This is an optimization exercise on Yosys and OpenROAD, whose aim is small area, a short achievable clock period and few clock cycles, not a production implementation. At most, simulation tests tie the RTL to the original design; equivalence was not proved. Some runs may be left out. An edit can pass the tests and still lose a function that they never use. The RTL of runs 2, 7 and 8 was laid out without a check of its function.

`design/flow/config.mk`:
```
export PLATFORM = sky130hd
export DESIGN_NAME = LCD_CTRL
export DESIGN_NICKNAME = LCD_CTRL
export VERILOG_FILES = /design/flow/design.v
export SDC_FILE = /design/flow/constraint.sdc
export NUM_CORES = 8
export LEC_CHECK = 0
export CAP_MARGIN = 20
export CORE_MARGIN = 2
export CORE_UTILIZATION = 30
export SLEW_MARGIN = 20
```
`design/flow/run.sh`:
```
#!/bin/bash
# synth_recipe.tcl (not shown) runs the flow's synth.tcl, then flattens the netlist and writes it again
# the make line also repeats each setting of config.mk as NAME=value (left out here)
make -C /OpenROAD-flow-scripts/flow DESIGN_CONFIG=/design/flow/config.mk WORK_HOME=/design/flow/orfs CLKGATE_MAP_FILE= SYNTH_SCRIPT=/design/flow/synth_recipe.tcl finish
```
`design/flow/design.v`:
```
module LCD_CTRL(clk, reset, IROM_Q, cmd, cmd_valid, IROM_EN, IROM_A, IRB_RW, IRB_D, IRB_A, busy, done);
input clk;
input reset;
input [7:0] IROM_Q;
input [2:0] cmd;
input cmd_valid;
output IROM_EN;
output [5:0] IROM_A;
output IRB_RW;
output [7:0] IRB_D;
output [5:0] IRB_A;
output busy;
output done;
reg busy;
reg IROM_EN;
reg IRB_RW;
reg done;
wire [5:0] IROM_A;
wire [5:0] IRB_A;
wire [7:0] IRB_D;
parameter	[1:0]	INIT=2'b00;
parameter	[1:0]	WORK=2'b01;
parameter	[1:0]	WRIT=2'b11;
parameter	[1:0]	DONE=2'b10;
parameter	[2:0]	WRTBK=3'd0;
parameter	[2:0]	OP_UP=3'd1;
parameter	[2:0]	OP_DN=3'd2;
parameter	[2:0]	OP_LF=3'd3;
parameter	[2:0]	OP_RT=3'd4;
parameter	[2:0]	AVRGE=3'd5;
parameter	[2:0]	MRR_X=3'd6;
parameter	[2:0]	MRR_Y=3'd7;
reg [6:0]pcnt;
reg [1:0]cs;
reg [1:0]ns;
always@(posedge clk or posedge reset)begin
	if(reset)	cs<=INIT;
	else		cs<=ns;
end
wire ini_done;
wire wrt_done;
assign ini_done=pcnt[6];	 
assign wrt_done=(pcnt[5:0]==6'd63)?1'b1:1'b0;		 
wire enterws;
assign enterws=(~|cmd)&cmd_valid;
always@(*)begin
	case(cs)
	INIT:	begin	ns=(ini_done)?WORK:INIT;
					busy=1'b1;
					IROM_EN=1'b0;
					IRB_RW=1'b1;
					done=1'b0;
			end
	WORK:	begin	ns=(enterws)?WRIT:WORK;
					busy=1'b0;
					IROM_EN=1'b1;
					IRB_RW=1'b1;
					done=1'b0;
			end
	WRIT:	begin	ns=(wrt_done)?DONE:WRIT;
					busy=1'b1;
					IROM_EN=1'b1;
					IRB_RW=1'b0;
					done=1'b0;
			end
	default:	begin	ns=DONE;
					busy=1'b0;
					IROM_EN=1'b1;
					IRB_RW=1'b1;
					done=1'b1;
			end
	endcase
end
wire cntzero;
wire workstate;
assign workstate=(~cs[1])&cs[0];
assign cntzero=workstate;
wire [6:0]pcnt1;
add1_7	a1(pcnt,pcnt1);
always@(posedge clk or posedge reset)begin
	if(reset)		begin pcnt<=0;			end
	else if(cntzero)	begin pcnt<=0;			end
	else 			begin pcnt<=pcnt1;		end
end
reg [2:0] 	opX,opY;
wire [2:0]	opXa1,opXs1,opYa1,opYs1;
add1_3	a2(opX,opXa1);
add1_3	a3(opY,opYa1);
sub1_3	a4(opX,opXs1);
sub1_3	a5(opY,opYs1);
wire op_valid;
assign op_valid=(~cs[1])&cs[0]&cmd_valid;
always@(posedge clk or posedge reset)begin
	if(reset)begin
		opX<=3'd4;
		opY<=3'd4;
		end
	else if(op_valid)begin
			case(cmd)
			OP_DN:	opY<=(&opY)?	opY:opYa1;
			OP_UP:	opY<=(opY==3'd1)?	opY:opYs1;
			OP_RT:	opX<=(&opX)?	opX:opXa1;
			OP_LF:	opX<=(opX==3'd1)?	opX:opXs1;
			default:	begin	opX<=opX;	opY<=opY;	end
			endcase
		end
end
reg  [7:0] img [0:63];
wire [5:0]pos1,pos2,pos3,pos4;
assign pos1={opY,opX}-6'd9;		 
assign pos2={opY,opX}-6'd8;		 
assign pos3={opY,opX}-6'd1;		 
assign pos4={opY,opX};
wire [9:0]sum;
assign sum=img[pos1]+img[pos2]+img[pos3]+img[pos4];
wire [6:0]pcnts1;
assign pcnts1=pcnt-7'd1;
always@(posedge clk)begin
	case(cs)
	INIT:	begin
			if(pcnt>7'd0 && pcnt<7'd65) begin img[pcnts1[5:0]]<=IROM_Q; end
			end
	WORK:	if (cmd_valid)begin
				case(cmd)
				MRR_X:	begin
				img[pos1]<=img[pos3];
				img[pos2]<=img[pos4];
				img[pos3]<=img[pos1];
				img[pos4]<=img[pos2];
				end
				MRR_Y:	begin
				img[pos1]<=img[pos2];
				img[pos2]<=img[pos1];
				img[pos3]<=img[pos4];
				img[pos4]<=img[pos3];
				end
				AVRGE:	begin
				img[pos1]<=sum[9:2];
				img[pos2]<=sum[9:2];
				img[pos3]<=sum[9:2];
				img[pos4]<=sum[9:2];
				end
				default:;
				endcase
			end
	default:	;
	endcase
end
assign IROM_A=pcnt[5:0];
assign IRB_A=pcnt[5:0];
assign IRB_D=img[pcnt[5:0]];
endmodule
module add1_7(A,S);
input [6:0]A;
output [6:0]S;
wire [6:0]C;
assign C[0]=1'b1;
assign C[1]=A[0];
assign C[2]=C[1]&A[1];
assign C[3]=C[2]&A[2];
assign C[4]=C[3]&A[3];
assign C[5]=C[4]&A[4];
assign C[6]=C[5]&A[5];
assign S=A^C;
endmodule
module add1_3(A,S);
input [2:0]A;
output [2:0]S;
wire [2:0]C;
assign C[0]=1'b1;
assign C[1]=A[0];
assign C[2]=C[1]&A[1];
assign S=A^C;
endmodule
module sub1_3(A,S);
input [2:0]A;
output [2:0]S;
wire [2:0]C;
assign C[0]=0;
assign C[1]=A[0];
assign C[2]=C[1]|A[1];
assign S=~(A^C);
endmodule
```
`design/flow/constraint.sdc`:
```
create_clock -name core_clock -period 11.0 [get_ports {clk}]
set_input_delay 2.2000 -clock core_clock [delete_from_list [all_inputs] [get_ports {clk}]]
set_output_delay 2.2000 -clock core_clock [all_outputs]
set_load 0.01 [all_outputs]
```
### Clock tree branches, run 1

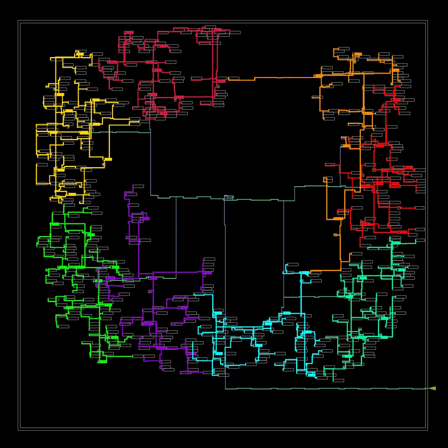
seq_cells: 527
H-tree levels: 3

### Gate-type map, run 1

Scale bar: 100 um.
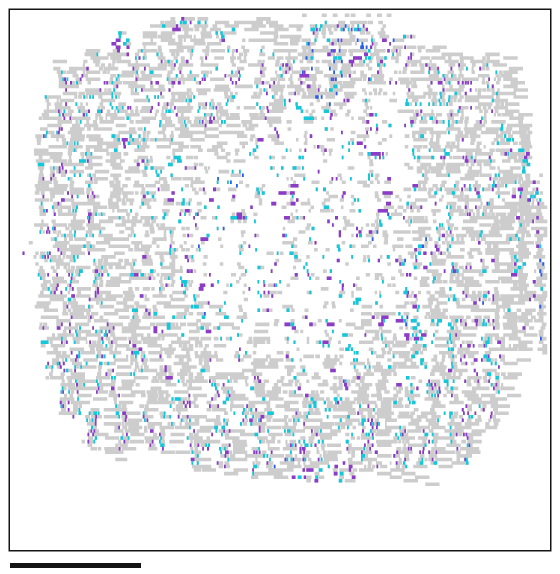
Purple shows nor cells, cells 718, where all over the die. Cyan shows nand cells, cells 900, where all over the die. Blue shows inv cells, cells 51.

### Local utilization, run 1

Scale bar: 100 um. The die is cut into 21 by 21 equal tiles; white is low, dark blue is high, 0 to 100% covered.
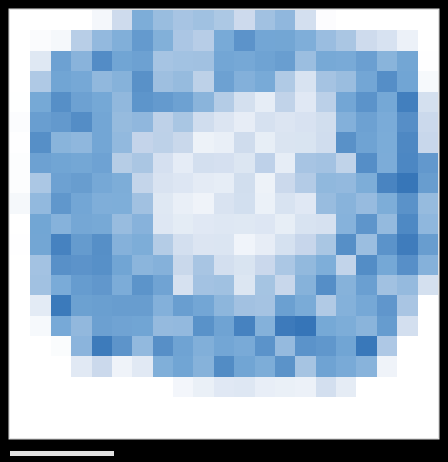
The densest ninth of the die: east. The mean over all tiles is 31%. 21% of the tiles are nearly empty. The emptiest ninth of the die: south-west. The fullest tile reaches 72%.

### The whole layout, all layers, run 1

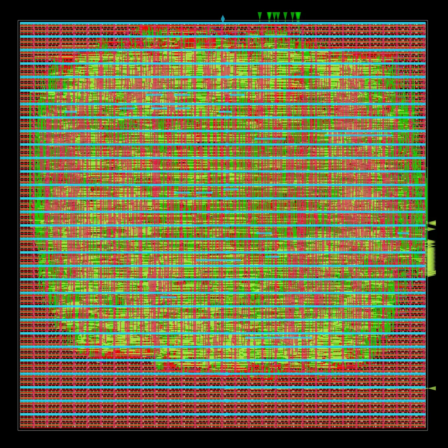
Boundary Pins: 38
Final Core Density: 33.6%
Die ar.: 171,000 um^2

==> impl_metrics.toml, run 1 <==
[drt]
vias_per_cell = 7.86
dr_total_vias = 59100
antenna_left = 0
route.met2.wl_um = 142000
post-route-drc-count = 0
wl_met3_um = 61600
routed_wl_um = 370000
wl_met1_um = 129000
first_pass_iters = 14
detail_route.wl_per_cell_um = 49.2
drt_iter0_markers = 13700
highest_layer = "met5"

[sta]
fmax_ghz = 0.106
hold_viol_final = 0
period_share_pct = 85.8
setup_viol_count_final = 0
period_needed_ps = 9440
whs_ps = 658
setup_tns_ps = 0
worst_clock_skew_ps = 44.6
rsz0062_at_grt = "no"
max-slew-margin-rel_pct = 10.8
slew_viol_final = 0

[hold_path]
min_path_cells = 1
worstHoldStart = "cs[0]"
hold_path_end = "cs[1]"
hold_path_class = "reg -> reg"

[yosys]
async_flop_share_pct = 2.85
synth.most_common_cell = "nand2_1"
seq_area_frac_synth_pct = 31.3
yosys-top-cells-count = "nand2_1, nor2_1, edfxtp_1, a22oi_1, mux2i_1"
yosysWarnings = 1
yosys_register_bits = 527
ys_types = 113
synth-edff-count = 512
synth_area_um2 = 50300
synthFlopType = "edfxtp_1"
synthesis.nets = 5407
syn_area_per_cell_um2 = 9.40
synthTopCellsByArea = "edfxtp_1, mux4_2, mux2i_1, a22oi_1, nand2_1"
synthCells = 5350
synth_top_area_cell = "edfxtp_1"
synth_top_area_share_pct = 30.6

[global_routing]
grt_pass1_wl_um = 482000
antenna_found_initial = 49
grt_pass1_vias = 51200
grt_use_total_pct = 41.8
grt-ovfl-total = 0
grt_max_degree = 111

[clocking]
clk_latency_ps = 730
max-clock-path-buffers = 3
cts_made_buffers = 68
clkTransAtPathRegs_ps = 60
root_buffer = "clkbuf_16"
cts.repair.resized = 0
cts_setup_buffers = 0
cts_hold_buf = 0
clock_sinks = 527
cts_tree = "done"

[worst_setup_path]
critPathCaptureType = "register"
r2r-end = "img[18][2]"
r2r.worst_path.cells = 23
critPathKind = "reg -> reg"
worstPathMaxFanout = 50
cp_slowest_cell = "dfrtp_4"
required_ps = 11460
worst_ep_arrival_time_ps = 9890
max_stage_delay_ps = 830
r2r-start = "opX[1]"
reg2reg_slack_ps = 1560
cp-start-kind = "register"
crit_chain = "clkinv_1 > ha_4 > xor2_4 > buf_12 > mux2_2 > a22oi_1 > a21oi_1 > nor4_1 > nor2_1 > fa_1 > inv_1 > fa_1 > inv_1 > ha_1 > nand4b_1 > a21boi_0 > or3_1 > mux2i_4 > buf_4 > nor3_4 > buf_4 > mux2i_1 > a221o_1"

[final_layout]
syn_to_final_growth_pct = 11.5
drive_gt1_share_pct = 15.7
fillers = 17000
stdcell_area_um2 = 56100
final_nets = 5254
final_cell_count_no_fill = 7528

[run_status]
status = "finished clean"

[floorplanning]
num_rows = 150
die_h_um = 413
core_um2 = 167000
start_util_pct = 30.1
die_w_um = 413

[placement]
port_buffers = 37
hpwl_um = 257000
placed_area_um2 = 53500
place_congestion = 1.14
dp_cells = 7327

[run]
maxCapViolCount = 0
Testbench counts for the RTL of run 1, summed over its fixed seeds: cycles 11,296.
[run 1: registers in the layout, summed over array words and instances (netlist names)]
register,cells
opY,3
opX,3
pcnt,7
img,512
cs,2
[run 1: per-layer routing]
| metal | vias up | global-route usage (%) |
|---|---|---|
| li1 | 21400 | - |
| met1 | 28900 | 49.8 |
| met2 | 6839 | 56.4 |
| met3 | 1952 | 21.0 |
| met4 | 38 | 32.4 |
| met5 | - | 1.19 |
[run 1: cell usage in the layout, fill, tap and decap left out, drive strengths merged, types with 41 or more instances in the layout]
master | synthesis | routed
o211ai | 97 | 97
o221ai | 120 | 120
nand2 | 652 | 652
a221o | 93 | 93
o22a | 87 | 87
nor2 | 567 | 567
mux2 | 59 | 59
mux2i | 326 | 326
nand3b | 41 | 41
diode | 0 | 75
a21oi | 255 | 255
nand3 | 155 | 155
o21ai | 214 | 214
a22oi | 331 | 331
edfxtp | 512 | 512
nor3 | 76 | 76
o22ai | 166 | 166
clkbuf | 196 | 75
a31oi | 72 | 72
inv | 48 | 56
mux4 | 232 | 232
buf | 305 | 241
a221oi | 156 | 156
[run 1: per-stage QoR]
step	utilization (%)	setup slack, ps
2_1_floorplan	-	3120
3_3_place_gp	32.1	2140
3_5_place_dp	32.1	2070
4_1_cts	33.4	2060
5_1_grt	33.5	1770
6_report	33.6	1560
[run 1: worst max path at each step]
stage,start,to,cells after the start
2_1_floorplan,opX[0],img[19][5],33
3_3_place_gp,opX[1],img[47][6],24
3_5_place_dp,opX[1],img[47][6],24
4_1_cts,opX[1],img[47][6],24
5_1_grt,opX[1],img[21][4],23
6_report,opX[1],img[18][2],23
[run 1: worst max-delay path: cells and delay by family (launching register included)]
| kind | cells | cell delay (ps) |
|---|---|---|
| compound gates | 4 | 1500 |
| fa+ha+maj | 4 | 1610 |
| flops | 1 | 830 |
| buf+inv | 6 | 1490 |
| simple gates | 5 | 2260 |
| xor+xnor | 1 | 630 |
| mux | 3 | 640 |
[run 1: kinds of logic after synthesis]
group,share of synthesized area (%)
flip-flops,31.3
multiplexers,18.2
XOR/XNOR,0.411
AND/OR/NAND/NOR,15.1
AO/OA/AOI/OAI,27.8
adder cells (fa/ha/maj),1.31
buffers and inverters,5.85
[run 1: final cells by class]
class                           count  area (um^2)  share of cell area (%)
Antenna cell                       75          188                   0.335
Clock buffer                       75         1750                    3.12
Timing Repair Buffer              278         2690                    4.79
Inverter                           51          193                   0.344
Clock inverter                     47          512                   0.913
Tap cell                         2204         2760                    4.92
Multi-Input combinational cell   4271        32200                    57.5
Sequential cell                   527        15800                    28.1
==> run 2: a larger rewrite; changed files in full <==
==> design/flow/design.v <==
module LCD_CTRL(clk, reset, IROM_Q, cmd, cmd_valid, IROM_EN, IROM_A, IRB_RW, IRB_D, IRB_A, busy, done);
input clk;
input reset;
input [7:0] IROM_Q;
input [2:0] cmd;
input cmd_valid;
output IROM_EN;
output [5:0] IROM_A;
output IRB_RW;
output [7:0] IRB_D;
output [5:0] IRB_A;
output busy;
output done;
reg        IROM_EN;
reg  [5:0] IROM_A;
reg        IRB_RW;
reg  [7:0] IRB_D;
reg  [5:0] IRB_A;
reg        done;
localparam [383:0] SPIRAL = 384'hff81c0fb9df03c8181f7abe85d0142f3b9e07d8103db1389d72ba959134ad339a179930bb6a552b2b96275a51392371b;
reg  [511:0] img;         
reg  [63:0]  req;         
reg  [63:0]  pend;        
reg  [6:0]   rt;          
reg  [6:0]   cl;          
reg  [2:0]   c_r;         
reg          v_r;
reg          ok;          
reg          flush;       
reg  [5:0]   land_a;      
reg          land_v;
wire [7:0] rt8 = {1'b0, rt};
wire [7:0] rb8 = {rt, 1'b0};
wire [7:0] cl8 = {1'b0, cl};
wire [7:0] cr8 = {cl, 1'b0};
wire is_data = c_r[2] & (c_r[0] | c_r[1]);             
wire is_wr   = (c_r == 3'd0);
wire exec    = v_r & (~is_data | ok);
wire exec_d  = v_r & is_data & ok;
assign busy  = flush | (v_r & is_wr) | (v_r & is_data & ~ok);
wire accept  = cmd_valid & ~busy & ~done;
wire mv_up = exec & (c_r == 3'd1) & ~rt[0];
wire mv_dn = exec & (c_r == 3'd2) & ~rt[6];
wire mv_lf = exec & (c_r == 3'd3) & ~cl[0];
wire mv_rt = exec & (c_r == 3'd4) & ~cl[6];
wire [6:0] rt_n = mv_up ? {1'b0, rt[6:1]} : mv_dn ? {rt[5:0], 1'b0} : rt;
wire [6:0] cl_n = mv_lf ? {1'b0, cl[6:1]} : mv_rt ? {cl[5:0], 1'b0} : cl;
wire [7:0] rt8n = {1'b0, rt_n};
wire [7:0] rb8n = {rt_n, 1'b0};
wire [7:0] cl8n = {1'b0, cl_n};
wire [7:0] cr8n = {cl_n, 1'b0};
wire [63:0] rowT, rowB;   
genvar gr, gc, gi;
generate
for (gc = 0; gc < 8; gc = gc + 1) begin : rd
    wire [7:0] t [0:7];
    wire [7:0] b [0:7];
    for (gr = 0; gr < 8; gr = gr + 1) begin : rr
        if (gr == 0) begin : f
            assign t[gr] = {8{rt8[gr]}} & img[(gr*8+gc)*8 +: 8];
            assign b[gr] = {8{rb8[gr]}} & img[(gr*8+gc)*8 +: 8];
        end else begin : n
            assign t[gr] = t[gr-1] | ({8{rt8[gr]}} & img[(gr*8+gc)*8 +: 8]);
            assign b[gr] = b[gr-1] | ({8{rb8[gr]}} & img[(gr*8+gc)*8 +: 8]);
        end
    end
    assign rowT[gc*8 +: 8] = t[7];
    assign rowB[gc*8 +: 8] = b[7];
end
endgenerate
reg [7:0] w00, w01, w10, w11;
integer k;
always @(*) begin
    w00 = 8'd0; w01 = 8'd0; w10 = 8'd0; w11 = 8'd0;
    for (k = 0; k < 8; k = k + 1) begin
        w00 = w00 | ({8{cl8[k]}} & rowT[k*8 +: 8]);
        w01 = w01 | ({8{cr8[k]}} & rowT[k*8 +: 8]);
        w10 = w10 | ({8{cl8[k]}} & rowB[k*8 +: 8]);
        w11 = w11 | ({8{cr8[k]}} & rowB[k*8 +: 8]);
    end
end
wire [9:0] sum = {2'b00, w00} + {2'b00, w01} + {2'b00, w10} + {2'b00, w11};
wire [7:0] avg = sum[9:2];
wire m_x = c_r[1];                   
wire m_y = c_r[0];
reg [7:0] nv00, nv01, nv10, nv11;
always @(*) begin
    case (c_r[1:0])
    2'b10:   begin nv00 = w10; nv01 = w11; nv10 = w00; nv11 = w01; end    
    2'b11:   begin nv00 = w01; nv01 = w00; nv10 = w11; nv11 = w10; end    
    default: begin nv00 = avg; nv01 = avg; nv10 = avg; nv11 = avg; end    
    endcase
end
wire [63:0] win_c, win_n00, win_n01, win_n10, win_n11, land_dec, irom_dec;
generate
for (gi = 0; gi < 64; gi = gi + 1) begin : msk
    assign win_c[gi]   = (rt8[gi/8] | rb8[gi/8]) & (cl8[gi%8] | cr8[gi%8]);
    assign win_n00[gi] = rt8n[gi/8] & cl8n[gi%8];
    assign win_n01[gi] = rt8n[gi/8] & cr8n[gi%8];
    assign win_n10[gi] = rb8n[gi/8] & cl8n[gi%8];
    assign win_n11[gi] = rb8n[gi/8] & cr8n[gi%8];
    assign land_dec[gi] = land_v & (land_a == gi);
    assign irom_dec[gi] = ~IROM_EN & (IROM_A == gi);
end
endgenerate
wire [63:0] have = req & ~irom_dec;
wire ok_n = |(win_n00 & have) & |(win_n01 & have) & |(win_n10 & have) & |(win_n11 & have);
wire [63:0] win_n = win_n00 | win_n01 | win_n10 | win_n11;
wire [63:0] dem   = win_n & ~req;
wire [63:0] lc    = (|dem) ? dem : ~req;
wire [63:0] lc_p;         
wire [63:0] lg;           
wire [5:0]  la;
generate
for (gi = 0; gi < 64; gi = gi + 1) begin : lp
    assign lc_p[gi] = lc[SPIRAL[gi*6 +: 6]];
end
endgenerate
wire [63:0] lg_p = lc_p & ~pre_or(lc_p);
reg  [5:0]  la_r;
reg  [63:0] lg_r;
integer j;
always @(*) begin
    la_r = 6'd0; lg_r = 64'd0;
    for (j = 0; j < 64; j = j + 1) begin
        la_r = la_r | ({6{lg_p[j]}} & SPIRAL[j*6 +: 6]);
        lg_r[SPIRAL[j*6 +: 6]] = lg_p[j];
    end
end
wire issue = |lc;
wire [63:0] wc   = pend & ~(flush ? 64'd0 : win_c);
wire [63:0] wc_p;
generate
for (gi = 0; gi < 64; gi = gi + 1) begin : wp
    assign wc_p[gi] = wc[SPIRAL[(63-gi)*6 +: 6]];
end
endgenerate
wire [63:0] wg_p = wc_p & ~pre_or(wc_p);
reg  [5:0]  wa_r;
reg  [63:0] wg_r;
reg  [7:0]  wd_r;
integer j2;
always @(*) begin
    wa_r = 6'd0; wg_r = 64'd0; wd_r = 8'd0;
    for (j2 = 0; j2 < 64; j2 = j2 + 1) begin
        wa_r = wa_r | ({6{wg_p[j2]}} & SPIRAL[(63-j2)*6 +: 6]);
        wg_r[SPIRAL[(63-j2)*6 +: 6]] = wg_p[j2];
    end
    for (j2 = 0; j2 < 64; j2 = j2 + 1)
        wd_r = wd_r | ({8{wg_r[j2]}} & img[j2*8 +: 8]);
end
wire wany = |wc;
function [63:0] pre_or;
    input [63:0] v;
    reg [63:0] s;
    integer d, i;
    begin
        s = v;
        for (d = 1; d < 64; d = d * 2)
            for (i = 63; i >= 0; i = i - 1)
                if (i >= d) s[i] = s[i] | s[i-d];
        pre_or = {s[62:0], 1'b0};
    end
endfunction
always @(posedge clk or posedge reset) begin
    if (reset) begin
        rt <= 7'b0001000; cl <= 7'b0001000;
        c_r <= 3'd0; v_r <= 1'b0; ok <= 1'b0; flush <= 1'b0; done <= 1'b0;
        req <= 64'd1 << 27; pend <= 64'd0;
        IROM_A <= 6'd27; IROM_EN <= 1'b0;
        land_a <= 6'd0; land_v <= 1'b0;
        IRB_RW <= 1'b1; IRB_A <= 6'd0; IRB_D <= 8'd0;
    end else begin
        if (accept) begin c_r <= cmd; v_r <= 1'b1; end
        else if (exec) v_r <= 1'b0;
        rt <= rt_n; cl <= cl_n;
        ok <= ok_n;
        if (exec & is_wr) flush <= 1'b1;
        req <= req | (issue ? lg_r : 64'd0);
        IROM_A <= la_r; IROM_EN <= ~issue;
        land_a <= IROM_A; land_v <= ~IROM_EN;
        pend <= (pend & ~wg_r) | land_dec | (exec_d ? win_c : 64'd0);
        IRB_RW <= ~wany; IRB_A <= wa_r; IRB_D <= wd_r;
        done <= done | (flush & ~|pend & &req & IROM_EN & ~land_v);
    end
end
integer q;
always @(posedge clk) begin
    for (q = 0; q < 64; q = q + 1)
        if (land_dec[q]) img[q*8 +: 8] <= IROM_Q;
        else if (exec_d & win_c[q])
            img[q*8 +: 8] <= rt8[q/8] ? (cl8[q%8] ? nv00 : nv01) : (cl8[q%8] ? nv10 : nv11);
end
endmodule
### Sequential cells coloured by netlist name, run 2

Other sequential cells in the stronger grey, the rest of the logic in the fainter grey.
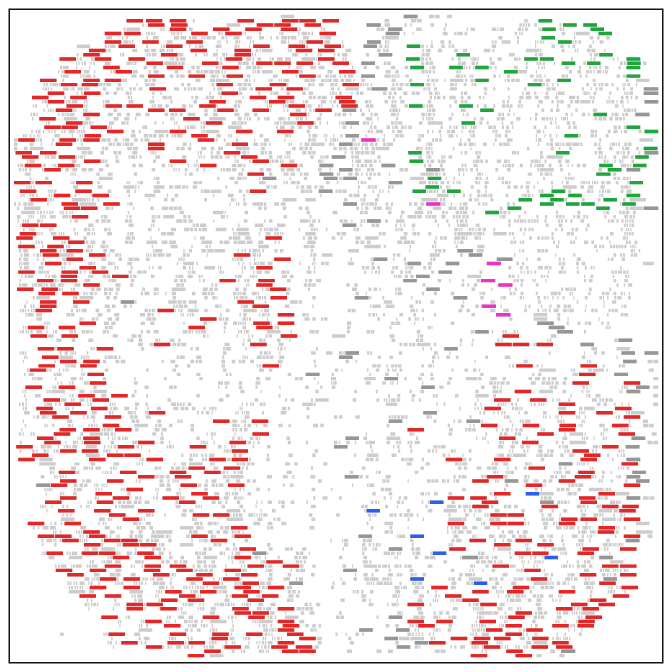
Blue shows IRB_D, sequential cells 8. Green shows req, sequential cells 64, where north-east. Red shows img, sequential cells 512, where all over the die. Magenta shows cl, sequential cells 7, where east.
Another 99 sequential cells are not coloured.
Final Core Density: 34.7%
FF+latch area: 19,900 um^2
Seq area share: 33.8%

### Local utilization, run 2

Scale bar: 100 um. The die is cut into 21 by 21 equal tiles; white is low, dark blue is high, 0 to 100% covered.
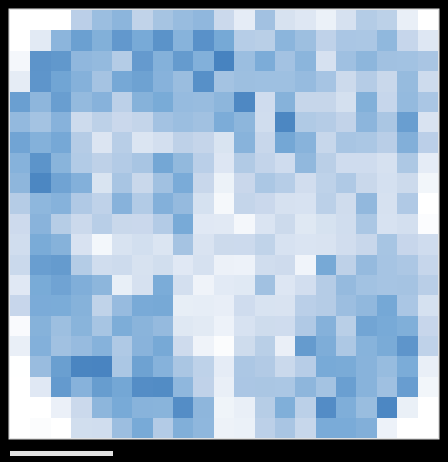
The fullest tile reaches 66%. The densest ninth of the die: north. 4.1% of the tiles are nearly empty. The mean over all tiles is 32%.

==> impl_metrics.toml, run 2 <==
[run_status]
status = "finished clean"

[yosys]
yosys-top-cells-count = "nor2_1, nand2_1, edfxtp_1, a22oi_1, o21ai_0"
seq_area_frac_synth_pct = 38.9
ys_types = 111
yosys_register_bits = 690
synth.most_common_cell = "nor2_1"
yosysWarnings = 1
synthesis.nets = 6155
synth_top_area_cell = "edfxtp_1"
synthTopCellsByArea = "edfxtp_1, dfrtp_1, nor2_1, a22oi_1, nand2_1"
synth_top_area_share_pct = 30.2
synth_area_um2 = 51000
syn_area_per_cell_um2 = 8.33
synthCells = 6118
async_flop_share_pct = 25.8

[drt]
detail_route.wl_per_cell_um = 49.9
wl_met1_um = 154000
highest_layer = "met5"
route.met2.wl_um = 166000
post-route-drc-count = 0
routed_wl_um = 421000
vias_per_cell = 7.20
antenna_left = 0
drt_iter0_markers = 14000
dr_total_vias = 60700
wl_met3_um = 61400

[worst_setup_path]
worst_ep_arrival_time_ps = 8450
max_stage_delay_ps = 1290
required_ps = 11390
crit_family = "compound AO/OA/AOI/OAI gates"
critPathKind = "reg -> reg"
critPathCaptureType = "register"
worstPathMaxFanout = 51
cp.buffers_inverters = 5
reg2reg_slack_ps = 2930
cp-start-kind = "register"
crit_chain = "buf_4 > buf_4 > a222oi_1 > nand3_1 > a21oi_1 > nand3_1 > inv_1 > fa_1 > inv_1 > fa_1 > ha_1 > nor2b_1 > o21ai_0 > nand2b_1 > a21o_1 > a21o_1 > a21o_1 > a21oi_1 > or2_2 > nand2_1 > buf_4 > mux2i_1 > mux2_2 > o21ai_0"

[final_layout]
syn_to_final_growth_pct = 15.3
fillers = 17500
top_regs = "img (512), pend (64), req (64)"
largest_register_ff_count = 512
top_register = "img"
final_nets = 6134
layout_commonest_cell = "nor2_1"

[clocking]
clk_latency_ps = 800
max-clock-path-buffers = 3
cts.repair.resized = 0
clkTransAtPathRegs_ps = 60
cts_hold_buf = 0
cts_tree = "done"
cts_setup_buffers = 0

[sta]
setup_tns_ps = 0
rsz0062_at_grt = "no"
setup_viol_count_final = 0
max-slew-margin-rel_pct = 13.7
period_share_pct = 73.3
worst_clock_skew_ps = 60.4
slew_viol_final = 0
fmax_ghz = 0.124

[run]
maxCapViolCount = 0

[placement]
hpwl_um = 316000

[floorplanning]
start_util_pct = 30.1
io_pins = 38
num_rows = 151
core_um2 = 169000
die_w_um = 416

[global_routing]
grt_use_total_pct = 46.8
antenna_found_initial = 68
### Clock tree branches, run 2

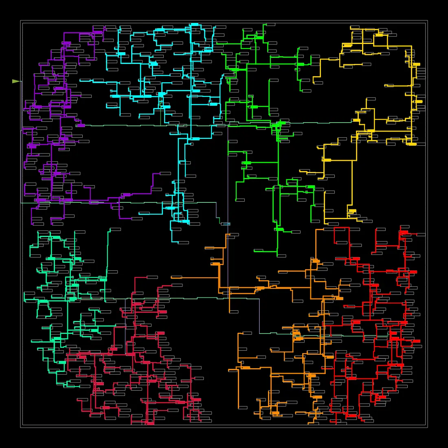
total clock sinks: 690
seq_cells: 690
clock buffer count from CTS: 92
Root Buffer: clkbuf_16

### The whole layout, all layers, run 2

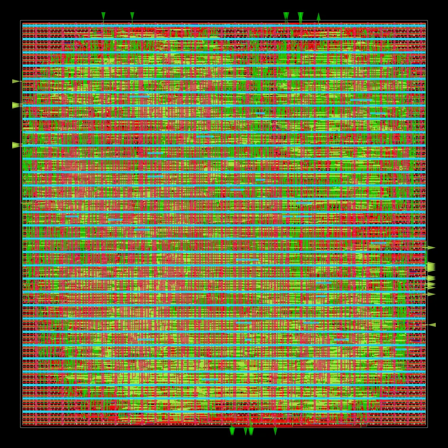
Die ar.: 173,000 um^2
final design instance area without fill: 58,700 um^2
Die H: 416 um

[run 2: kinds of logic (layout without fill, tap and decap cells)]
group / after synthesis / in the layout / share of synthesized area (%)
and+or+nand+nor: 2438 / 2438 / 21.5
xor gates and xnor gates: 5 / 5 / 0.0859
other: 0 / 41 / 0
AOI/OAI and AO/OA: 1987 / 1987 / 26.7
muxes: 356 / 356 / 7.29
buffers and inverters: 619 / 676 / 4.72
adders and majority gates: 23 / 23 / 0.800
DFF: 690 / 690 / 38.9
[run 2: worst paths after layout]
kind / start / end / cells after the start
setup / recovery: rt[3] / img[367] / 24
hold / removal: IROM_A[4] / land_a[4] / 0
setup reg to reg: rt[3] / img[367] / 24
hold reg to reg: IROM_A[4] / land_a[4] / 0
max in group asynchronous: reset / rt[0] / 3
min in group asynchronous: reset / IRB_A[5] / 2
[run 2: metrics by stage]
| stage | instances | util, % | setup WS [ps] |
|---|---|---|---|
| final | 8434 | 34.7 | 2930 |
| after global placement | 8205 | 32.6 | 3160 |
| after floorplan | 6118 | - | 3980 |
| after detailed placement | 8215 | 32.7 | 3410 |
| after CTS | 8387 | 34.6 | 3350 |
| after global routing | 8393 | 34.7 | 2970 |
[run 2: final cells by class]
type / count / area, um^2 / area share, %
antenna: 41 / 103 / 0.175
tap: 2218 / 2780 / 4.72
sequential: 690 / 19900 / 33.8
timing repair buffer: 371 / 2990 / 5.08
clock buffer: 112 / 2490 / 4.24
clock inverter: 60 / 741 / 1.26
multi-input combinational: 4809 / 29300 / 49.8
inverter: 133 / 507 / 0.863
[run 2: per-layer routing]
metal	vias up	track usage (%)
li1	23400	-
met1	29800	57.7
met2	5978	64.7
met3	1493	19.9
met4	52	34.1
met5	-	0
## Run 3: files that changed since run 2, shown whole
==> design/flow/design.v <==
module LCD_CTRL(clk, reset, IROM_Q, cmd, cmd_valid, IROM_EN, IROM_A, IRB_RW, IRB_D, IRB_A, busy, done);
input clk;
input reset;
input [7:0] IROM_Q;
input [2:0] cmd;
input cmd_valid;
output IROM_EN;
output [5:0] IROM_A;
output IRB_RW;
output [7:0] IRB_D;
output [5:0] IRB_A;
output busy;
output done;
reg        IROM_EN;
reg  [5:0] IROM_A;
reg        IRB_RW;
reg  [7:0] IRB_D;
reg  [5:0] IRB_A;
reg        busy;
reg        done;
localparam [383:0] SPIRAL = 384'hff81c0fb9df03c8181f7abe85d0142f3b9e07d8103db1389d72ba959134ad339a179930bb6a552b2b96275a51392371b;
genvar gi, gj;
integer i, j;
reg  [511:0] img;         
reg  [6:0]   n;           
reg  [6:0]   ln;          
reg  [63:0]  pend;        
reg  [2:0]   X, Y;        
reg  [6:0]   rt;          
reg  [6:0]   cl;          
reg  [7:0]   wv [0:3];    
reg  [2:0]   c_r;         
reg          v_r;
reg          ok;          
reg          flush;       
reg  [5:0]   land_a;      
reg          land_v;
wire is_data = c_r[2] & (c_r[1] | c_r[0]);               
wire is_wr   = (c_r == 3'd0);
wire exec    = v_r & (~is_data | ok);
wire exec_d  = v_r & is_data & ok;
wire accept  = cmd_valid & ~busy & ~done;
wire mv_up = exec & (c_r == 3'd1) & ~rt[0];
wire mv_dn = exec & (c_r == 3'd2) & ~rt[6];
wire mv_lf = exec & (c_r == 3'd3) & ~cl[0];
wire mv_rt = exec & (c_r == 3'd4) & ~cl[6];
wire [6:0] rt_n = mv_up ? {1'b0, rt[6:1]} : mv_dn ? {rt[5:0], 1'b0} : rt;
wire [6:0] cl_n = mv_lf ? {1'b0, cl[6:1]} : mv_rt ? {cl[5:0], 1'b0} : cl;
wire [2:0] Y_n  = mv_up ? Y - 3'd1 : mv_dn ? Y + 3'd1 : Y;
wire [2:0] X_n  = mv_lf ? X - 3'd1 : mv_rt ? X + 3'd1 : X;
wire [7:0] rw  = {1'b0, rt} | {rt, 1'b0};                
wire [7:0] cw  = {1'b0, cl} | {cl, 1'b0};
wire [7:0] rwn = {1'b0, rt_n} | {rt_n, 1'b0};
wire [7:0] cwn = {1'b0, cl_n} | {cl_n, 1'b0};
wire [63:0] win_c, win_n, land_dec;
generate
for (gi = 0; gi < 64; gi = gi + 1) begin : msk
    assign win_c[gi]    = rw[gi/8] & cw[gi%8];
    assign win_n[gi]    = rwn[gi/8] & cwn[gi%8];
    assign land_dec[gi] = land_v & (land_a == gi);
end
endgenerate
function [3:0] cls_or;
    input [63:0] m;
    integer p;
    begin
        cls_or = 4'd0;
        for (p = 0; p < 64; p = p + 1)
            cls_or[{p[3], p[0]}] = cls_or[{p[3], p[0]}] | m[p];
    end
endfunction
wire [9:0] sum = {2'b00, wv[0]} + {2'b00, wv[1]} + {2'b00, wv[2]} + {2'b00, wv[3]};
reg  [7:0] nv [0:3];      
always @(*) begin
    for (i = 0; i < 4; i = i + 1)
        case (c_r[1:0])
        2'b10:   nv[i] = wv[i ^ 2];           
        2'b11:   nv[i] = wv[i ^ 1];           
        default: nv[i] = sum[9:2];            
        endcase
end
reg [7:0] rd [0:3];
always @(*) begin
    for (i = 0; i < 4; i = i + 1) rd[i] = 8'd0;
    for (j = 0; j < 64; j = j + 1)
        rd[{j[3], j[0]}] = rd[{j[3], j[0]}] | ({8{win_n[j]}} & img[j*8 +: 8]);
end
function [5:0] sp_addr;
    input [5:0] n;
    case (n)
    6'd0: sp_addr = 6'd27;
    6'd1: sp_addr = 6'd28;
    6'd2: sp_addr = 6'd35;
    6'd3: sp_addr = 6'd36;
    6'd4: sp_addr = 6'd19;
    6'd5: sp_addr = 6'd20;
    6'd6: sp_addr = 6'd26;
    6'd7: sp_addr = 6'd29;
    6'd8: sp_addr = 6'd34;
    6'd9: sp_addr = 6'd37;
    6'd10: sp_addr = 6'd43;
    6'd11: sp_addr = 6'd44;
    6'd12: sp_addr = 6'd18;
    6'd13: sp_addr = 6'd21;
    6'd14: sp_addr = 6'd42;
    6'd15: sp_addr = 6'd45;
    6'd16: sp_addr = 6'd11;
    6'd17: sp_addr = 6'd12;
    6'd18: sp_addr = 6'd25;
    6'd19: sp_addr = 6'd30;
    6'd20: sp_addr = 6'd33;
    6'd21: sp_addr = 6'd38;
    6'd22: sp_addr = 6'd51;
    6'd23: sp_addr = 6'd52;
    6'd24: sp_addr = 6'd10;
    6'd25: sp_addr = 6'd13;
    6'd26: sp_addr = 6'd17;
    6'd27: sp_addr = 6'd22;
    6'd28: sp_addr = 6'd41;
    6'd29: sp_addr = 6'd46;
    6'd30: sp_addr = 6'd50;
    6'd31: sp_addr = 6'd53;
    6'd32: sp_addr = 6'd9;
    6'd33: sp_addr = 6'd14;
    6'd34: sp_addr = 6'd49;
    6'd35: sp_addr = 6'd54;
    6'd36: sp_addr = 6'd3;
    6'd37: sp_addr = 6'd4;
    6'd38: sp_addr = 6'd24;
    6'd39: sp_addr = 6'd31;
    6'd40: sp_addr = 6'd32;
    6'd41: sp_addr = 6'd39;
    6'd42: sp_addr = 6'd59;
    6'd43: sp_addr = 6'd60;
    6'd44: sp_addr = 6'd2;
    6'd45: sp_addr = 6'd5;
    6'd46: sp_addr = 6'd16;
    6'd47: sp_addr = 6'd23;
    6'd48: sp_addr = 6'd40;
    6'd49: sp_addr = 6'd47;
    6'd50: sp_addr = 6'd58;
    6'd51: sp_addr = 6'd61;
    6'd52: sp_addr = 6'd1;
    6'd53: sp_addr = 6'd6;
    6'd54: sp_addr = 6'd8;
    6'd55: sp_addr = 6'd15;
    6'd56: sp_addr = 6'd48;
    6'd57: sp_addr = 6'd55;
    6'd58: sp_addr = 6'd57;
    6'd59: sp_addr = 6'd62;
    6'd60: sp_addr = 6'd0;
    6'd61: sp_addr = 6'd7;
    6'd62: sp_addr = 6'd56;
    6'd63: sp_addr = 6'd63;
    endcase
endfunction
function [5:0] rk_s;
    input [2:0] y, x;
    case ({y, x})
    {3'd1, 3'd1}: rk_s = 6'd60;
    {3'd1, 3'd2}: rk_s = 6'd52;
    {3'd1, 3'd3}: rk_s = 6'd44;
    {3'd1, 3'd4}: rk_s = 6'd37;
    {3'd1, 3'd5}: rk_s = 6'd45;
    {3'd1, 3'd6}: rk_s = 6'd53;
    {3'd1, 3'd7}: rk_s = 6'd61;
    {3'd2, 3'd1}: rk_s = 6'd54;
    {3'd2, 3'd2}: rk_s = 6'd32;
    {3'd2, 3'd3}: rk_s = 6'd24;
    {3'd2, 3'd4}: rk_s = 6'd17;
    {3'd2, 3'd5}: rk_s = 6'd25;
    {3'd2, 3'd6}: rk_s = 6'd33;
    {3'd2, 3'd7}: rk_s = 6'd55;
    {3'd3, 3'd1}: rk_s = 6'd46;
    {3'd3, 3'd2}: rk_s = 6'd26;
    {3'd3, 3'd3}: rk_s = 6'd12;
    {3'd3, 3'd4}: rk_s = 6'd5;
    {3'd3, 3'd5}: rk_s = 6'd13;
    {3'd3, 3'd6}: rk_s = 6'd27;
    {3'd3, 3'd7}: rk_s = 6'd47;
    {3'd4, 3'd1}: rk_s = 6'd40;
    {3'd4, 3'd2}: rk_s = 6'd20;
    {3'd4, 3'd3}: rk_s = 6'd8;
    {3'd4, 3'd4}: rk_s = 6'd3;
    {3'd4, 3'd5}: rk_s = 6'd9;
    {3'd4, 3'd6}: rk_s = 6'd21;
    {3'd4, 3'd7}: rk_s = 6'd41;
    {3'd5, 3'd1}: rk_s = 6'd48;
    {3'd5, 3'd2}: rk_s = 6'd28;
    {3'd5, 3'd3}: rk_s = 6'd14;
    {3'd5, 3'd4}: rk_s = 6'd11;
    {3'd5, 3'd5}: rk_s = 6'd15;
    {3'd5, 3'd6}: rk_s = 6'd29;
    {3'd5, 3'd7}: rk_s = 6'd49;
    {3'd6, 3'd1}: rk_s = 6'd56;
    {3'd6, 3'd2}: rk_s = 6'd34;
    {3'd6, 3'd3}: rk_s = 6'd30;
    {3'd6, 3'd4}: rk_s = 6'd23;
    {3'd6, 3'd5}: rk_s = 6'd31;
    {3'd6, 3'd6}: rk_s = 6'd35;
    {3'd6, 3'd7}: rk_s = 6'd57;
    {3'd7, 3'd1}: rk_s = 6'd62;
    {3'd7, 3'd2}: rk_s = 6'd58;
    {3'd7, 3'd3}: rk_s = 6'd50;
    {3'd7, 3'd4}: rk_s = 6'd43;
    {3'd7, 3'd5}: rk_s = 6'd51;
    {3'd7, 3'd6}: rk_s = 6'd59;
    {3'd7, 3'd7}: rk_s = 6'd63;
    default: rk_s = 6'bxxxxxx;
    endcase
endfunction
function [5:0] rk_u;
    input [2:0] y, x;
    case ({y, x})
    {3'd2, 3'd1}: rk_u = 6'd60;
    {3'd2, 3'd2}: rk_u = 6'd52;
    {3'd2, 3'd3}: rk_u = 6'd44;
    {3'd2, 3'd4}: rk_u = 6'd37;
    {3'd2, 3'd5}: rk_u = 6'd45;
    {3'd2, 3'd6}: rk_u = 6'd53;
    {3'd2, 3'd7}: rk_u = 6'd61;
    {3'd3, 3'd1}: rk_u = 6'd54;
    {3'd3, 3'd2}: rk_u = 6'd32;
    {3'd3, 3'd3}: rk_u = 6'd24;
    {3'd3, 3'd4}: rk_u = 6'd17;
    {3'd3, 3'd5}: rk_u = 6'd25;
    {3'd3, 3'd6}: rk_u = 6'd33;
    {3'd3, 3'd7}: rk_u = 6'd55;
    {3'd4, 3'd1}: rk_u = 6'd46;
    {3'd4, 3'd2}: rk_u = 6'd26;
    {3'd4, 3'd3}: rk_u = 6'd12;
    {3'd4, 3'd4}: rk_u = 6'd5;
    {3'd4, 3'd5}: rk_u = 6'd13;
    {3'd4, 3'd6}: rk_u = 6'd27;
    {3'd4, 3'd7}: rk_u = 6'd47;
    {3'd5, 3'd1}: rk_u = 6'd40;
    {3'd5, 3'd2}: rk_u = 6'd20;
    {3'd5, 3'd3}: rk_u = 6'd8;
    {3'd5, 3'd4}: rk_u = 6'd3;
    {3'd5, 3'd5}: rk_u = 6'd9;
    {3'd5, 3'd6}: rk_u = 6'd21;
    {3'd5, 3'd7}: rk_u = 6'd41;
    {3'd6, 3'd1}: rk_u = 6'd48;
    {3'd6, 3'd2}: rk_u = 6'd28;
    {3'd6, 3'd3}: rk_u = 6'd14;
    {3'd6, 3'd4}: rk_u = 6'd11;
    {3'd6, 3'd5}: rk_u = 6'd15;
    {3'd6, 3'd6}: rk_u = 6'd29;
    {3'd6, 3'd7}: rk_u = 6'd49;
    {3'd7, 3'd1}: rk_u = 6'd56;
    {3'd7, 3'd2}: rk_u = 6'd34;
    {3'd7, 3'd3}: rk_u = 6'd30;
    {3'd7, 3'd4}: rk_u = 6'd23;
    {3'd7, 3'd5}: rk_u = 6'd31;
    {3'd7, 3'd6}: rk_u = 6'd35;
    {3'd7, 3'd7}: rk_u = 6'd57;
    default: rk_u = 6'bxxxxxx;
    endcase
endfunction
function [5:0] rk_d;
    input [2:0] y, x;
    case ({y, x})
    {3'd1, 3'd1}: rk_d = 6'd54;
    {3'd1, 3'd2}: rk_d = 6'd32;
    {3'd1, 3'd3}: rk_d = 6'd24;
    {3'd1, 3'd4}: rk_d = 6'd17;
    {3'd1, 3'd5}: rk_d = 6'd25;
    {3'd1, 3'd6}: rk_d = 6'd33;
    {3'd1, 3'd7}: rk_d = 6'd55;
    {3'd2, 3'd1}: rk_d = 6'd46;
    {3'd2, 3'd2}: rk_d = 6'd26;
    {3'd2, 3'd3}: rk_d = 6'd12;
    {3'd2, 3'd4}: rk_d = 6'd5;
    {3'd2, 3'd5}: rk_d = 6'd13;
    {3'd2, 3'd6}: rk_d = 6'd27;
    {3'd2, 3'd7}: rk_d = 6'd47;
    {3'd3, 3'd1}: rk_d = 6'd40;
    {3'd3, 3'd2}: rk_d = 6'd20;
    {3'd3, 3'd3}: rk_d = 6'd8;
    {3'd3, 3'd4}: rk_d = 6'd3;
    {3'd3, 3'd5}: rk_d = 6'd9;
    {3'd3, 3'd6}: rk_d = 6'd21;
    {3'd3, 3'd7}: rk_d = 6'd41;
    {3'd4, 3'd1}: rk_d = 6'd48;
    {3'd4, 3'd2}: rk_d = 6'd28;
    {3'd4, 3'd3}: rk_d = 6'd14;
    {3'd4, 3'd4}: rk_d = 6'd11;
    {3'd4, 3'd5}: rk_d = 6'd15;
    {3'd4, 3'd6}: rk_d = 6'd29;
    {3'd4, 3'd7}: rk_d = 6'd49;
    {3'd5, 3'd1}: rk_d = 6'd56;
    {3'd5, 3'd2}: rk_d = 6'd34;
    {3'd5, 3'd3}: rk_d = 6'd30;
    {3'd5, 3'd4}: rk_d = 6'd23;
    {3'd5, 3'd5}: rk_d = 6'd31;
    {3'd5, 3'd6}: rk_d = 6'd35;
    {3'd5, 3'd7}: rk_d = 6'd57;
    {3'd6, 3'd1}: rk_d = 6'd62;
    {3'd6, 3'd2}: rk_d = 6'd58;
    {3'd6, 3'd3}: rk_d = 6'd50;
    {3'd6, 3'd4}: rk_d = 6'd43;
    {3'd6, 3'd5}: rk_d = 6'd51;
    {3'd6, 3'd6}: rk_d = 6'd59;
    {3'd6, 3'd7}: rk_d = 6'd63;
    default: rk_d = 6'bxxxxxx;
    endcase
endfunction
function [5:0] rk_l;
    input [2:0] y, x;
    case ({y, x})
    {3'd1, 3'd2}: rk_l = 6'd60;
    {3'd1, 3'd3}: rk_l = 6'd52;
    {3'd1, 3'd4}: rk_l = 6'd44;
    {3'd1, 3'd5}: rk_l = 6'd37;
    {3'd1, 3'd6}: rk_l = 6'd45;
    {3'd1, 3'd7}: rk_l = 6'd53;
    {3'd2, 3'd2}: rk_l = 6'd54;
    {3'd2, 3'd3}: rk_l = 6'd32;
    {3'd2, 3'd4}: rk_l = 6'd24;
    {3'd2, 3'd5}: rk_l = 6'd17;
    {3'd2, 3'd6}: rk_l = 6'd25;
    {3'd2, 3'd7}: rk_l = 6'd33;
    {3'd3, 3'd2}: rk_l = 6'd46;
    {3'd3, 3'd3}: rk_l = 6'd26;
    {3'd3, 3'd4}: rk_l = 6'd12;
    {3'd3, 3'd5}: rk_l = 6'd5;
    {3'd3, 3'd6}: rk_l = 6'd13;
    {3'd3, 3'd7}: rk_l = 6'd27;
    {3'd4, 3'd2}: rk_l = 6'd40;
    {3'd4, 3'd3}: rk_l = 6'd20;
    {3'd4, 3'd4}: rk_l = 6'd8;
    {3'd4, 3'd5}: rk_l = 6'd3;
    {3'd4, 3'd6}: rk_l = 6'd9;
    {3'd4, 3'd7}: rk_l = 6'd21;
    {3'd5, 3'd2}: rk_l = 6'd48;
    {3'd5, 3'd3}: rk_l = 6'd28;
    {3'd5, 3'd4}: rk_l = 6'd14;
    {3'd5, 3'd5}: rk_l = 6'd11;
    {3'd5, 3'd6}: rk_l = 6'd15;
    {3'd5, 3'd7}: rk_l = 6'd29;
    {3'd6, 3'd2}: rk_l = 6'd56;
    {3'd6, 3'd3}: rk_l = 6'd34;
    {3'd6, 3'd4}: rk_l = 6'd30;
    {3'd6, 3'd5}: rk_l = 6'd23;
    {3'd6, 3'd6}: rk_l = 6'd31;
    {3'd6, 3'd7}: rk_l = 6'd35;
    {3'd7, 3'd2}: rk_l = 6'd62;
    {3'd7, 3'd3}: rk_l = 6'd58;
    {3'd7, 3'd4}: rk_l = 6'd50;
    {3'd7, 3'd5}: rk_l = 6'd43;
    {3'd7, 3'd6}: rk_l = 6'd51;
    {3'd7, 3'd7}: rk_l = 6'd59;
    default: rk_l = 6'bxxxxxx;
    endcase
endfunction
function [5:0] rk_r;
    input [2:0] y, x;
    case ({y, x})
    {3'd1, 3'd1}: rk_r = 6'd52;
    {3'd1, 3'd2}: rk_r = 6'd44;
    {3'd1, 3'd3}: rk_r = 6'd37;
    {3'd1, 3'd4}: rk_r = 6'd45;
    {3'd1, 3'd5}: rk_r = 6'd53;
    {3'd1, 3'd6}: rk_r = 6'd61;
    {3'd2, 3'd1}: rk_r = 6'd32;
    {3'd2, 3'd2}: rk_r = 6'd24;
    {3'd2, 3'd3}: rk_r = 6'd17;
    {3'd2, 3'd4}: rk_r = 6'd25;
    {3'd2, 3'd5}: rk_r = 6'd33;
    {3'd2, 3'd6}: rk_r = 6'd55;
    {3'd3, 3'd1}: rk_r = 6'd26;
    {3'd3, 3'd2}: rk_r = 6'd12;
    {3'd3, 3'd3}: rk_r = 6'd5;
    {3'd3, 3'd4}: rk_r = 6'd13;
    {3'd3, 3'd5}: rk_r = 6'd27;
    {3'd3, 3'd6}: rk_r = 6'd47;
    {3'd4, 3'd1}: rk_r = 6'd20;
    {3'd4, 3'd2}: rk_r = 6'd8;
    {3'd4, 3'd3}: rk_r = 6'd3;
    {3'd4, 3'd4}: rk_r = 6'd9;
    {3'd4, 3'd5}: rk_r = 6'd21;
    {3'd4, 3'd6}: rk_r = 6'd41;
    {3'd5, 3'd1}: rk_r = 6'd28;
    {3'd5, 3'd2}: rk_r = 6'd14;
    {3'd5, 3'd3}: rk_r = 6'd11;
    {3'd5, 3'd4}: rk_r = 6'd15;
    {3'd5, 3'd5}: rk_r = 6'd29;
    {3'd5, 3'd6}: rk_r = 6'd49;
    {3'd6, 3'd1}: rk_r = 6'd34;
    {3'd6, 3'd2}: rk_r = 6'd30;
    {3'd6, 3'd3}: rk_r = 6'd23;
    {3'd6, 3'd4}: rk_r = 6'd31;
    {3'd6, 3'd5}: rk_r = 6'd35;
    {3'd6, 3'd6}: rk_r = 6'd57;
    {3'd7, 3'd1}: rk_r = 6'd58;
    {3'd7, 3'd2}: rk_r = 6'd50;
    {3'd7, 3'd3}: rk_r = 6'd43;
    {3'd7, 3'd4}: rk_r = 6'd51;
    {3'd7, 3'd5}: rk_r = 6'd59;
    {3'd7, 3'd6}: rk_r = 6'd63;
    default: rk_r = 6'bxxxxxx;
    endcase
endfunction
wire [3:0] ia_r = 4'b0001 << IROM_A[4:3];
wire [3:0] ia_c = 4'b0001 << IROM_A[1:0];
wire [3:0] wr4 = rw[3:0] | rw[7:4];                    
wire [3:0] wc4 = cw[3:0] | cw[7:4];
wire [3:0] wr4u = {wr4[0], wr4[3:1]}, wr4d = {wr4[2:0], wr4[3]};
wire [3:0] wc4l = {wc4[0], wc4[3:1]}, wc4r = {wc4[2:0], wc4[3]};
wire hr  = |(ia_r & wr4),  hc  = |(ia_c & wc4);
wire hru = |(ia_r & wr4u), hrd = |(ia_r & wr4d);
wire hcl = |(ia_c & wc4l), hcr = |(ia_c & wc4r);
wire ld  = ~IROM_EN;
wire ok_s = ({1'b0, rk_s(Y, X)} < ln) & ~(ld & hr  & hc);
wire ok_u = ({1'b0, rk_u(Y, X)} < ln) & ~(ld & hru & hc);
wire ok_d = ({1'b0, rk_d(Y, X)} < ln) & ~(ld & hrd & hc);
wire ok_l = ({1'b0, rk_l(Y, X)} < ln) & ~(ld & hr  & hcl);
wire ok_r = ({1'b0, rk_r(Y, X)} < ln) & ~(ld & hr  & hcr);
wire ok_n = mv_up ? ok_u : mv_dn ? ok_d : mv_lf ? ok_l : mv_rt ? ok_r : ok_s;
wire [3:0] fwd = cls_or(win_n & land_dec);
wire [63:0] wc = pend & ~(flush ? 64'd0 : win_c);
wire [63:0] wc_p;
generate
for (gi = 0; gi < 64; gi = gi + 1) begin : wp
    assign wc_p[gi] = wc[SPIRAL[(63-gi)*6 +: 6]];
end
endgenerate
wire [63:0] wg_p = wc_p & ~pre_or(wc_p);
reg  [5:0]  wa;
reg  [63:0] wg;
always @(*) begin
    wa = 6'd0; wg = 64'd0;
    for (j = 0; j < 64; j = j + 1) begin
        wa = wa | ({6{wg_p[j]}} & SPIRAL[(63-j)*6 +: 6]);
        wg[SPIRAL[(63-j)*6 +: 6]] = wg_p[j];
    end
end
reg  [5:0]  wa_r;
reg         wv_r;
reg  [7:0]  wd;
always @(*) begin
    wd = 8'd0;
    for (j = 0; j < 64; j = j + 1)
        wd = wd | ({8{wa_r == j}} & img[j*8 +: 8]);
end
wire wany = |wc;
function [63:0] pre_or;
    input [63:0] v;
    reg [63:0] s;
    integer d, q;
    begin
        s = v;
        for (d = 1; d < 64; d = d * 2)
            for (q = 63; q >= 0; q = q - 1)
                if (q >= d) s[q] = s[q] | s[q-d];
        pre_or = {s[62:0], 1'b0};
    end
endfunction
wire [3:0] r4 = rw[3:0] | rw[7:4];
wire [3:0] c4 = cw[3:0] | cw[7:4];
wire [7:0] wbus [0:15];
generate
for (gi = 0; gi < 4; gi = gi + 1) begin : wbr
    for (gj = 0; gj < 4; gj = gj + 1) begin : wbc
        wire s = exec_d & r4[gi] & c4[gj];
        assign wbus[gi*4+gj] = s ? nv[(gi%2)*2 + gj%2] : IROM_Q;
    end
end
endgenerate
always @(posedge clk) begin
    for (j = 0; j < 64; j = j + 1)
        if (land_dec[j] | (exec_d & win_c[j]))
            img[j*8 +: 8] <= wbus[((j/8)%4)*4 + (j%8)%4];
end
wire       flush_n = flush | (exec & is_wr);
wire       v_r_n   = accept | (v_r & ~exec);
wire [2:0] c_r_n   = accept ? cmd : c_r;
wire       busy_n  = flush_n | (v_r_n & ((c_r_n == 3'd0) | (c_r_n[2] & (c_r_n[1] | c_r_n[0]) & ~ok_n)));
always @(posedge clk or posedge reset) begin
    if (reset) begin
        X <= 3'd4; Y <= 3'd4; rt <= 7'b0001000; cl <= 7'b0001000;
        c_r <= 3'd0; v_r <= 1'b0; ok <= 1'b0; flush <= 1'b0;
        busy <= 1'b0; done <= 1'b0;
        n <= 7'd1; ln <= 7'd0; pend <= 64'd0;
        IROM_A <= 6'd27; IROM_EN <= 1'b0;
        land_a <= 6'd0; land_v <= 1'b0;
        IRB_RW <= 1'b1; wv_r <= 1'b0;
    end else begin
        c_r <= c_r_n; v_r <= v_r_n; flush <= flush_n; busy <= busy_n;
        X <= X_n; Y <= Y_n; rt <= rt_n; cl <= cl_n;
        ok <= ok_n;
        IROM_A <= sp_addr(n[5:0]);
        IROM_EN <= n[6];
        n <= n + {6'd0, ~n[6]}; ln <= n;
        land_a <= IROM_A; land_v <= ~IROM_EN;
        pend <= (pend & ~wg) | land_dec | (exec_d ? win_c : 64'd0);
        wv_r <= wany; IRB_RW <= ~wv_r;
        done <= done | (flush & ~|pend & ~wv_r & n[6] & IROM_EN & ~land_v);
    end
end
always @(posedge clk) begin
    wa_r <= wa; IRB_A <= wa_r; IRB_D <= wd;
    for (i = 0; i < 4; i = i + 1)
        wv[i] <= exec_d ? nv[i] : (fwd[i] ? IROM_Q : rd[i]);
end
endmodule
==> design/flow/config.mk <==
export PLATFORM = sky130hd
export DESIGN_NAME = LCD_CTRL
export DESIGN_NICKNAME = LCD_CTRL
export VERILOG_FILES = /design/flow/design.v
export SDC_FILE = /design/flow/constraint.sdc
export NUM_CORES = 8
export LEC_CHECK = 0
export CAP_MARGIN = 20
export CORE_MARGIN = 2
export CORE_UTILIZATION = 45
export SLEW_MARGIN = 20
### Sequential cells coloured by netlist name, run 3

Other sequential cells in the stronger grey, the rest of the logic in the fainter grey.
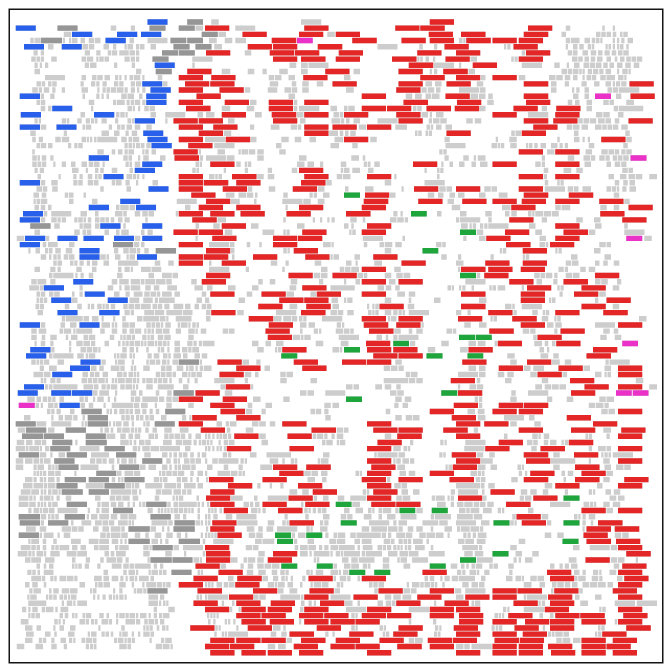
Red shows img, sequential cells 512. Green shows wv, sequential cells 32. Blue shows pend, sequential cells 64. Magenta shows IRB_D, sequential cells 8.
Seq area share: 46.9%
Final Core Density: 52.4%
FF+latch area: 19,400 um^2

### The whole layout, all layers, run 3

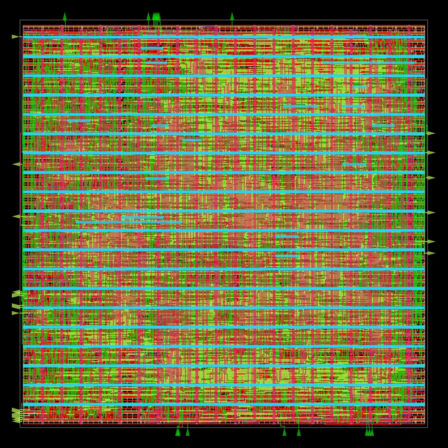
Die ar.: 82,300 um^2
Rows: 103
die width: 287 um
routed wire length: 226,000 um
Die H: 287 um

==> impl_metrics.toml, run 3 <==
[run_status]
status = "finished clean"

[hold_path]
hold_path_class = "reg -> reg"
hold_path_end = "land_a[5]"
min_path_cells = 0
worstHoldStart = "IROM_A[5]"

[sta]
max-slew-margin-rel_pct = 10.3
tightestPinTransition_ps = 1350
slew_viol_final = 0
worst_clock_skew_ps = 40.6
setup_viol_count_final = 0
rsz0062_at_grt = "no"
hold_viol_final = 0
setup_tns_ps = 0
period_share_pct = 45.9
fmax_ghz = 0.198
period_needed_ps = 5050
setup_ws_ps = 5950

[worst_setup_path]
crit_chain = "nor4bb_1 > nand2_1 > a22oi_1 > buf_4 > inv_2 > a222oi_1 > o21ai_0 > nor4_1 > a211o_1 > o21ai_0"
worst_ep_arrival_time_ps = 5550
r2r-end = "wv[2][2]"
reg2reg_slack_ps = 5950
critPathKind = "reg -> reg"
r2r-start = "c_r[1]"
worstPathMaxFanout = 55
critPathLaunch = "c_r[1]"
max_stage_delay_ps = 1000
crit_path_frequent_cell = "o21ai_0"
required_ps = 11510
cp-start-kind = "register"
cp_slowest_cell = "nor4bb_1"
r2r.worst_path.cells = 10
critPathCaptureType = "register"

[drt]
drt_iter0_markers = 8308
first_pass_iters = 15
dr_total_vias = 37000
post-route-drc-count = 0
antenna_left = 0
vias_per_cell = 8.15
detail_route.wl_per_cell_um = 49.8

[yosys]
synthFlopType = "edfxtp_1"
yosys-top-cells-count = "edfxtp_1, nor2_1, nand2_1, o21ai_0, clkbuf_1"
yosysWarnings = 4
syn_area_per_cell_um2 = 10.9
async_flop_share_pct = 17.5
synthTopCellsByArea = "edfxtp_1, dfrtp_1, a221oi_1, a22o_1, o21ai_0"
synth_area_um2 = 36000
synthCells = 3306
seq_area_frac_synth_pct = 54.0
synth-edff-count = 512
yosys_register_bits = 684
synth_top_area_share_pct = 42.7
synth_top_area_cell = "edfxtp_1"
ys_types = 95
synthesis.nets = 3385
synth.most_common_cell = "edfxtp_1"

[final_layout]
layout_commonest_cell = "edfxtp_1"
drive_gt1_share_pct = 15.3
multiInputGateArea_um2 = 16000
final_nets = 3478
syn_to_final_growth_pct = 15.1
fillers = 6963
stdcell_area_um2 = 41400
final_cell_mix = "edfxtp_1, nand2_1, nor2_1, o21ai_0, buf_4"
largest_register_ff_count = 512
top_register = "img"
top_regs = "img (512), pend (64), wv (32)"

[placement]
port_buffers = 37
pre_cts_slack_ps = 6290
hpwl_um = 157000
place_congestion = 1.12
placed_area_um2 = 38600

[global_routing]
grt-ovfl-total = 0
grt_use_total_pct = 54.6
grt_pass1_vias = 33800
grt_pass1_wl_um = 300000
grt_max_degree = 66
antenna_found_initial = 36

[clocking]
clock_sinks = 684
max-clock-path-buffers = 3
clkTransAtPathRegs_ps = 70
root_buffer = "clkbuf_16"
cts_tree = "done"
cts.repair.resized = 0
cts_setup_buffers = 0
cts_hold_buf = 0
clk_latency_ps = 680
htree_levels = 3

[floorplanning]
io_pins = 38

[run]
maxCapViolCount = 0
Testbench counts for the RTL of run 3, summed over its fixed seeds: cycles 5,870.
### Local utilization, run 3

Scale bar: 100 um. The die is cut into 29 by 29 equal tiles; white is low, dark blue is high, 0 to 100% covered.
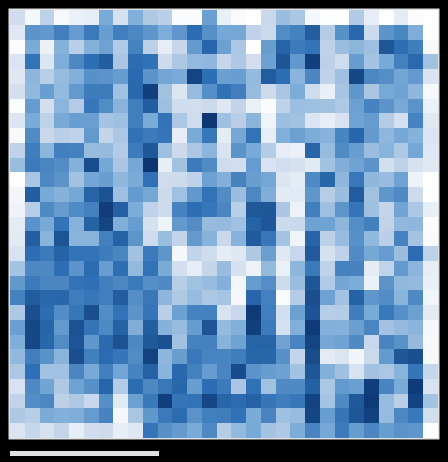
Core Region: 79,100 um^2
initial core utilization: 45.5%

### Clock tree branches, run 3

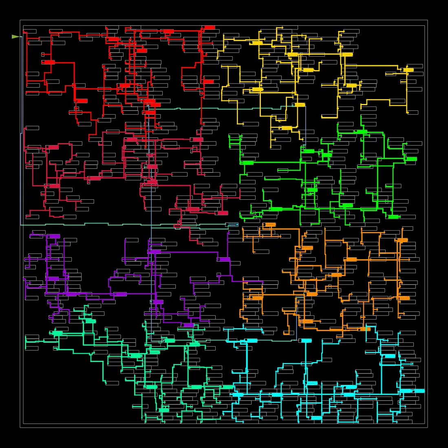
seq_cells: 684
clock buffer count from CTS: 78

[run 3: critical path: cells and delay by family (launching register included)]
family / cells / cell delay, ps
AND/OR/NAND/NOR: 3 / 2050
AO/OA/AOI/OAI: 5 / 1140
flip-flops: 1 / 770
buffers and inverters: 2 / 850
[run 3: area by class of cell]
type,count,share of cell area (%)
Antenna cell,31,0.187
Clock buffer,105,5.18
Inverter,63,0.583
Clock inverter,36,0.990
Timing Repair Buffer,220,4.27
Multi-Input combinational cell,2352,38.7
Sequential cell,684,46.9
Tap cell,1050,3.17
[run 3: kinds of logic after synthesis]
group,after synthesis,synth area share [%]
xor+xnor,20,0.487
buf+inv,270,2.95
compound gates,1206,24.0
flops,684,54.0
simple gates,976,13.2
fa+ha+maj,65,2.64
mux,85,2.67
[run 3: per-layer routing]
layer | track usage [%] | part of all wire [%] | up-vias
li1 | - | - | 13400
met1 | 59.4 | 31 | 17800
met2 | 75.1 | 40 | 4227
met3 | 30.8 | 17 | 1450
met4 | 49.2 | 12 | 32
met5 | 2.79 | 0.15 | -
[run 3: worst max-delay path by stage]
stage	endpoint	cells after the start	slack, ps
2_1_floorplan	IROM_A[5]	1	5630
3_3_place_gp	wv[2][6]	10	6420
3_5_place_dp	wv[2][2]	10	6290
4_1_cts	wv[2][2]	10	6300
5_1_grt	wv[2][4]	11	5920
6_report	wv[2][2]	10	5950
[run 3: stage by stage]
| stage | hold WS [ps] | std cells |
|---|---|---|
| finish | 412 | 4541 |
| global route | 405 | 4513 |
| CTS | 402 | 4500 |
| detailed placement | 385 | 4359 |
| global placement | 389 | 4357 |
| floorplan | 352 | 3306 |
==> run 4: changes to the inputs <==
--- a/design/flow/design.v
+++ b/design/flow/design.v
@@ -26,2 +26,3 @@
 reg  [6:0]   ln;          
+reg  [5:0]   rks, rku, rkd, rkl, rkr;    
 reg  [63:0]  pend;        
@@ -71,3 +72,22 @@
 endfunction
-wire [9:0] sum = {2'b00, wv[0]} + {2'b00, wv[1]} + {2'b00, wv[2]} + {2'b00, wv[3]};
+wire [7:0] s1 = wv[0] ^ wv[1] ^ wv[2];
+wire [8:0] c1 = {(wv[0] & wv[1]) | (wv[0] & wv[2]) | (wv[1] & wv[2]), 1'b0};
+wire [8:0] s2 = {1'b0, s1} ^ c1 ^ {1'b0, wv[3]};
+wire [9:0] c2 = {({1'b0, s1} & c1) | ({1'b0, s1} & {1'b0, wv[3]}) | (c1 & {1'b0, wv[3]}), 1'b0};
+wire [9:0] sum = pfx_add({1'b0, s2}, c2);
+function [9:0] pfx_add;
+    input [9:0] a, b;
+    reg [9:0] g, p, gg, pp;
+    integer d, q;
+    begin
+        g = a & b; p = a ^ b; gg = g; pp = p;
+        for (d = 1; d < 10; d = d * 2)
+            for (q = 9; q >= 0; q = q - 1)
+                if (q >= d) begin
+                    gg[q] = gg[q] | (pp[q] & gg[q-d]);
+                    pp[q] = pp[q] & pp[q-d];
+                end
+        pfx_add = p ^ {gg[8:0], 1'b0};
+    end
+endfunction
 reg  [7:0] nv [0:3];      
@@ -208,3 +228,3 @@
     {3'd7, 3'd7}: rk_s = 6'd63;
-    default: rk_s = 6'bxxxxxx;
+    default: rk_s = 6'd63;
     endcase
@@ -256,3 +276,3 @@
     {3'd7, 3'd7}: rk_u = 6'd57;
-    default: rk_u = 6'bxxxxxx;
+    default: rk_u = 6'd63;
     endcase
@@ -304,3 +324,3 @@
     {3'd6, 3'd7}: rk_d = 6'd63;
-    default: rk_d = 6'bxxxxxx;
+    default: rk_d = 6'd63;
     endcase
@@ -352,3 +372,3 @@
     {3'd7, 3'd7}: rk_l = 6'd59;
-    default: rk_l = 6'bxxxxxx;
+    default: rk_l = 6'd63;
     endcase
@@ -400,3 +420,3 @@
     {3'd7, 3'd6}: rk_r = 6'd63;
-    default: rk_r = 6'bxxxxxx;
+    default: rk_r = 6'd63;
     endcase
@@ -413,7 +433,7 @@
 wire ld  = ~IROM_EN;
-wire ok_s = ({1'b0, rk_s(Y, X)} < ln) & ~(ld & hr  & hc);
-wire ok_u = ({1'b0, rk_u(Y, X)} < ln) & ~(ld & hru & hc);
-wire ok_d = ({1'b0, rk_d(Y, X)} < ln) & ~(ld & hrd & hc);
-wire ok_l = ({1'b0, rk_l(Y, X)} < ln) & ~(ld & hr  & hcl);
-wire ok_r = ({1'b0, rk_r(Y, X)} < ln) & ~(ld & hr  & hcr);
+wire ok_s = ({1'b0, rks} < ln) & ~(ld & hr  & hc);
+wire ok_u = ({1'b0, rku} < ln) & ~(ld & hru & hc);
+wire ok_d = ({1'b0, rkd} < ln) & ~(ld & hrd & hc);
+wire ok_l = ({1'b0, rkl} < ln) & ~(ld & hr  & hcl);
+wire ok_r = ({1'b0, rkr} < ln) & ~(ld & hr  & hcr);
 wire ok_n = mv_up ? ok_u : mv_dn ? ok_d : mv_lf ? ok_l : mv_rt ? ok_r : ok_s;
@@ -484,2 +504,4 @@
         n <= 7'd1; ln <= 7'd0; pend <= 64'd0;
+        rks <= rk_s(3'd4, 3'd4); rku <= rk_u(3'd4, 3'd4); rkd <= rk_d(3'd4, 3'd4);
+        rkl <= rk_l(3'd4, 3'd4); rkr <= rk_r(3'd4, 3'd4);
         IROM_A <= 6'd27; IROM_EN <= 1'b0;
@@ -490,2 +512,4 @@
         X <= X_n; Y <= Y_n; rt <= rt_n; cl <= cl_n;
+        rks <= rk_s(Y_n, X_n); rku <= rk_u(Y_n, X_n); rkd <= rk_d(Y_n, X_n);
+        rkl <= rk_l(Y_n, X_n); rkr <= rk_r(Y_n, X_n);
         ok <= ok_n;
==> design/flow/flow/run.sh (new file) <==
#!/bin/bash
# Layout: the standard flow (standard.sh), unchanged, except that its
# timing repair (floorplan, CTS and global-route repair_timing) aims at a
# setup margin of 8.0 ns instead of 0, so it sizes the critical paths for a
# shorter period. The SDC, the clock period and every other step are the
# standard ones. make's full output goes to flow.log here; each ORFS step
# writes its own log under orfs/logs/.
set -euo pipefail
bash standard.sh SETUP_SLACK_MARGIN=8.0 finish > flow.log 2>&1
==> design/flow/standard.sh (new file) <==
#!/bin/bash
# synth_recipe.tcl (not shown) runs the flow's synth.tcl, then flattens the netlist and writes it again
# the make line also repeats each setting of config.mk as NAME=value (left out here)
make -C /OpenROAD-flow-scripts/flow DESIGN_CONFIG=/design/flow/config.mk WORK_HOME=/design/flow/orfs CLKGATE_MAP_FILE= SYNTH_SCRIPT=/design/flow/synth_recipe.tcl "${@:-finish}"
--- a/design/flow/config.mk
+++ b/design/flow/config.mk
@@ -9,3 +9,6 @@
 export CORE_MARGIN = 2
-export CORE_UTILIZATION = 45
+export CORE_UTILIZATION = 40
+export CTS_BUF_LIST = sky130_fd_sc_hd__clkbuf_16
+export CTS_CLUSTER_DIAMETER = 80
+export CTS_CLUSTER_SIZE = 30
 export SLEW_MARGIN = 20
removed: design/flow/run.sh
### Clock tree branches, run 4

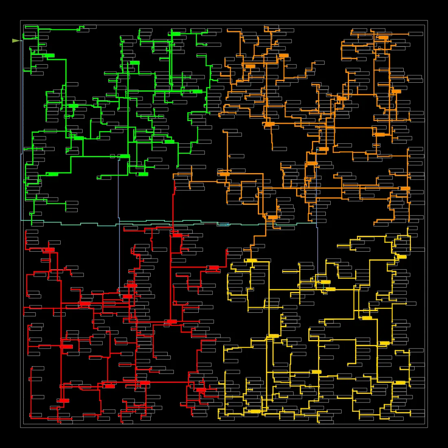
clock buffer count from CTS: 45
total clock sinks: 714
H-tree levels: 2
seq_cells: 714

### Sequential cells coloured by netlist name, run 4

Other sequential cells in the stronger grey, the rest of the logic in the fainter grey.
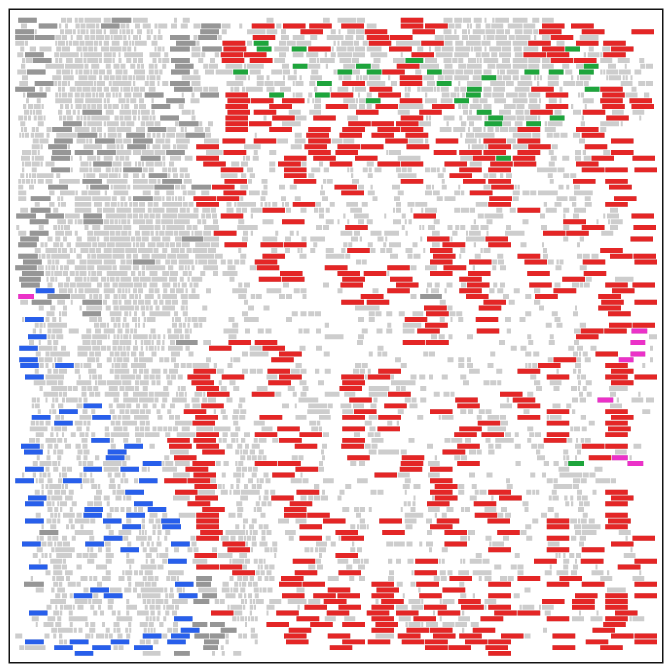
Green shows wv, sequential cells 32. Blue shows pend, sequential cells 64. Red shows img, sequential cells 512. Magenta shows IRB_D, sequential cells 8.

==> impl_metrics.toml, run 4 <==
[run_status]
status = "finished clean"

[worst_setup_path]
critPathLaunch = "wv[1][2]"
crit_end = "img[135]"
r2r-end = "img[135]"
worst_ep_arrival_time_ps = 4590
critPathKind = "reg -> reg"
cp-start-kind = "register"
crit_chain = "fa_1 > fa_2 > buf_6 > buf_6 > inv_2 > fa_2 > buf_6 > nor2b_4 > o21ai_2 > a21boi_2 > o21ai_2 > a21boi_2 > o21a_2 > nor3_4 > buf_4 > a21o_4 > mux2i_4"
cp_slowest_cell = "fa_2"
cp.buffers_inverters = 5
r2r-start = "wv[1][2]"
critPathCaptureType = "register"
reg2reg_slack_ps = 6910
worstPathMaxFanout = 5
crit_path_frequent_cell = "buf_6"
required_ps = 11500

[drt]
dr_total_vias = 39300
post-route-drc-count = 0
drt_iter0_markers = 7502
detail_route.wl_per_cell_um = 50.4
first_pass_iters = 9
antenna_left = 0
vias_per_cell = 7.85

[floorplanning]
die_h_um = 308
io_pins = 38
num_rows = 111

[final_layout]
final_nets = 3842
final_cell_mix = "edfxtp_1, buf_4, nor2_1, nand2_1, a22o_1"
top_regs = "img (512), pend (64), wv (32)"
ff_latch_area_um2 = 20300
drive_gt1_share_pct = 35.3
stdcell_area_um2 = 49600
syn_to_final_growth_pct = 34.2
final_cell_count_no_fill = 5004
top_register = "img"
largest_register_ff_count = 512
fillers = 7726

[hold_path]
hold_path_class = "reg -> reg"

[sta]
rsz0062_at_grt = "yes"
period_needed_ps = 4090
tightestPinTransition_ps = 1380
fmax_ghz = 0.245
slew_viol_final = 0
max-slew-margin-rel_pct = 7.88

[yosys]
ys_types = 102
synthesis.nets = 3406
yosysWarnings = 4
seq_area_frac_synth_pct = 54.6
synth_top_area_share_pct = 41.6
syn_area_per_cell_um2 = 11.1
synth.most_common_cell = "edfxtp_1"
synthFlopType = "edfxtp_1"
synth_area_um2 = 37000
async_flop_share_pct = 21.0

[global_routing]
grt_use_total_pct = 51.1
grt-ovfl-total = 0
grt_pass1_vias = 35200

[placement]
dp_cells = 4528
pre_cts_slack_ps = 6190
hpwl_um = 170000

[run]
maxCapViolCount = 0

[clocking]
max-clock-path-buffers = 3
root_buffer = "clkbuf_16"
clk_latency_ps = 700
Testbench counts for the RTL of run 4, summed over its fixed seeds: cycles 5,870.
### Metal 1, run 4

Supply wires on this layer in grey.
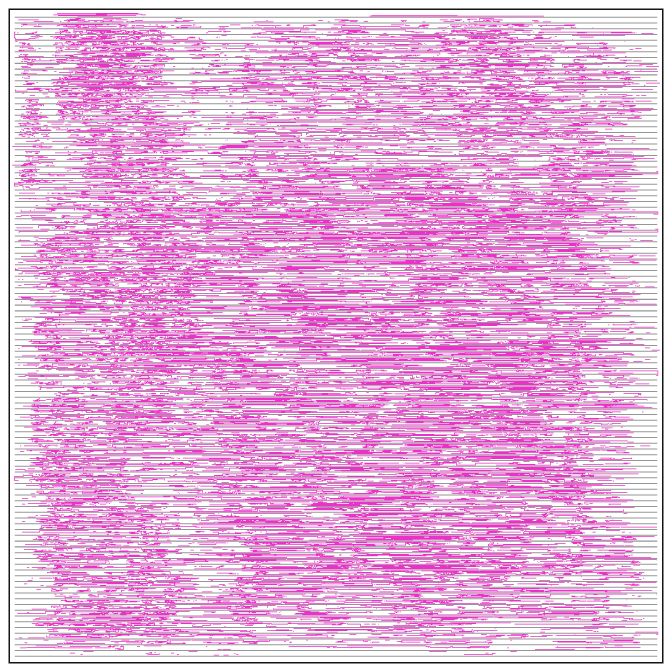
3,677 nets have wire on it. The layer carries 81.2 mm of wire. The longest straight run is 98.0 um.

### Local utilization, run 4

Scale bar: 100 um. The die is cut into 31 by 31 equal tiles; white is low, dark blue is high, 0 to 100% covered.
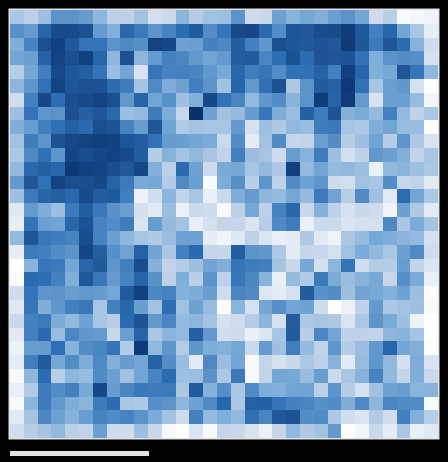
initial core utilization: 40.4%
Core Region: 91,700 um^2
Final Core Density: 54.2%

[run 4: cell types whose count changed after synthesis, sizes merged, moves of 15 or more]
cell | before | now
a21oi | 149 | 201
a22oi | 85 | 100
clkbuf | 162 | 137
dfrtp | 110 | 130
mux2 | 38 | 55
nand2 | 261 | 184
nand3 | 96 | 81
nor2 | 286 | 354
nor3 | 44 | 62
o21ai | 252 | 171
[run 4: worst min path at each step]
stage | start | endpoint | slack (ps)
global route | IROM_A[5] | land_a[5] | 400
finish | IROM_A[5] | land_a[5] | 390
global placement | IROM_A[5] | land_a[5] | 370
detailed placement | IROM_A[5] | land_a[5] | 370
CTS | IROM_A[5] | land_a[5] | 390
floorplan | n[5] | ln[5] | 350
[run 4: logic make-up after synthesis]
kind of cell | Yosys count | synth area share, %
XOR/XNOR | 15 | 0.355
AO/OA/AOI/OAI | 1211 | 23.8
AND/OR/NAND/NOR | 961 | 12.7
multiplexers | 104 | 3.20
flip-flops | 714 | 54.6
adder cells (fa/ha/maj) | 69 | 2.66
buffers and inverters | 249 | 2.68
[run 4: layout make-up]
type | instances | area share (%)
multi-input combinational | 2361 | 40.4
tap | 1186 | 2.99
clock buffer | 45 | 2.27
sequential | 714 | 40.8
inverter | 58 | 0.544
clock inverter | 38 | 1.08
antenna | 23 | 0.116
timing repair inverter | 4 | 0.0630
timing repair buffer | 575 | 11.7
[run 4: what timing repair did]
action | 4_1_cts | 5_1_grt
setup buffers | 220 | 132
resized for setup | 703 | 334
cloned | 11 | 5
pin swaps | 71 | 99
endpoints found under the setup margin | 1185 | 694
hold buffers | 0 | 0
[run 4: stage by stage]
| stage | util, % | hold slack [ps] |
|---|---|---|
| detailed placement | 43.8 | 371 |
| floorplan | - | 352 |
| CTS | 51.1 | 393 |
| global route | 54.1 | 402 |
| global placement | 43.8 | 368 |
| finish | 54.2 | 386 |
[run 4: routing by layer]
layer  vias to the layer above  part of all wire (%)  GRT usage (%)
met2                      4208                    41           72.8
met4                        12                    13           47.6
li1                      14300                     -              -
met5                         -                 0.031          0.258
met3                      1539                    15           21.9
met1                     19300                    32           57.2
==> run 5: changes to the inputs <==
==> design/flow/flow/run.sh (replaced) <==
#!/bin/bash
# Layout: the standard flow (standard.sh), unchanged, except that its
# timing repair (floorplan, CTS and global-route repair_timing) aims at a
# setup margin of 7.5 ns instead of 0, so it sizes the critical paths for a
# shorter period. The SDC, the clock period and every other step are the
# standard ones. make's full output goes to flow.log here; each ORFS step
# writes its own log under orfs/logs/.
set -euo pipefail
bash standard.sh SETUP_SLACK_MARGIN=7.5 finish > flow.log 2>&1
### Metal 1, run 5

Supply wires on this layer in grey.
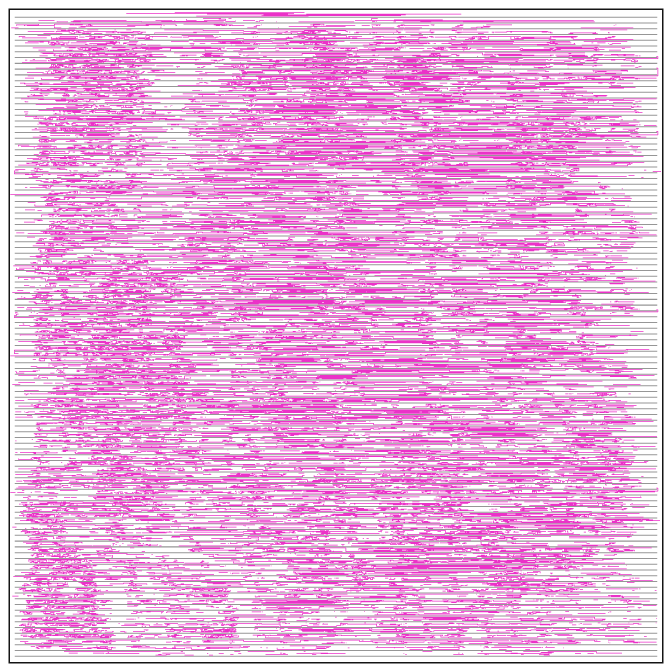
The longest straight run is 113 um. The wires run mostly horizontal. 3,452 nets have wire on it. The layer holds 34% of the routed length.

### Clock tree branches, run 5

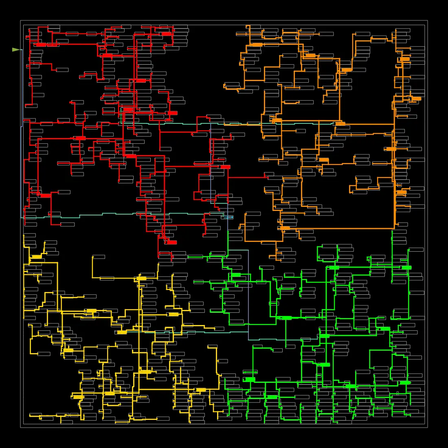
clock buffer count from CTS: 44

==> impl_metrics.toml, run 5 <==
[drt]
drt_iter0_markers = 6843
post-route-drc-count = 0
first_pass_iters = 7
vias_per_cell = 7.66
routed_wl_um = 242000
dr_total_vias = 36400
antenna_left = 0

[yosys]
synth.most_common_cell = "edfxtp_1"
synthFlopType = "edfxtp_1"
synthesis.nets = 3406
synth_compound_area_share_pct = 23.8
synthTopCellsByArea = "edfxtp_1, dfrtp_1, a221oi_1, nor2_1, a22o_1"
synth-xor-area-share_pct = 0.355
seq_area_frac_synth_pct = 54.6
yosys.area_share.simple_pct = 12.7
synth_top_family_by_area = "compound AO/OA/AOI/OAI gates"
syn_area_per_cell_um2 = 11.1
synth_top_area_share_pct = 41.6
synth_top_area_cell = "edfxtp_1"
synth-edff-count = 512
synthCells = 3323
yosys-top-cells-count = "edfxtp_1, nor2_1, a21oi_1, nand2_1, a221oi_1"
ys_types = 102

[worst_setup_path]
required_ps = 11430
r2r.worst_path.cells = 13
worst_ep_arrival_time_ps = 4370
crit_end = "img[134]"
critPathKind = "reg -> reg"
r2r-end = "img[134]"
reg2reg_slack_ps = 7060
cp-start-kind = "register"
critPathLaunch = "wv[0][2]"

[placement]
hpwl_um = 174000
place_congestion = 1.09
port_buffers = 37

[final_layout]
drive_gt1_share_pct = 25.0
top_register = "img"
syn_to_final_growth_pct = 21.0
layout_commonest_cell = "edfxtp_1"
final_nets = 3607

[sta]
period_needed_ps = 3940
tightestPinTransition_ps = 1330
rsz0062_at_grt = "yes"
hold_viol_final = 0
fmax_ghz = 0.254

[clocking]
max-clock-path-buffers = 3
htree_levels = 2
clock_sinks = 714
cts_hold_buf = 0

[global_routing]
grt_max_degree = 151
grt-ovfl-total = 0
grt_pass1_wl_um = 316000
grt_use_total_pct = 50.4
grt_pass1_vias = 33600

[floorplanning]
start_util_pct = 40.4
core_um2 = 91700
io_pins = 38
num_rows = 111

[hold_path]
hold_path_class = "reg -> reg"

[run_status]
status = "finished clean"
### Sequential cells coloured by netlist name, run 5

Other sequential cells in the stronger grey, the rest of the logic in the fainter grey.
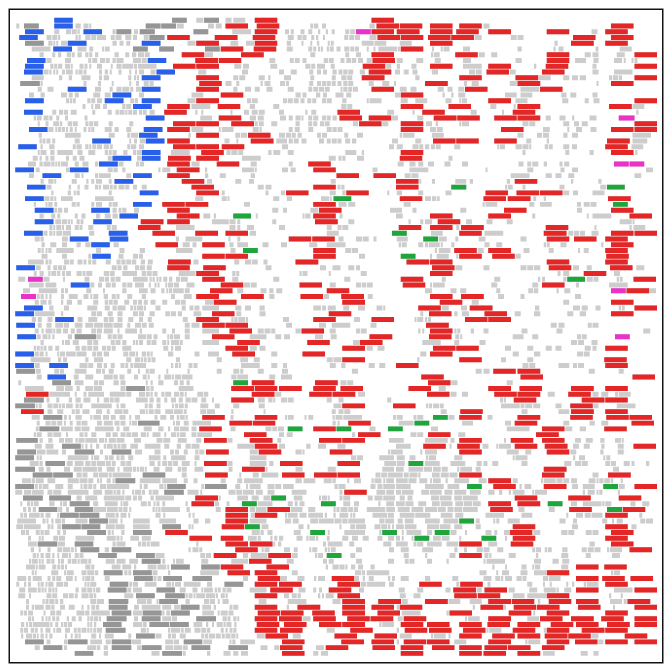
Magenta shows IRB_D, sequential cells 8. Green shows wv, sequential cells 32. Red shows img, sequential cells 512, where all over the die. Blue shows pend, sequential cells 64.
Seq area share: 45.2%
FF+latch area: 20,200 um^2
Final Core Density: 48.8%

### The whole layout, all layers, run 5

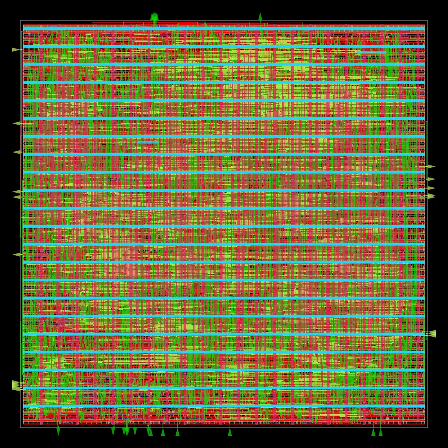
final design instance area without fill: 44,800 um^2
Die H: 308 um

[run 5: changes by cell type in the layout (fill, tap and decap cells not counted), sizes merged]
cell           delta
dlygate4sd2       +3
a41o              -1
clkinvlp          -1
diode            -11
inv               -4
clkbuf            -5
clkdlybuf4s15     +9
clkdlybuf4s50     +1
buf             -235
bufbuf            -4
[run 5: what timing repair did]
action,CTS,global route
buffers inserted,67,41
endpoints found under the setup margin,756,519
resized for setup,374,165
pin swaps,33,30
gates cloned,2,0
[run 5: worst min-delay path by stage]
stage | endpoint | slack [ps] | depth (start not counted)
after floorplan | ln[5] | 350 | 0
after global placement | IRB_RW | 410 | 1
after detailed placement | IRB_RW | 400 | 1
after CTS | IRB_RW | 420 | 1
after global routing | IRB_RW | 450 | 1
final | IRB_RW | 430 | 1
[run 5: cell families (layout without fill, tap and decap cells)]
kind of cell / count (synthesis) / count (layout)
compound gates: 1211 / 1211
simple gates: 961 / 961
flops: 714 / 714
buf+inv: 249 / 484
mux: 104 / 104
fa+ha+maj: 69 / 69
xor+xnor: 15 / 15
other cells: 0 / 12
[run 5: routing by layer]
| layer | global-route usage (%) | part of all wire, % |
|---|---|---|
| met1 | 58.1 | 34 |
| met4 | 47.8 | 12 |
| met3 | 17.6 | 13 |
| met2 | 72.8 | 41 |
| met5 | 0.568 | 0.014 |
[run 5: through the flow]
step | hold WS, ps | std cells | setup WS (ps) | area (um^2)
after floorplan | 352 | 3323 | 6930 | 37000
after global placement | 409 | 4544 | 6080 | 39900
after detailed placement | 403 | 4548 | 5900 | 39900
after CTS | 423 | 4697 | 7180 | 43500
after global routing | 447 | 4745 | 7010 | 44700
final | 428 | 4756 | 7060 | 44800
[run 5: layout make-up]
type / count / share of cell area, %
multi-input cells: 2360 / 40.5
clock buffers: 45 / 2.52
clock inverters: 35 / 1.16
inverters: 58 / 0.556
diodes: 12 / 0.0671
well taps: 1186 / 3.32
repair inverters: 2 / 0.0224
repair buffers: 344 / 6.62
flip-flops and latches: 714 / 45.2
[run 5: worst max-delay path: stages, from the launching register on]
cell and delay, ps:
dfxtp_4 400, fa_1 570, fa_1 470, ha_1 280
and4b_1 180, o21a_1 200, o21a_1 200, o21a_1 220
o21a_1 210, o21ai_2 130, mux2i_1 190, buf_4 150
and3_4 330, a21oi_4 110
==> run 6: changes to the inputs <==
==> design/flow/flow/run.sh (replaced) <==
#!/bin/bash
# Layout: the standard flow (standard.sh), unchanged, except that its
# timing repair (floorplan, CTS and global-route repair_timing) aims at a
# setup margin of 7.0 ns instead of 0, so it sizes the critical paths for a
# shorter period. The SDC, the clock period and every other step are the
# standard ones. make's full output goes to flow.log here; each ORFS step
# writes its own log under orfs/logs/.
set -euo pipefail
bash standard.sh SETUP_SLACK_MARGIN=7.0 finish > flow.log 2>&1
### The whole layout, all layers, run 6

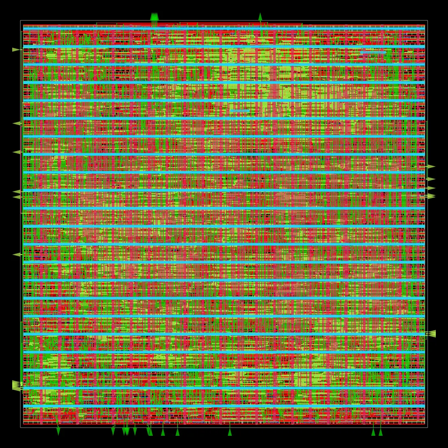
Final Core Density: 46.4%
Rows: 111

### Local utilization, run 6

Scale bar: 100 um. The die is cut into 31 by 31 equal tiles; white is low, dark blue is high, 0 to 100% covered.
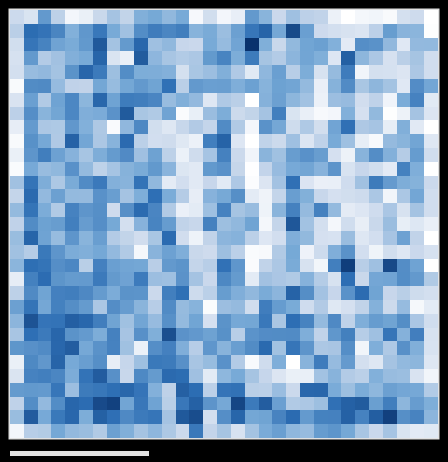

==> impl_metrics.toml, run 6 <==
[run_status]
status = "finished clean"

[hold_path]
worstHoldStart = "wv_r"
min_path_cells = 1
hold_path_end = "IRB_RW"
hold_path_class = "reg -> reg"

[worst_setup_path]
worst_ep_arrival_time_ps = 4610
r2r.worst_path.cells = 7
required_ps = 11550
critPathKind = "reg -> reg"
reg2reg_slack_ps = 6950
r2r-end = "IRB_D[1]"
worstPathMaxFanout = 16
r2r-start = "wa_r[5]"
critPathCaptureType = "register"

[placement]
hpwl_um = 174000
port_buffers = 37
pre_cts_slack_ps = 5900
place_congestion = 1.09

[final_layout]
top_register = "img"
drive_gt1_share_pct = 18.3
largest_register_ff_count = 512
final_nets = 3531
final_cell_mix = "edfxtp_1, nor2_1, buf_4, nand2_1, a21oi_1"

[global_routing]
grt_util_met2_pct = 72.2
grt_use_total_pct = 50.0
grt_max_degree = 151
use_met3_pct = 16.8
grt-ovfl-total = 0

[clocking]
cts_tree = "done"
root_buffer = "clkbuf_16"
max-clock-path-buffers = 3
clkTransAtPathRegs_ps = 100
htree_levels = 2
cts_hold_buf = 0
clock_sinks = 714

[yosys]
synthCells = 3323
ys_types = 102
seq_area_frac_synth_pct = 54.6
synth-edff-count = 512
synth_top_area_share_pct = 41.6
synthesis.nets = 3406
synthFlopType = "edfxtp_1"
yosys-top-cells-count = "edfxtp_1, nor2_1, a21oi_1, nand2_1, a221oi_1"
yosysWarnings = 4
yosys_register_bits = 714
synthTopCellsByArea = "edfxtp_1, dfrtp_1, a221oi_1, nor2_1, a22o_1"
synth_top_area_cell = "edfxtp_1"

[floorplanning]
die_w_um = 308
start_util_pct = 40.4
io_pins = 38
die_h_um = 308
fp.dieArea_um2 = 94900

[sta]
hold_viol_final = 0
rsz0062_at_grt = "yes"
max-slew-margin-rel_pct = 9.97
slew_viol_final = 0
tightestPinTransition_ps = 1350
setup_viol_count_final = 0
setup_ws_ps = 6950
period_share_pct = 36.9
whs_ps = 422
worst_clock_skew_ps = 53.6

[drt]
first_pass_iters = 7
drt_iter0_markers = 7014
detail_route.wl_per_cell_um = 51.4
post-route-drc-count = 0

[run]
maxCapViolCount = 0
### Sequential cells coloured by netlist name, run 6

Other sequential cells in the stronger grey, the rest of the logic in the fainter grey.
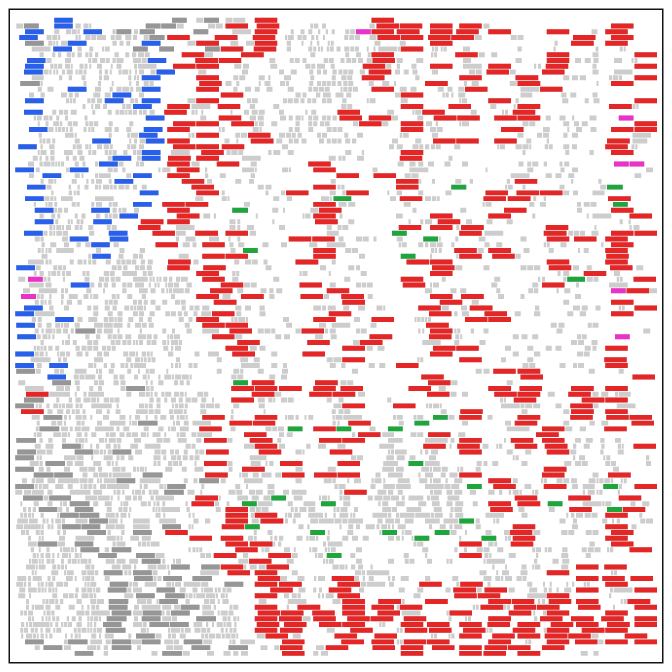
Magenta shows IRB_D, sequential cells 8. Red shows img, sequential cells 512, where all over the die. Green shows wv, sequential cells 32. Blue shows pend, sequential cells 64.
FF+latch area: 20,200 um^2

### Metal 1, run 6

Supply wires on this layer in grey.
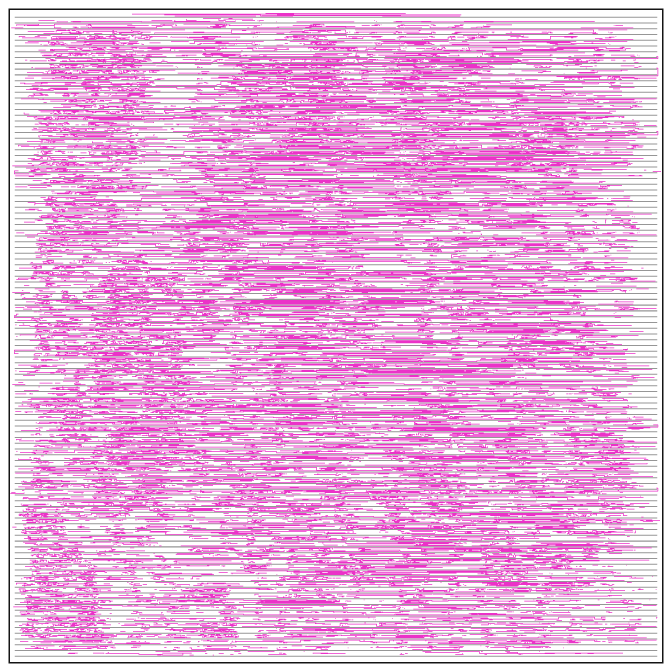
The wires run mostly horizontal. The layer holds 34% of the routed length. The layer carries 82.0 mm of wire. 3,396 nets have wire on it. The longest straight run is 113 um.
routed wire length: 241,000 um
GR Util met1: 58.2%
Vias: 36,100

run 6: layout make-up:
type / instances / area, um^2
diodes: 16 / 40.0
clock buffers: 45 / 1130
clock inverters: 35 / 520
fillers: 8417 / 49200
inverters: 58 / 234
multi-input cells: 2360 / 16700
flip-flops and latches: 714 / 20200
well taps: 1186 / 1480
repair buffers: 268 / 2210
repair inverters: 2 / 10.0
run 6: timing repair:
| item | 4_1_cts | 5_1_grt |
|---|---|---|
| pin swaps | 4 | 9 |
| resized for setup | 61 | 78 |
| setup endpoints to repair | 379 | 368 |
| cloned | 1 | 1 |
| setup buffers | 20 | 12 |
run 6: metrics by stage:
step | instances | cell area, um^2
after floorplan | 3323 | 37000
after global placement | 4544 | 39900
after detailed placement | 4548 | 39900
after CTS | 4649 | 42000
after global routing | 4669 | 42500
final | 4684 | 42500
run 6: cells by family (layout without fill, tap and decap cells):
group / count (synthesis) / after routing / share of synthesized area (%)
other: 0 / 16 / 0
AO/OA/AOI/OAI: 1211 / 1211 / 23.8
buffers and inverters: 249 / 408 / 2.68
adder cells (fa/ha/maj): 69 / 69 / 2.66
AND/OR/NAND/NOR: 961 / 961 / 12.7
multiplexers: 104 / 104 / 3.20
XOR/XNOR: 15 / 15 / 0.355
flip-flops: 714 / 714 / 54.6
run 6: how the worst max path moves through the flow:
stage	start	end	slack, ps	cells past startpoint
5_1_grt	wv[0][2]	img[68]	6980	12
2_1_floorplan	reset	IROM_A[5]	6930	1
3_5_place_dp	c_r[0]	wv[0][6]	5900	11
3_3_place_gp	c_r[0]	wv[0][6]	6080	11
6_report	wa_r[5]	IRB_D[1]	6950	7
4_1_cts	wv[0][2]	img[102]	6990	13
run 6: critical path, cell delays in order (launching register included):
cell	delay (ps)
dfxtp_1	460
nand2b_1	820
nor2_2	70
buf_4	290
a22o_1	290
a221oi_1	1030
nand4_1	350
or4_1	580
run 6: layer usage:
layer	up-vias	part of all wire, %
met5	-	0.012
li1	13700	-
met1	17800	34
met3	1062	13
met4	4	12
met2	3515	41
==> run 7: changes to the inputs <==
--- a/design/flow/design.v
+++ b/design/flow/design.v
@@ -448,12 +448,17 @@
 wire [63:0] wg_p = wc_p & ~pre_or(wc_p);
-reg  [5:0]  wa;
 reg  [63:0] wg;
 always @(*) begin
-    wa = 6'd0; wg = 64'd0;
-    for (j = 0; j < 64; j = j + 1) begin
-        wa = wa | ({6{wg_p[j]}} & SPIRAL[(63-j)*6 +: 6]);
+    wg = 64'd0;
+    for (j = 0; j < 64; j = j + 1)
         wg[SPIRAL[(63-j)*6 +: 6]] = wg_p[j];
+end
+reg  [7:0]  wrow, wcol;
+always @(*) begin
+    wrow = 8'd0; wcol = 8'd0;
+    for (j = 0; j < 64; j = j + 1) begin
+        wrow[j/8] = wrow[j/8] | wg[j];
+        wcol[j%8] = wcol[j%8] | wg[j];
     end
 end
-reg  [5:0]  wa_r;
+reg  [7:0]  wr_r, wc_r;
 reg         wv_r;
@@ -463,4 +468,8 @@
     for (j = 0; j < 64; j = j + 1)
-        wd = wd | ({8{wa_r == j}} & img[j*8 +: 8]);
+        wd = wd | ({8{wr_r[j/8] & wc_r[j%8]}} & img[j*8 +: 8]);
 end
+function [2:0] enc8;
+    input [7:0] v;
+    enc8 = {|v[7:4], |{v[7:6], v[3:2]}, |{v[7], v[5], v[3], v[1]}};
+endfunction
 wire wany = |wc;
@@ -525,3 +534,3 @@
 always @(posedge clk) begin
-    wa_r <= wa; IRB_A <= wa_r; IRB_D <= wd;
+    wr_r <= wrow; wc_r <= wcol; IRB_A <= {enc8(wr_r), enc8(wc_r)}; IRB_D <= wd;
     for (i = 0; i < 4; i = i + 1)
### Metal 1, run 7

Supply wires on this layer in grey.
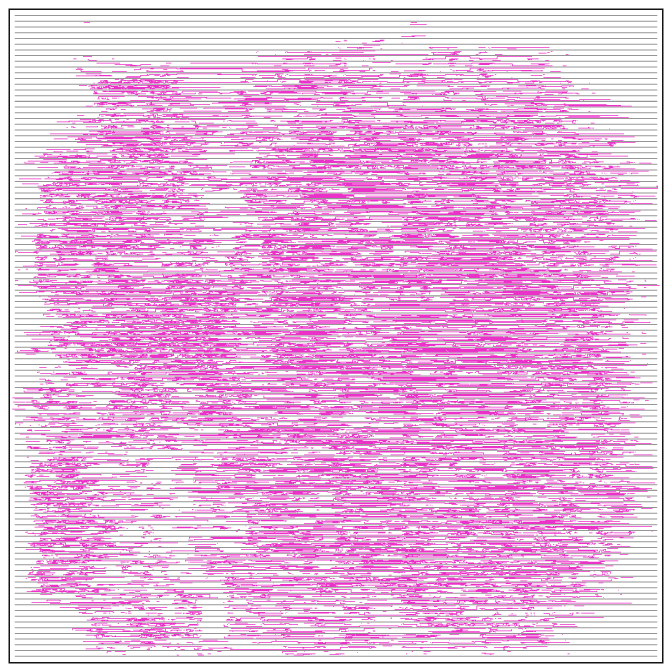
Vias: 35,000
routed wire length: 207,000 um

### Local utilization, run 7

Scale bar: 100 um. The die is cut into 31 by 31 equal tiles; white is low, dark blue is high, 0 to 100% covered.
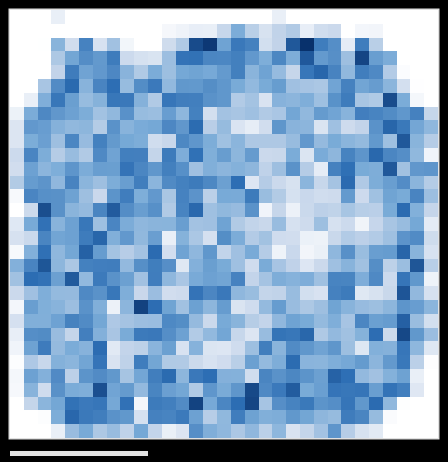
9.8% of the tiles are nearly empty. The fullest tile reaches 100%. The mean over all tiles is 42%. 4.9% of the tiles are over 75% full.

==> impl_metrics.toml, run 7 <==
[sta]
tightestPinTransition_ps = 1230
worst_clock_skew_ps = 56.1
hold_viol_final = 0
setup_viol_count_final = 0
slew_viol_final = 0
rsz0062_at_grt = "yes"
max-slew-margin-rel_pct = 17.4
period_needed_ps = 4030
period_share_pct = 36.7
setup_tns_ps = 0
fmax_ghz = 0.248

[clocking]
clock_sinks = 724
clk_latency_ps = 690
clkTransAtPathRegs_ps = 100
cts_made_buffers = 42
cts_tree = "done"
htree_levels = 2
root_buffer = "clkbuf_16"
max-clock-path-buffers = 3

[yosys]
async_flop_share_pct = 20.7
syn_area_per_cell_um2 = 10.9
synthAdderAreaFrac_pct = 2.68
synthesis.nets = 3506
synth_compound_area_share_pct = 23.4
yosys.area_share.simple_pct = 12.5
synthCells = 3423
synth-xor-area-share_pct = 0.421
seq_area_frac_synth_pct = 54.4
synthTopCellsByArea = "edfxtp_1, dfrtp_1, a22oi_1, dfxtp_1, a21oi_1"
synthMuxAreaShare_pct = 3.09
ys_types = 100
synth_top_area_cell = "edfxtp_1"
yosysWarnings = 4
synth_top_area_share_pct = 41.0
synthFlopType = "edfxtp_1"
synth-edff-count = 512
yosys_register_bits = 724
yosys-top-cells-count = "edfxtp_1, nor2_1, a22oi_1, a21oi_1, nand2_1"
synth_area_um2 = 37500
synth.most_common_cell = "edfxtp_1"
synth_top_family_by_area = "compound AO/OA/AOI/OAI gates"

[final_layout]
largest_register_ff_count = 512
top_regs = "img (512), pend (64), wv (32)"
syn_to_final_growth_pct = 12.0
layout_commonest_cell = "edfxtp_1"
final_cell_mix = "edfxtp_1, nor2_1, a22oi_1, nand2_1, a21oi_1"
top_register = "img"
final_nets = 3489
drive_gt1_share_pct = 15.3

[drt]
first_pass_iters = 12
detail_route.wl_per_cell_um = 44.0
vias_per_cell = 7.44
drt_iter0_markers = 7614
antenna_left = 0
post-route-drc-count = 0

[run]
maxCapViolCount = 0

[global_routing]
grt-ovfl-total = 0
grt_pass1_wl_um = 277000
antenna_found_initial = 26
grt_pass1_vias = 31800
grt_use_total_pct = 42.5
grt_max_degree = 151

[worst_setup_path]
worstPathMaxFanout = 40
critPathKind = "reg -> reg"
required_ps = 11450
cp-start-kind = "register"
worst_ep_arrival_time_ps = 4480
critPathLaunch = "c_r[1]"
critPathCaptureType = "register"
r2r-start = "c_r[1]"

[floorplanning]
core_um2 = 93000
start_util_pct = 40.3
num_rows = 112
io_pins = 38

[placement]
place_congestion = 1.09
hpwl_um = 151000
port_buffers = 37
dp_cells = 4592

[run_status]
status = "finished clean"

[hold_path]
worstHoldStart = "IROM_A[5]"
hold_path_class = "reg -> reg"
### The whole layout, all layers, run 7

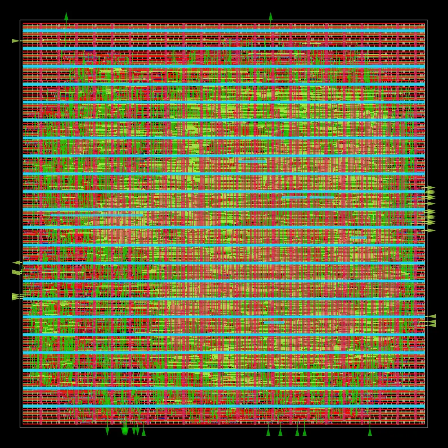
Die ar.: 96,100 um^2
Layout Cells excl Fill: 4,711
die width: 310 um
final design instance area without fill: 42,000 um^2
Die H: 310 um

### Sequential cells coloured by netlist name, run 7

Other sequential cells in the stronger grey, the rest of the logic in the fainter grey.
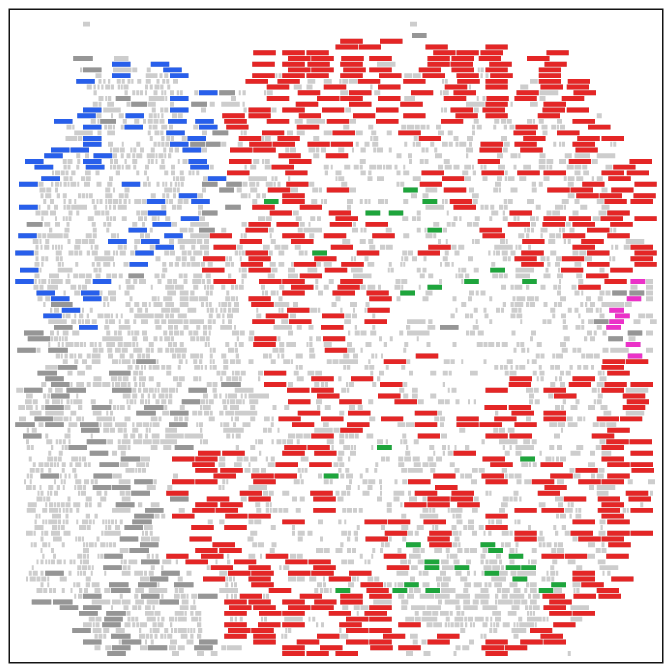
Red shows img, sequential cells 512. Magenta shows IRB_D, sequential cells 8, where east. Blue shows pend, sequential cells 64, where north-west. Green shows wv, sequential cells 32.
Another 108 sequential cells are not coloured.
FF+latch area: 20,400 um^2
Seq area share: 48.7%
Final Core Density: 45.1%

==> run 7: cell families after synthesis <==
group           count (synthesis)
mux                           106
fa+ha+maj                      71
buf+inv                       331
compound gates               1241
xor+xnor                       18
simple gates                  932
flops                         724
==> run 7: worst max-delay path: stages (launching register included) <==
cell,delay (ps)
dfrtp_1,360
buf_6,350
nand4bb_1,380
or3_1,430
a21oi_2,370
or2_2,390
o22ai_1,160
nor2_1,170
a21oi_1,150
buf_4,260
nor3_1,470
o22ai_1,330
==> run 7: final cells by class <==
type | instances | area, um^2
Antenna cell | 18 | 45.0
Clock buffer | 43 | 1080
Clock inverter | 34 | 487
Fill cell | 8729 | 51100
Inverter | 77 | 310
Multi-Input combinational cell | 2369 | 16500
Sequential cell | 724 | 20400
Tap cell | 1254 | 1570
Timing Repair Buffer | 192 | 1560
==> run 7: repair_timing <==
action                     in CTS  in global routing
gates cloned                    0                  1
setup endpoints to repair     200                295
hold buffers                    0                  0
buffers inserted                6                 15
pin swaps                       1                  9
resized for setup              53                 86
==> run 7: final timing paths <==
path	to	slack [ps]	cells after the start
max in group asynchronous	cl[6]	8020	3
worst min register to register	land_a[5]	390	0
worst max register to register	wv[2][4]	6970	11
worst max-delay path	wv[2][4]	6970	11
min in group asynchronous	IROM_A[5]	2010	3
worst min-delay path	land_a[5]	390	0
==> run 7: per-stage QoR <==
| stage | area (um^2) | setup slack [ps] | hold WS, ps |
|---|---|---|---|
| finish | 42000 | 6970 | 391 |
| detailed placement | 39700 | 6210 | 368 |
| global placement | 39700 | 6190 | 362 |
| floorplan | 37500 | 6930 | 352 |
| CTS | 41400 | 6940 | 395 |
| global route | 41900 | 6880 | 415 |
==> run 7: routing by layer <==
metal  routed length [um]  share of wire (%)  track usage [%]
met1                72100                 35             51.7
met2                83700                 40             60.6
met3                29300                 14             15.6
met4                22100                 11             33.7
met5                  144              0.069                0
==> run 8: changes to the inputs <==
--- a/design/flow/design.v
+++ b/design/flow/design.v
@@ -34,3 +34,7 @@
 reg          v_r;
+reg          m_up, m_dn, m_lf, m_rt;    
+reg  [6:0]   rtm, clm;    
+reg  [2:0]   Xm, Ym;
 reg          ok;          
+reg          wb;          
 reg          flush;       
@@ -43,10 +47,15 @@
 wire accept  = cmd_valid & ~busy & ~done;
-wire mv_up = exec & (c_r == 3'd1) & ~rt[0];
-wire mv_dn = exec & (c_r == 3'd2) & ~rt[6];
-wire mv_lf = exec & (c_r == 3'd3) & ~cl[0];
-wire mv_rt = exec & (c_r == 3'd4) & ~cl[6];
-wire [6:0] rt_n = mv_up ? {1'b0, rt[6:1]} : mv_dn ? {rt[5:0], 1'b0} : rt;
-wire [6:0] cl_n = mv_lf ? {1'b0, cl[6:1]} : mv_rt ? {cl[5:0], 1'b0} : cl;
-wire [2:0] Y_n  = mv_up ? Y - 3'd1 : mv_dn ? Y + 3'd1 : Y;
-wire [2:0] X_n  = mv_lf ? X - 3'd1 : mv_rt ? X + 3'd1 : X;
+wire mv_up = v_r & m_up;
+wire mv_dn = v_r & m_dn;
+wire mv_lf = v_r & m_lf;
+wire mv_rt = v_r & m_rt;
+wire mv    = mv_up | mv_dn | mv_lf | mv_rt;
+wire [6:0] rt_n = mv ? rtm : rt;
+wire [6:0] cl_n = mv ? clm : cl;
+wire [2:0] Y_n  = mv ? Ym : Y;
+wire [2:0] X_n  = mv ? Xm : X;
+wire a_up = accept & (cmd == 3'd1) & ~rt_n[0];
+wire a_dn = accept & (cmd == 3'd2) & ~rt_n[6];
+wire a_lf = accept & (cmd == 3'd3) & ~cl_n[0];
+wire a_rt = accept & (cmd == 3'd4) & ~cl_n[6];
 wire [7:0] rw  = {1'b0, rt} | {rt, 1'b0};                
@@ -423,4 +432,5 @@
 endfunction
-wire [3:0] ia_r = 4'b0001 << IROM_A[4:3];
-wire [3:0] ia_c = 4'b0001 << IROM_A[1:0];
+wire [5:0] ia_nx = sp_addr(n[5:0]);
+wire [3:0] ia_r = 4'b0001 << ia_nx[4:3];
+wire [3:0] ia_c = 4'b0001 << ia_nx[1:0];
 wire [3:0] wr4 = rw[3:0] | rw[7:4];                    
@@ -432,3 +442,3 @@
 wire hcl = |(ia_c & wc4l), hcr = |(ia_c & wc4r);
-wire ld  = ~IROM_EN;
+wire ld  = ~n[6];
 wire ok_s = ({1'b0, rks} < ln) & ~(ld & hr  & hc);
@@ -440,3 +450,8 @@
 wire [3:0] fwd = cls_or(win_n & land_dec);
-wire [63:0] wc = pend & ~(flush ? 64'd0 : win_c);
+wire [3:0] enter = ({4{mv_up}} & (Y[0] ? 4'b1100 : 4'b0011))
+                 | ({4{mv_dn}} & (Y[0] ? 4'b0011 : 4'b1100))
+                 | ({4{mv_lf}} & (X[0] ? 4'b1010 : 4'b0101))
+                 | ({4{mv_rt}} & (X[0] ? 4'b0101 : 4'b1010));
+wire fin = flush | (v_r & is_wr);                      
+wire [63:0] wc = pend & ~(fin ? 64'd0 : win_c);
 wire [63:0] wc_p;
@@ -448,17 +463,12 @@
 wire [63:0] wg_p = wc_p & ~pre_or(wc_p);
+reg  [5:0]  wa;
 reg  [63:0] wg;
 always @(*) begin
-    wg = 64'd0;
-    for (j = 0; j < 64; j = j + 1)
-        wg[SPIRAL[(63-j)*6 +: 6]] = wg_p[j];
-end
-reg  [7:0]  wrow, wcol;
-always @(*) begin
-    wrow = 8'd0; wcol = 8'd0;
+    wa = 6'd0; wg = 64'd0;
     for (j = 0; j < 64; j = j + 1) begin
-        wrow[j/8] = wrow[j/8] | wg[j];
-        wcol[j%8] = wcol[j%8] | wg[j];
+        wa = wa | ({6{wg_p[j]}} & SPIRAL[(63-j)*6 +: 6]);
+        wg[SPIRAL[(63-j)*6 +: 6]] = wg_p[j];
     end
 end
-reg  [7:0]  wr_r, wc_r;
+reg  [5:0]  wa_r;
 reg         wv_r;
@@ -468,8 +478,4 @@
     for (j = 0; j < 64; j = j + 1)
-        wd = wd | ({8{wr_r[j/8] & wc_r[j%8]}} & img[j*8 +: 8]);
+        wd = wd | ({8{wa_r == j}} & img[j*8 +: 8]);
 end
-function [2:0] enc8;
-    input [7:0] v;
-    enc8 = {|v[7:4], |{v[7:6], v[3:2]}, |{v[7], v[5], v[3], v[1]}};
-endfunction
 wire wany = |wc;
@@ -493,4 +499,4 @@
     for (gj = 0; gj < 4; gj = gj + 1) begin : wbc
-        wire s = exec_d & r4[gi] & c4[gj];
-        assign wbus[gi*4+gj] = s ? nv[(gi%2)*2 + gj%2] : IROM_Q;
+        wire s = wb & r4[gi] & c4[gj];
+        assign wbus[gi*4+gj] = s ? wv[(gi%2)*2 + gj%2] : IROM_Q;
     end
@@ -500,3 +506,3 @@
     for (j = 0; j < 64; j = j + 1)
-        if (land_dec[j] | (exec_d & win_c[j]))
+        if (land_dec[j] | (wb & win_c[j]))
             img[j*8 +: 8] <= wbus[((j/8)%4)*4 + (j%8)%4];
@@ -510,3 +516,5 @@
         X <= 3'd4; Y <= 3'd4; rt <= 7'b0001000; cl <= 7'b0001000;
-        c_r <= 3'd0; v_r <= 1'b0; ok <= 1'b0; flush <= 1'b0;
+        c_r <= 3'd0; v_r <= 1'b0; ok <= 1'b0; wb <= 1'b0; flush <= 1'b0;
+        m_up <= 1'b0; m_dn <= 1'b0; m_lf <= 1'b0; m_rt <= 1'b0;
+        rtm <= 7'b0001000; clm <= 7'b0001000; Xm <= 3'd4; Ym <= 3'd4;
         busy <= 1'b0; done <= 1'b0;
@@ -521,5 +529,10 @@
         X <= X_n; Y <= Y_n; rt <= rt_n; cl <= cl_n;
+        m_up <= a_up; m_dn <= a_dn; m_lf <= a_lf; m_rt <= a_rt;
+        rtm <= a_up ? {1'b0, rt_n[6:1]} : a_dn ? {rt_n[5:0], 1'b0} : rt_n;
+        clm <= a_lf ? {1'b0, cl_n[6:1]} : a_rt ? {cl_n[5:0], 1'b0} : cl_n;
+        Ym  <= a_up ? Y_n - 3'd1 : a_dn ? Y_n + 3'd1 : Y_n;
+        Xm  <= a_lf ? X_n - 3'd1 : a_rt ? X_n + 3'd1 : X_n;
         rks <= rk_s(Y_n, X_n); rku <= rk_u(Y_n, X_n); rkd <= rk_d(Y_n, X_n);
         rkl <= rk_l(Y_n, X_n); rkr <= rk_r(Y_n, X_n);
-        ok <= ok_n;
+        ok <= ok_n; wb <= exec_d;
         IROM_A <= sp_addr(n[5:0]);
@@ -534,5 +547,5 @@
 always @(posedge clk) begin
-    wr_r <= wrow; wc_r <= wcol; IRB_A <= {enc8(wr_r), enc8(wc_r)}; IRB_D <= wd;
+    wa_r <= wa; IRB_A <= wa_r; IRB_D <= wd;
     for (i = 0; i < 4; i = i + 1)
-        wv[i] <= exec_d ? nv[i] : (fwd[i] ? IROM_Q : rd[i]);
+        wv[i] <= exec_d ? nv[i] : fwd[i] ? IROM_Q : enter[i] ? rd[i] : wv[i];
 end
==> design/flow/flow/run.sh (replaced) <==
#!/bin/bash
# Layout: the standard flow (standard.sh), unchanged, except that its
# timing repair (floorplan, CTS and global-route repair_timing) aims at a
# setup margin of 7.5 ns instead of 0, so it sizes the critical paths for a
# shorter period. The SDC, the clock period and every other step are the
# standard ones. make's full output goes to flow.log here; each ORFS step
# writes its own log under orfs/logs/.
set -euo pipefail
bash standard.sh SETUP_SLACK_MARGIN=7.5 finish > flow.log 2>&1
### Gate-type map, run 8

Scale bar: 100 um.
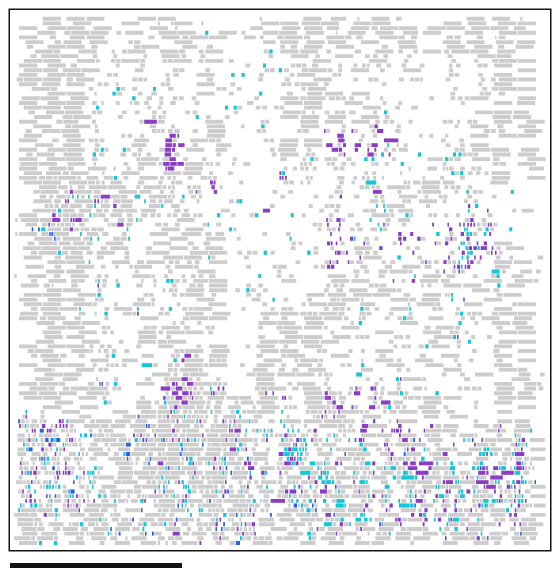
Purple shows nor cells, cells 428. Blue shows inv cells, cells 69, where a horizontal strip, bottom. Cyan shows nand cells, cells 400.
commonest non-fill, non-tap cell in the layout: edfxtp_1
fraction of area in multi-input gates: 38.5%

### Local utilization, run 8

Scale bar: 100 um. The die is cut into 31 by 31 equal tiles; white is low, dark blue is high, 0 to 100% covered.
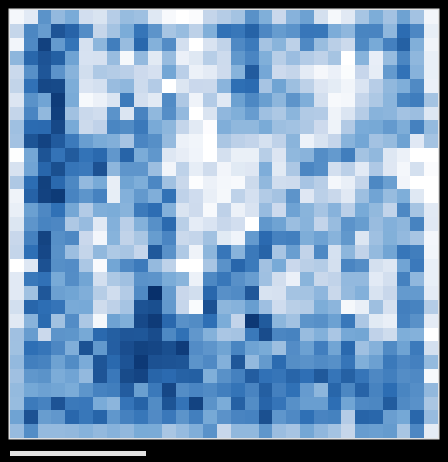
initial core utilization: 40.4%
Core Region: 95,000 um^2
Final Core Density: 49.4%

==> impl_metrics.toml, run 8 <==
[global_routing]
grt_max_degree = 76
grt_util_met2_pct = 64.4
grt_use_total_pct = 52.2
antenna_found_initial = 38
grt-ovfl-total = 0
use_met1_pct = 64.9
busiest_layer = "met1"
grt_pass1_wl_um = 337000

[placement]
port_buffers = 37
dp_cells = 4614

[run_status]
status = "finished clean"

[yosys]
syn_area_per_cell_um2 = 11.7
synthesis.nets = 3353
synth_top_area_cell = "edfxtp_1"
synth-edff-count = 544
yosysWarnings = 4
yosys-top-cells-count = "edfxtp_1, nor2_1, nand2_1, a221oi_1, a22o_1"
yosys.area_share.simple_pct = 11.9
seq_area_frac_synth_pct = 55.1
synthCells = 3272

[final_layout]
ff_latch_area_um2 = 21200
syn_to_final_growth_pct = 22.2
final_cell_mix = "edfxtp_1, buf_4, nor2_1, nand2_1, a22o_1"
fillers = 8441
drive_gt1_share_pct = 28.7
final_nets = 3685
stdcell_area_um2 = 46900

[clocking]
htree_levels = 2
root_buffer = "clkbuf_16"
max-clock-path-buffers = 3
cts_hold_buf = 0

[worst_setup_path]
required_ps = 11410
cp_slowest_cell = "fa_1"
crit_family = "adder cells"
crit_path_frequent_cell = "buf_6"

[drt]
first_pass_iters = 11
drt_iter0_markers = 8543
vias_per_cell = 7.95
wl_met1_um = 94600
highest_layer = "met5"
antenna_left = 0

[sta]
whs_ps = 412
hold_viol_final = 0
setup_viol_count_final = 0
setup_ws_ps = 7070
slew_viol_final = 0
period_share_pct = 35.7

[floorplanning]
num_rows = 113
io_pins = 38
### The whole layout, all layers, run 8

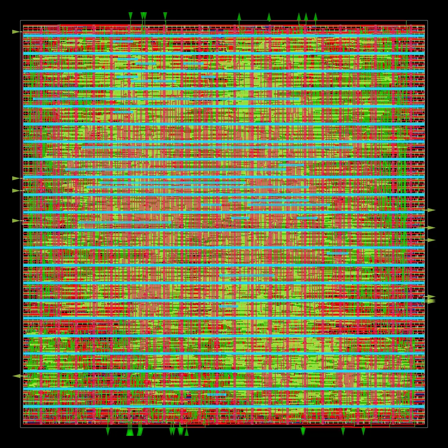
Die H: 314 um
Die ar.: 98,500 um^2
die width: 314 um
Layout Cells excl Fill: 4,931

### Clock tree branches, run 8

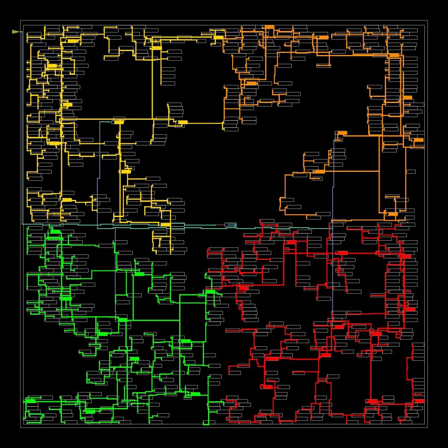
total clock sinks: 739
seq_cells: 739

run 8: changes by cell type in the layout (fill, tap and decap cells not counted), moves of 58 or more:
cell,delta
a21oi_1,-107
a221oi_1,+143
a222oi_1,-66
a22o_1,+120
a22oi_1,-58
buf_4,+185
mux2_2,+103
nand3_1,-73
run 8: cell families (layout without fill, tap and decap cells):
logic type      Yosys count  in the layout
compound gates         1094           1094
xor+xnor                 17             17
fa+ha+maj                67             67
buf+inv                 221            588
flops                   739            739
mux                     210            210
other cells               0             27
simple gates            924            924
run 8: layout make-up:
cell class                 count  area share, %
sequential                   739           45.1
multi-input combinational   2312           38.5
timing repair buffer         438           8.56
tap                         1265           3.37
clock buffer                  46           2.45
clock inverter                35           1.20
inverter                      66          0.589
antenna                       27          0.144
timing repair inverter         3         0.0373
run 8: path summary, 6_finish.rpt:
check | start | to | slack, ps | cells past startpoint
max reg2reg | wv[0][2] | wv[0][2] | 7070 | 18
max | wv[0][2] | wv[0][2] | 7070 | 18
min reg2reg | IROM_A[4] | land_a[4] | 410 | 0
min | IROM_A[4] | land_a[4] | 410 | 0
max in group asynchronous | reset | rt[6] | 7790 | 3
min in group asynchronous | reset | IROM_A[5] | 2020 | 2
run 8: timing repair:
action | CTS | global route
pin swaps | 50 | 58
gates resized for setup | 345 | 163
gates cloned | 9 | 5
buffers inserted | 108 | 87
setup endpoints to repair | 298 | 194
run 8: worst register-to-register path: cells and delay by family, from the launching register on:
family / cells / cell delay (ps)
AO/OA/AOI/OAI: 2 / 210
XOR/XNOR: 1 / 150
adder cells (fa/ha/maj): 3 / 1310
buffers and inverters: 8 / 1080
flip-flops: 1 / 450
AND/OR/NAND/NOR: 4 / 450

## Gallery

Gate-type map.
Scale bar: 100 um.
image #1
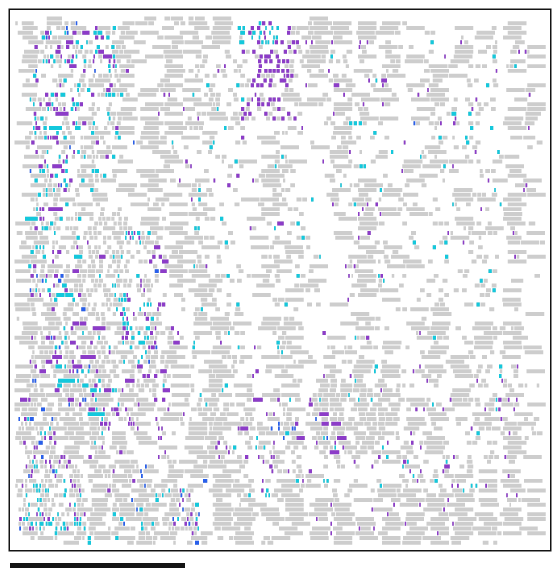
image #2
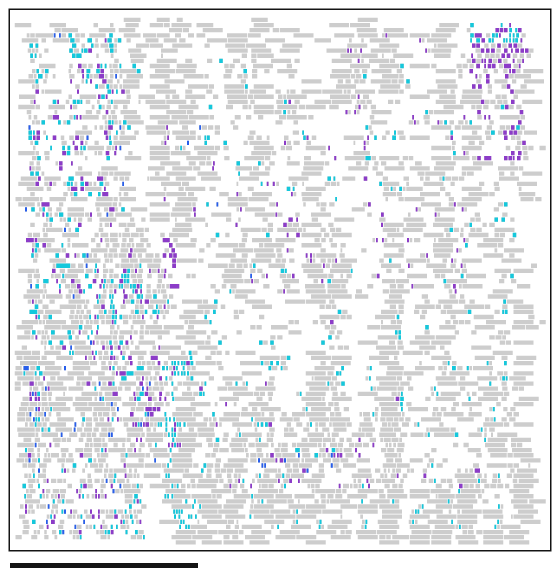
image #3
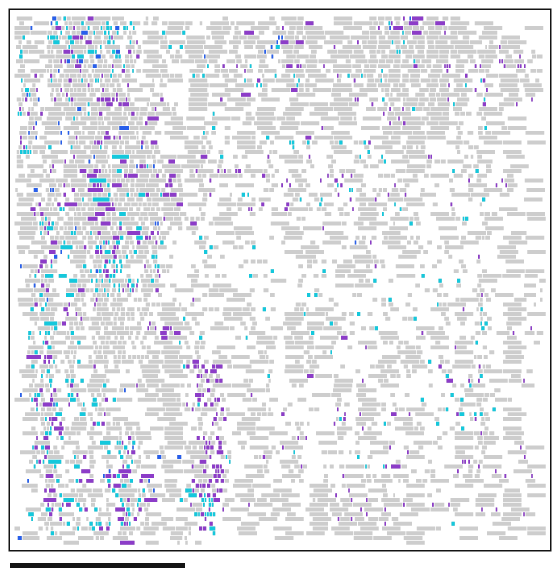
image #4
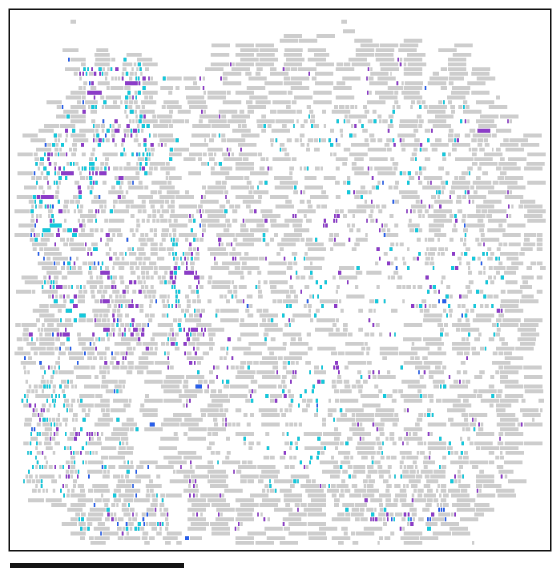
image #4 -> run 7
image #2 -> run 3
image #1 -> run 5
image #3 -> run 4
Of these, smallest die: image #2

Key to image #2:
Blue shows inv cells, cells 63. Purple shows nor cells, cells 399, where all over the die. Cyan shows nand cells, cells 487, where all over the die.


==> gallery <==
Metal 1.
Supply wires on this layer in grey.
(a)
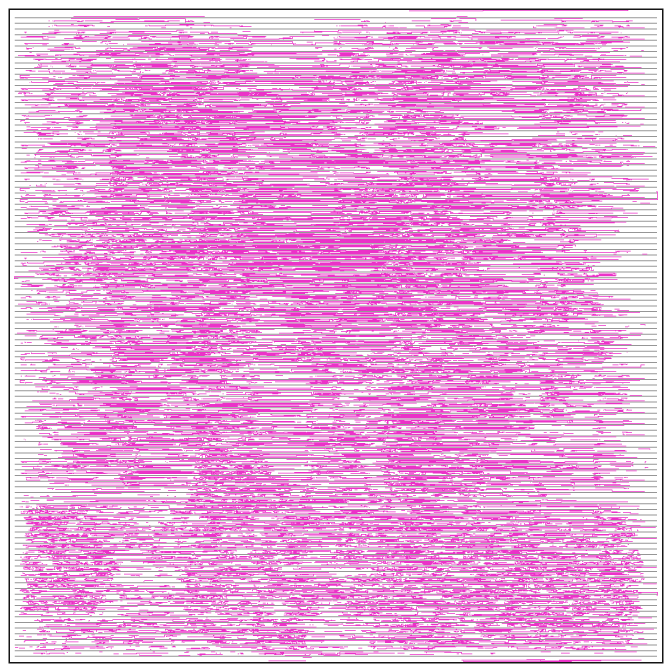
(b)
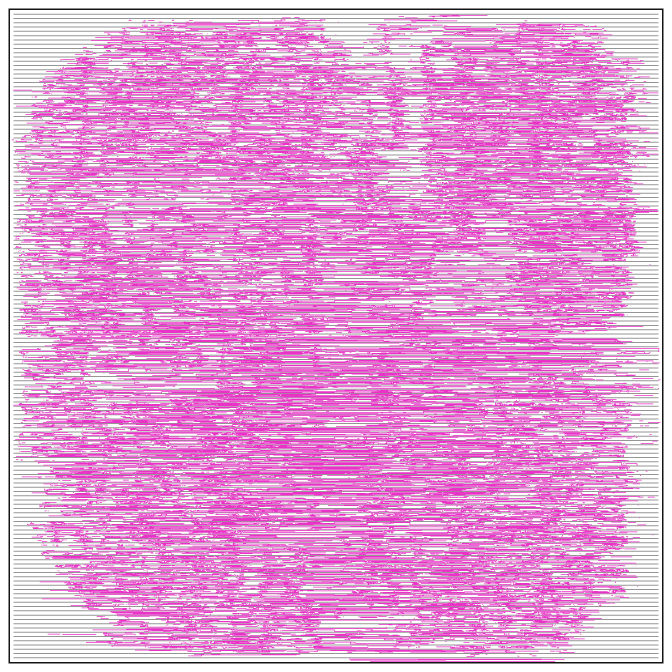
(c)
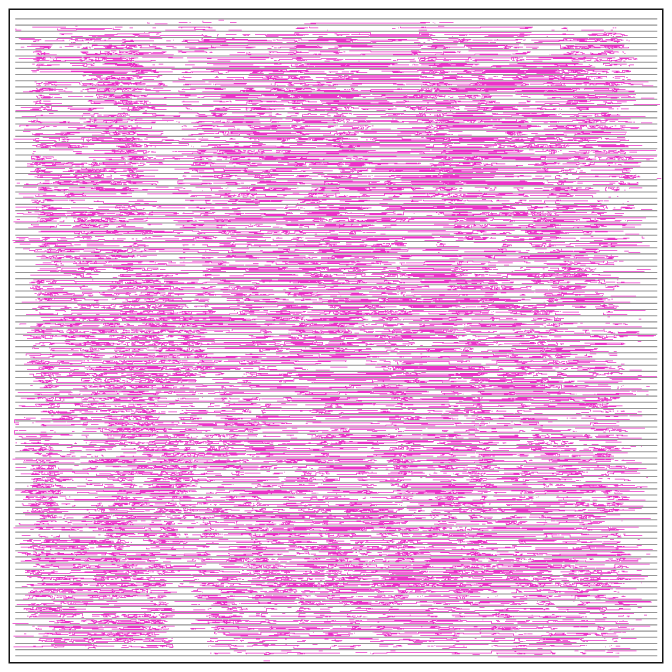
run 2: (b)
run 3: (c)
run 8: (a)

## re-timing with driven ports
The flow's constraints put no driver on any port. The routed layouts listed below were extracted and timed again, unchanged, in two steps. Step 1 sets driving cells, clkbuf_16 on the clock port and buf_2 on the other inputs (assumed; they add their load-dependent delay and slew). Step 2 adds t to the input delays and takes it off the output delays; t is the mean of the earliest and latest rising clock arrival at the registers after step 1. Input paths then give back, and output paths get back, about the clock's delay inside the block. Three values: ideal, step 1, step 2; two values: the first two.
run | shift t [ns] | slack for setup (ns) | hold WS [ns] | slew at the worst register clock pin (ns) | worst slew at a driven data input, ns
run 1 | 0.797 | 1.565 / 1.565 / 1.565 | 0.658 / 0.658 / 0.658 | 0.08 / 0.08 | 0.07
run 2 | 0.856 | 2.935 / 2.935 / 2.935 | 0.488 / 0.488 / 0.488 | 0.07 / 0.07 | 0.05
run 3 | 0.736 | 5.953 / 5.953 / 5.953 | 0.412 / 0.412 / 0.412 | 0.07 / 0.07 | 0.04
run 4 | 0.742 | 6.911 / 6.911 / 6.911 | 0.386 / 0.386 / 0.386 | 0.12 / 0.12 | 0.03
run 5 | 0.754 | 7.063 / 7.063 / 6.649 | 0.428 / 0.428 / 0.428 | 0.12 / 0.12 | 0.06
run 6 | 0.758 | 6.945 / 6.945 / 6.872 | 0.422 / 0.422 / 0.422 | 0.12 / 0.12 | 0.06
run 7 | 0.734 | 6.968 / 6.968 / 6.536 | 0.391 / 0.391 / 0.391 | 0.12 / 0.12 | 0.04
run 8 | 0.768 | 7.071 / 7.071 / 6.913 | 0.412 / 0.412 / 0.412 | 0.12 / 0.12 | 0.03
After both steps every run listed still meets setup and hold. For run 7, which loses most, drivers alone change the setup slack by 0.000 ns; drivers and shift together by -0.432 ns.
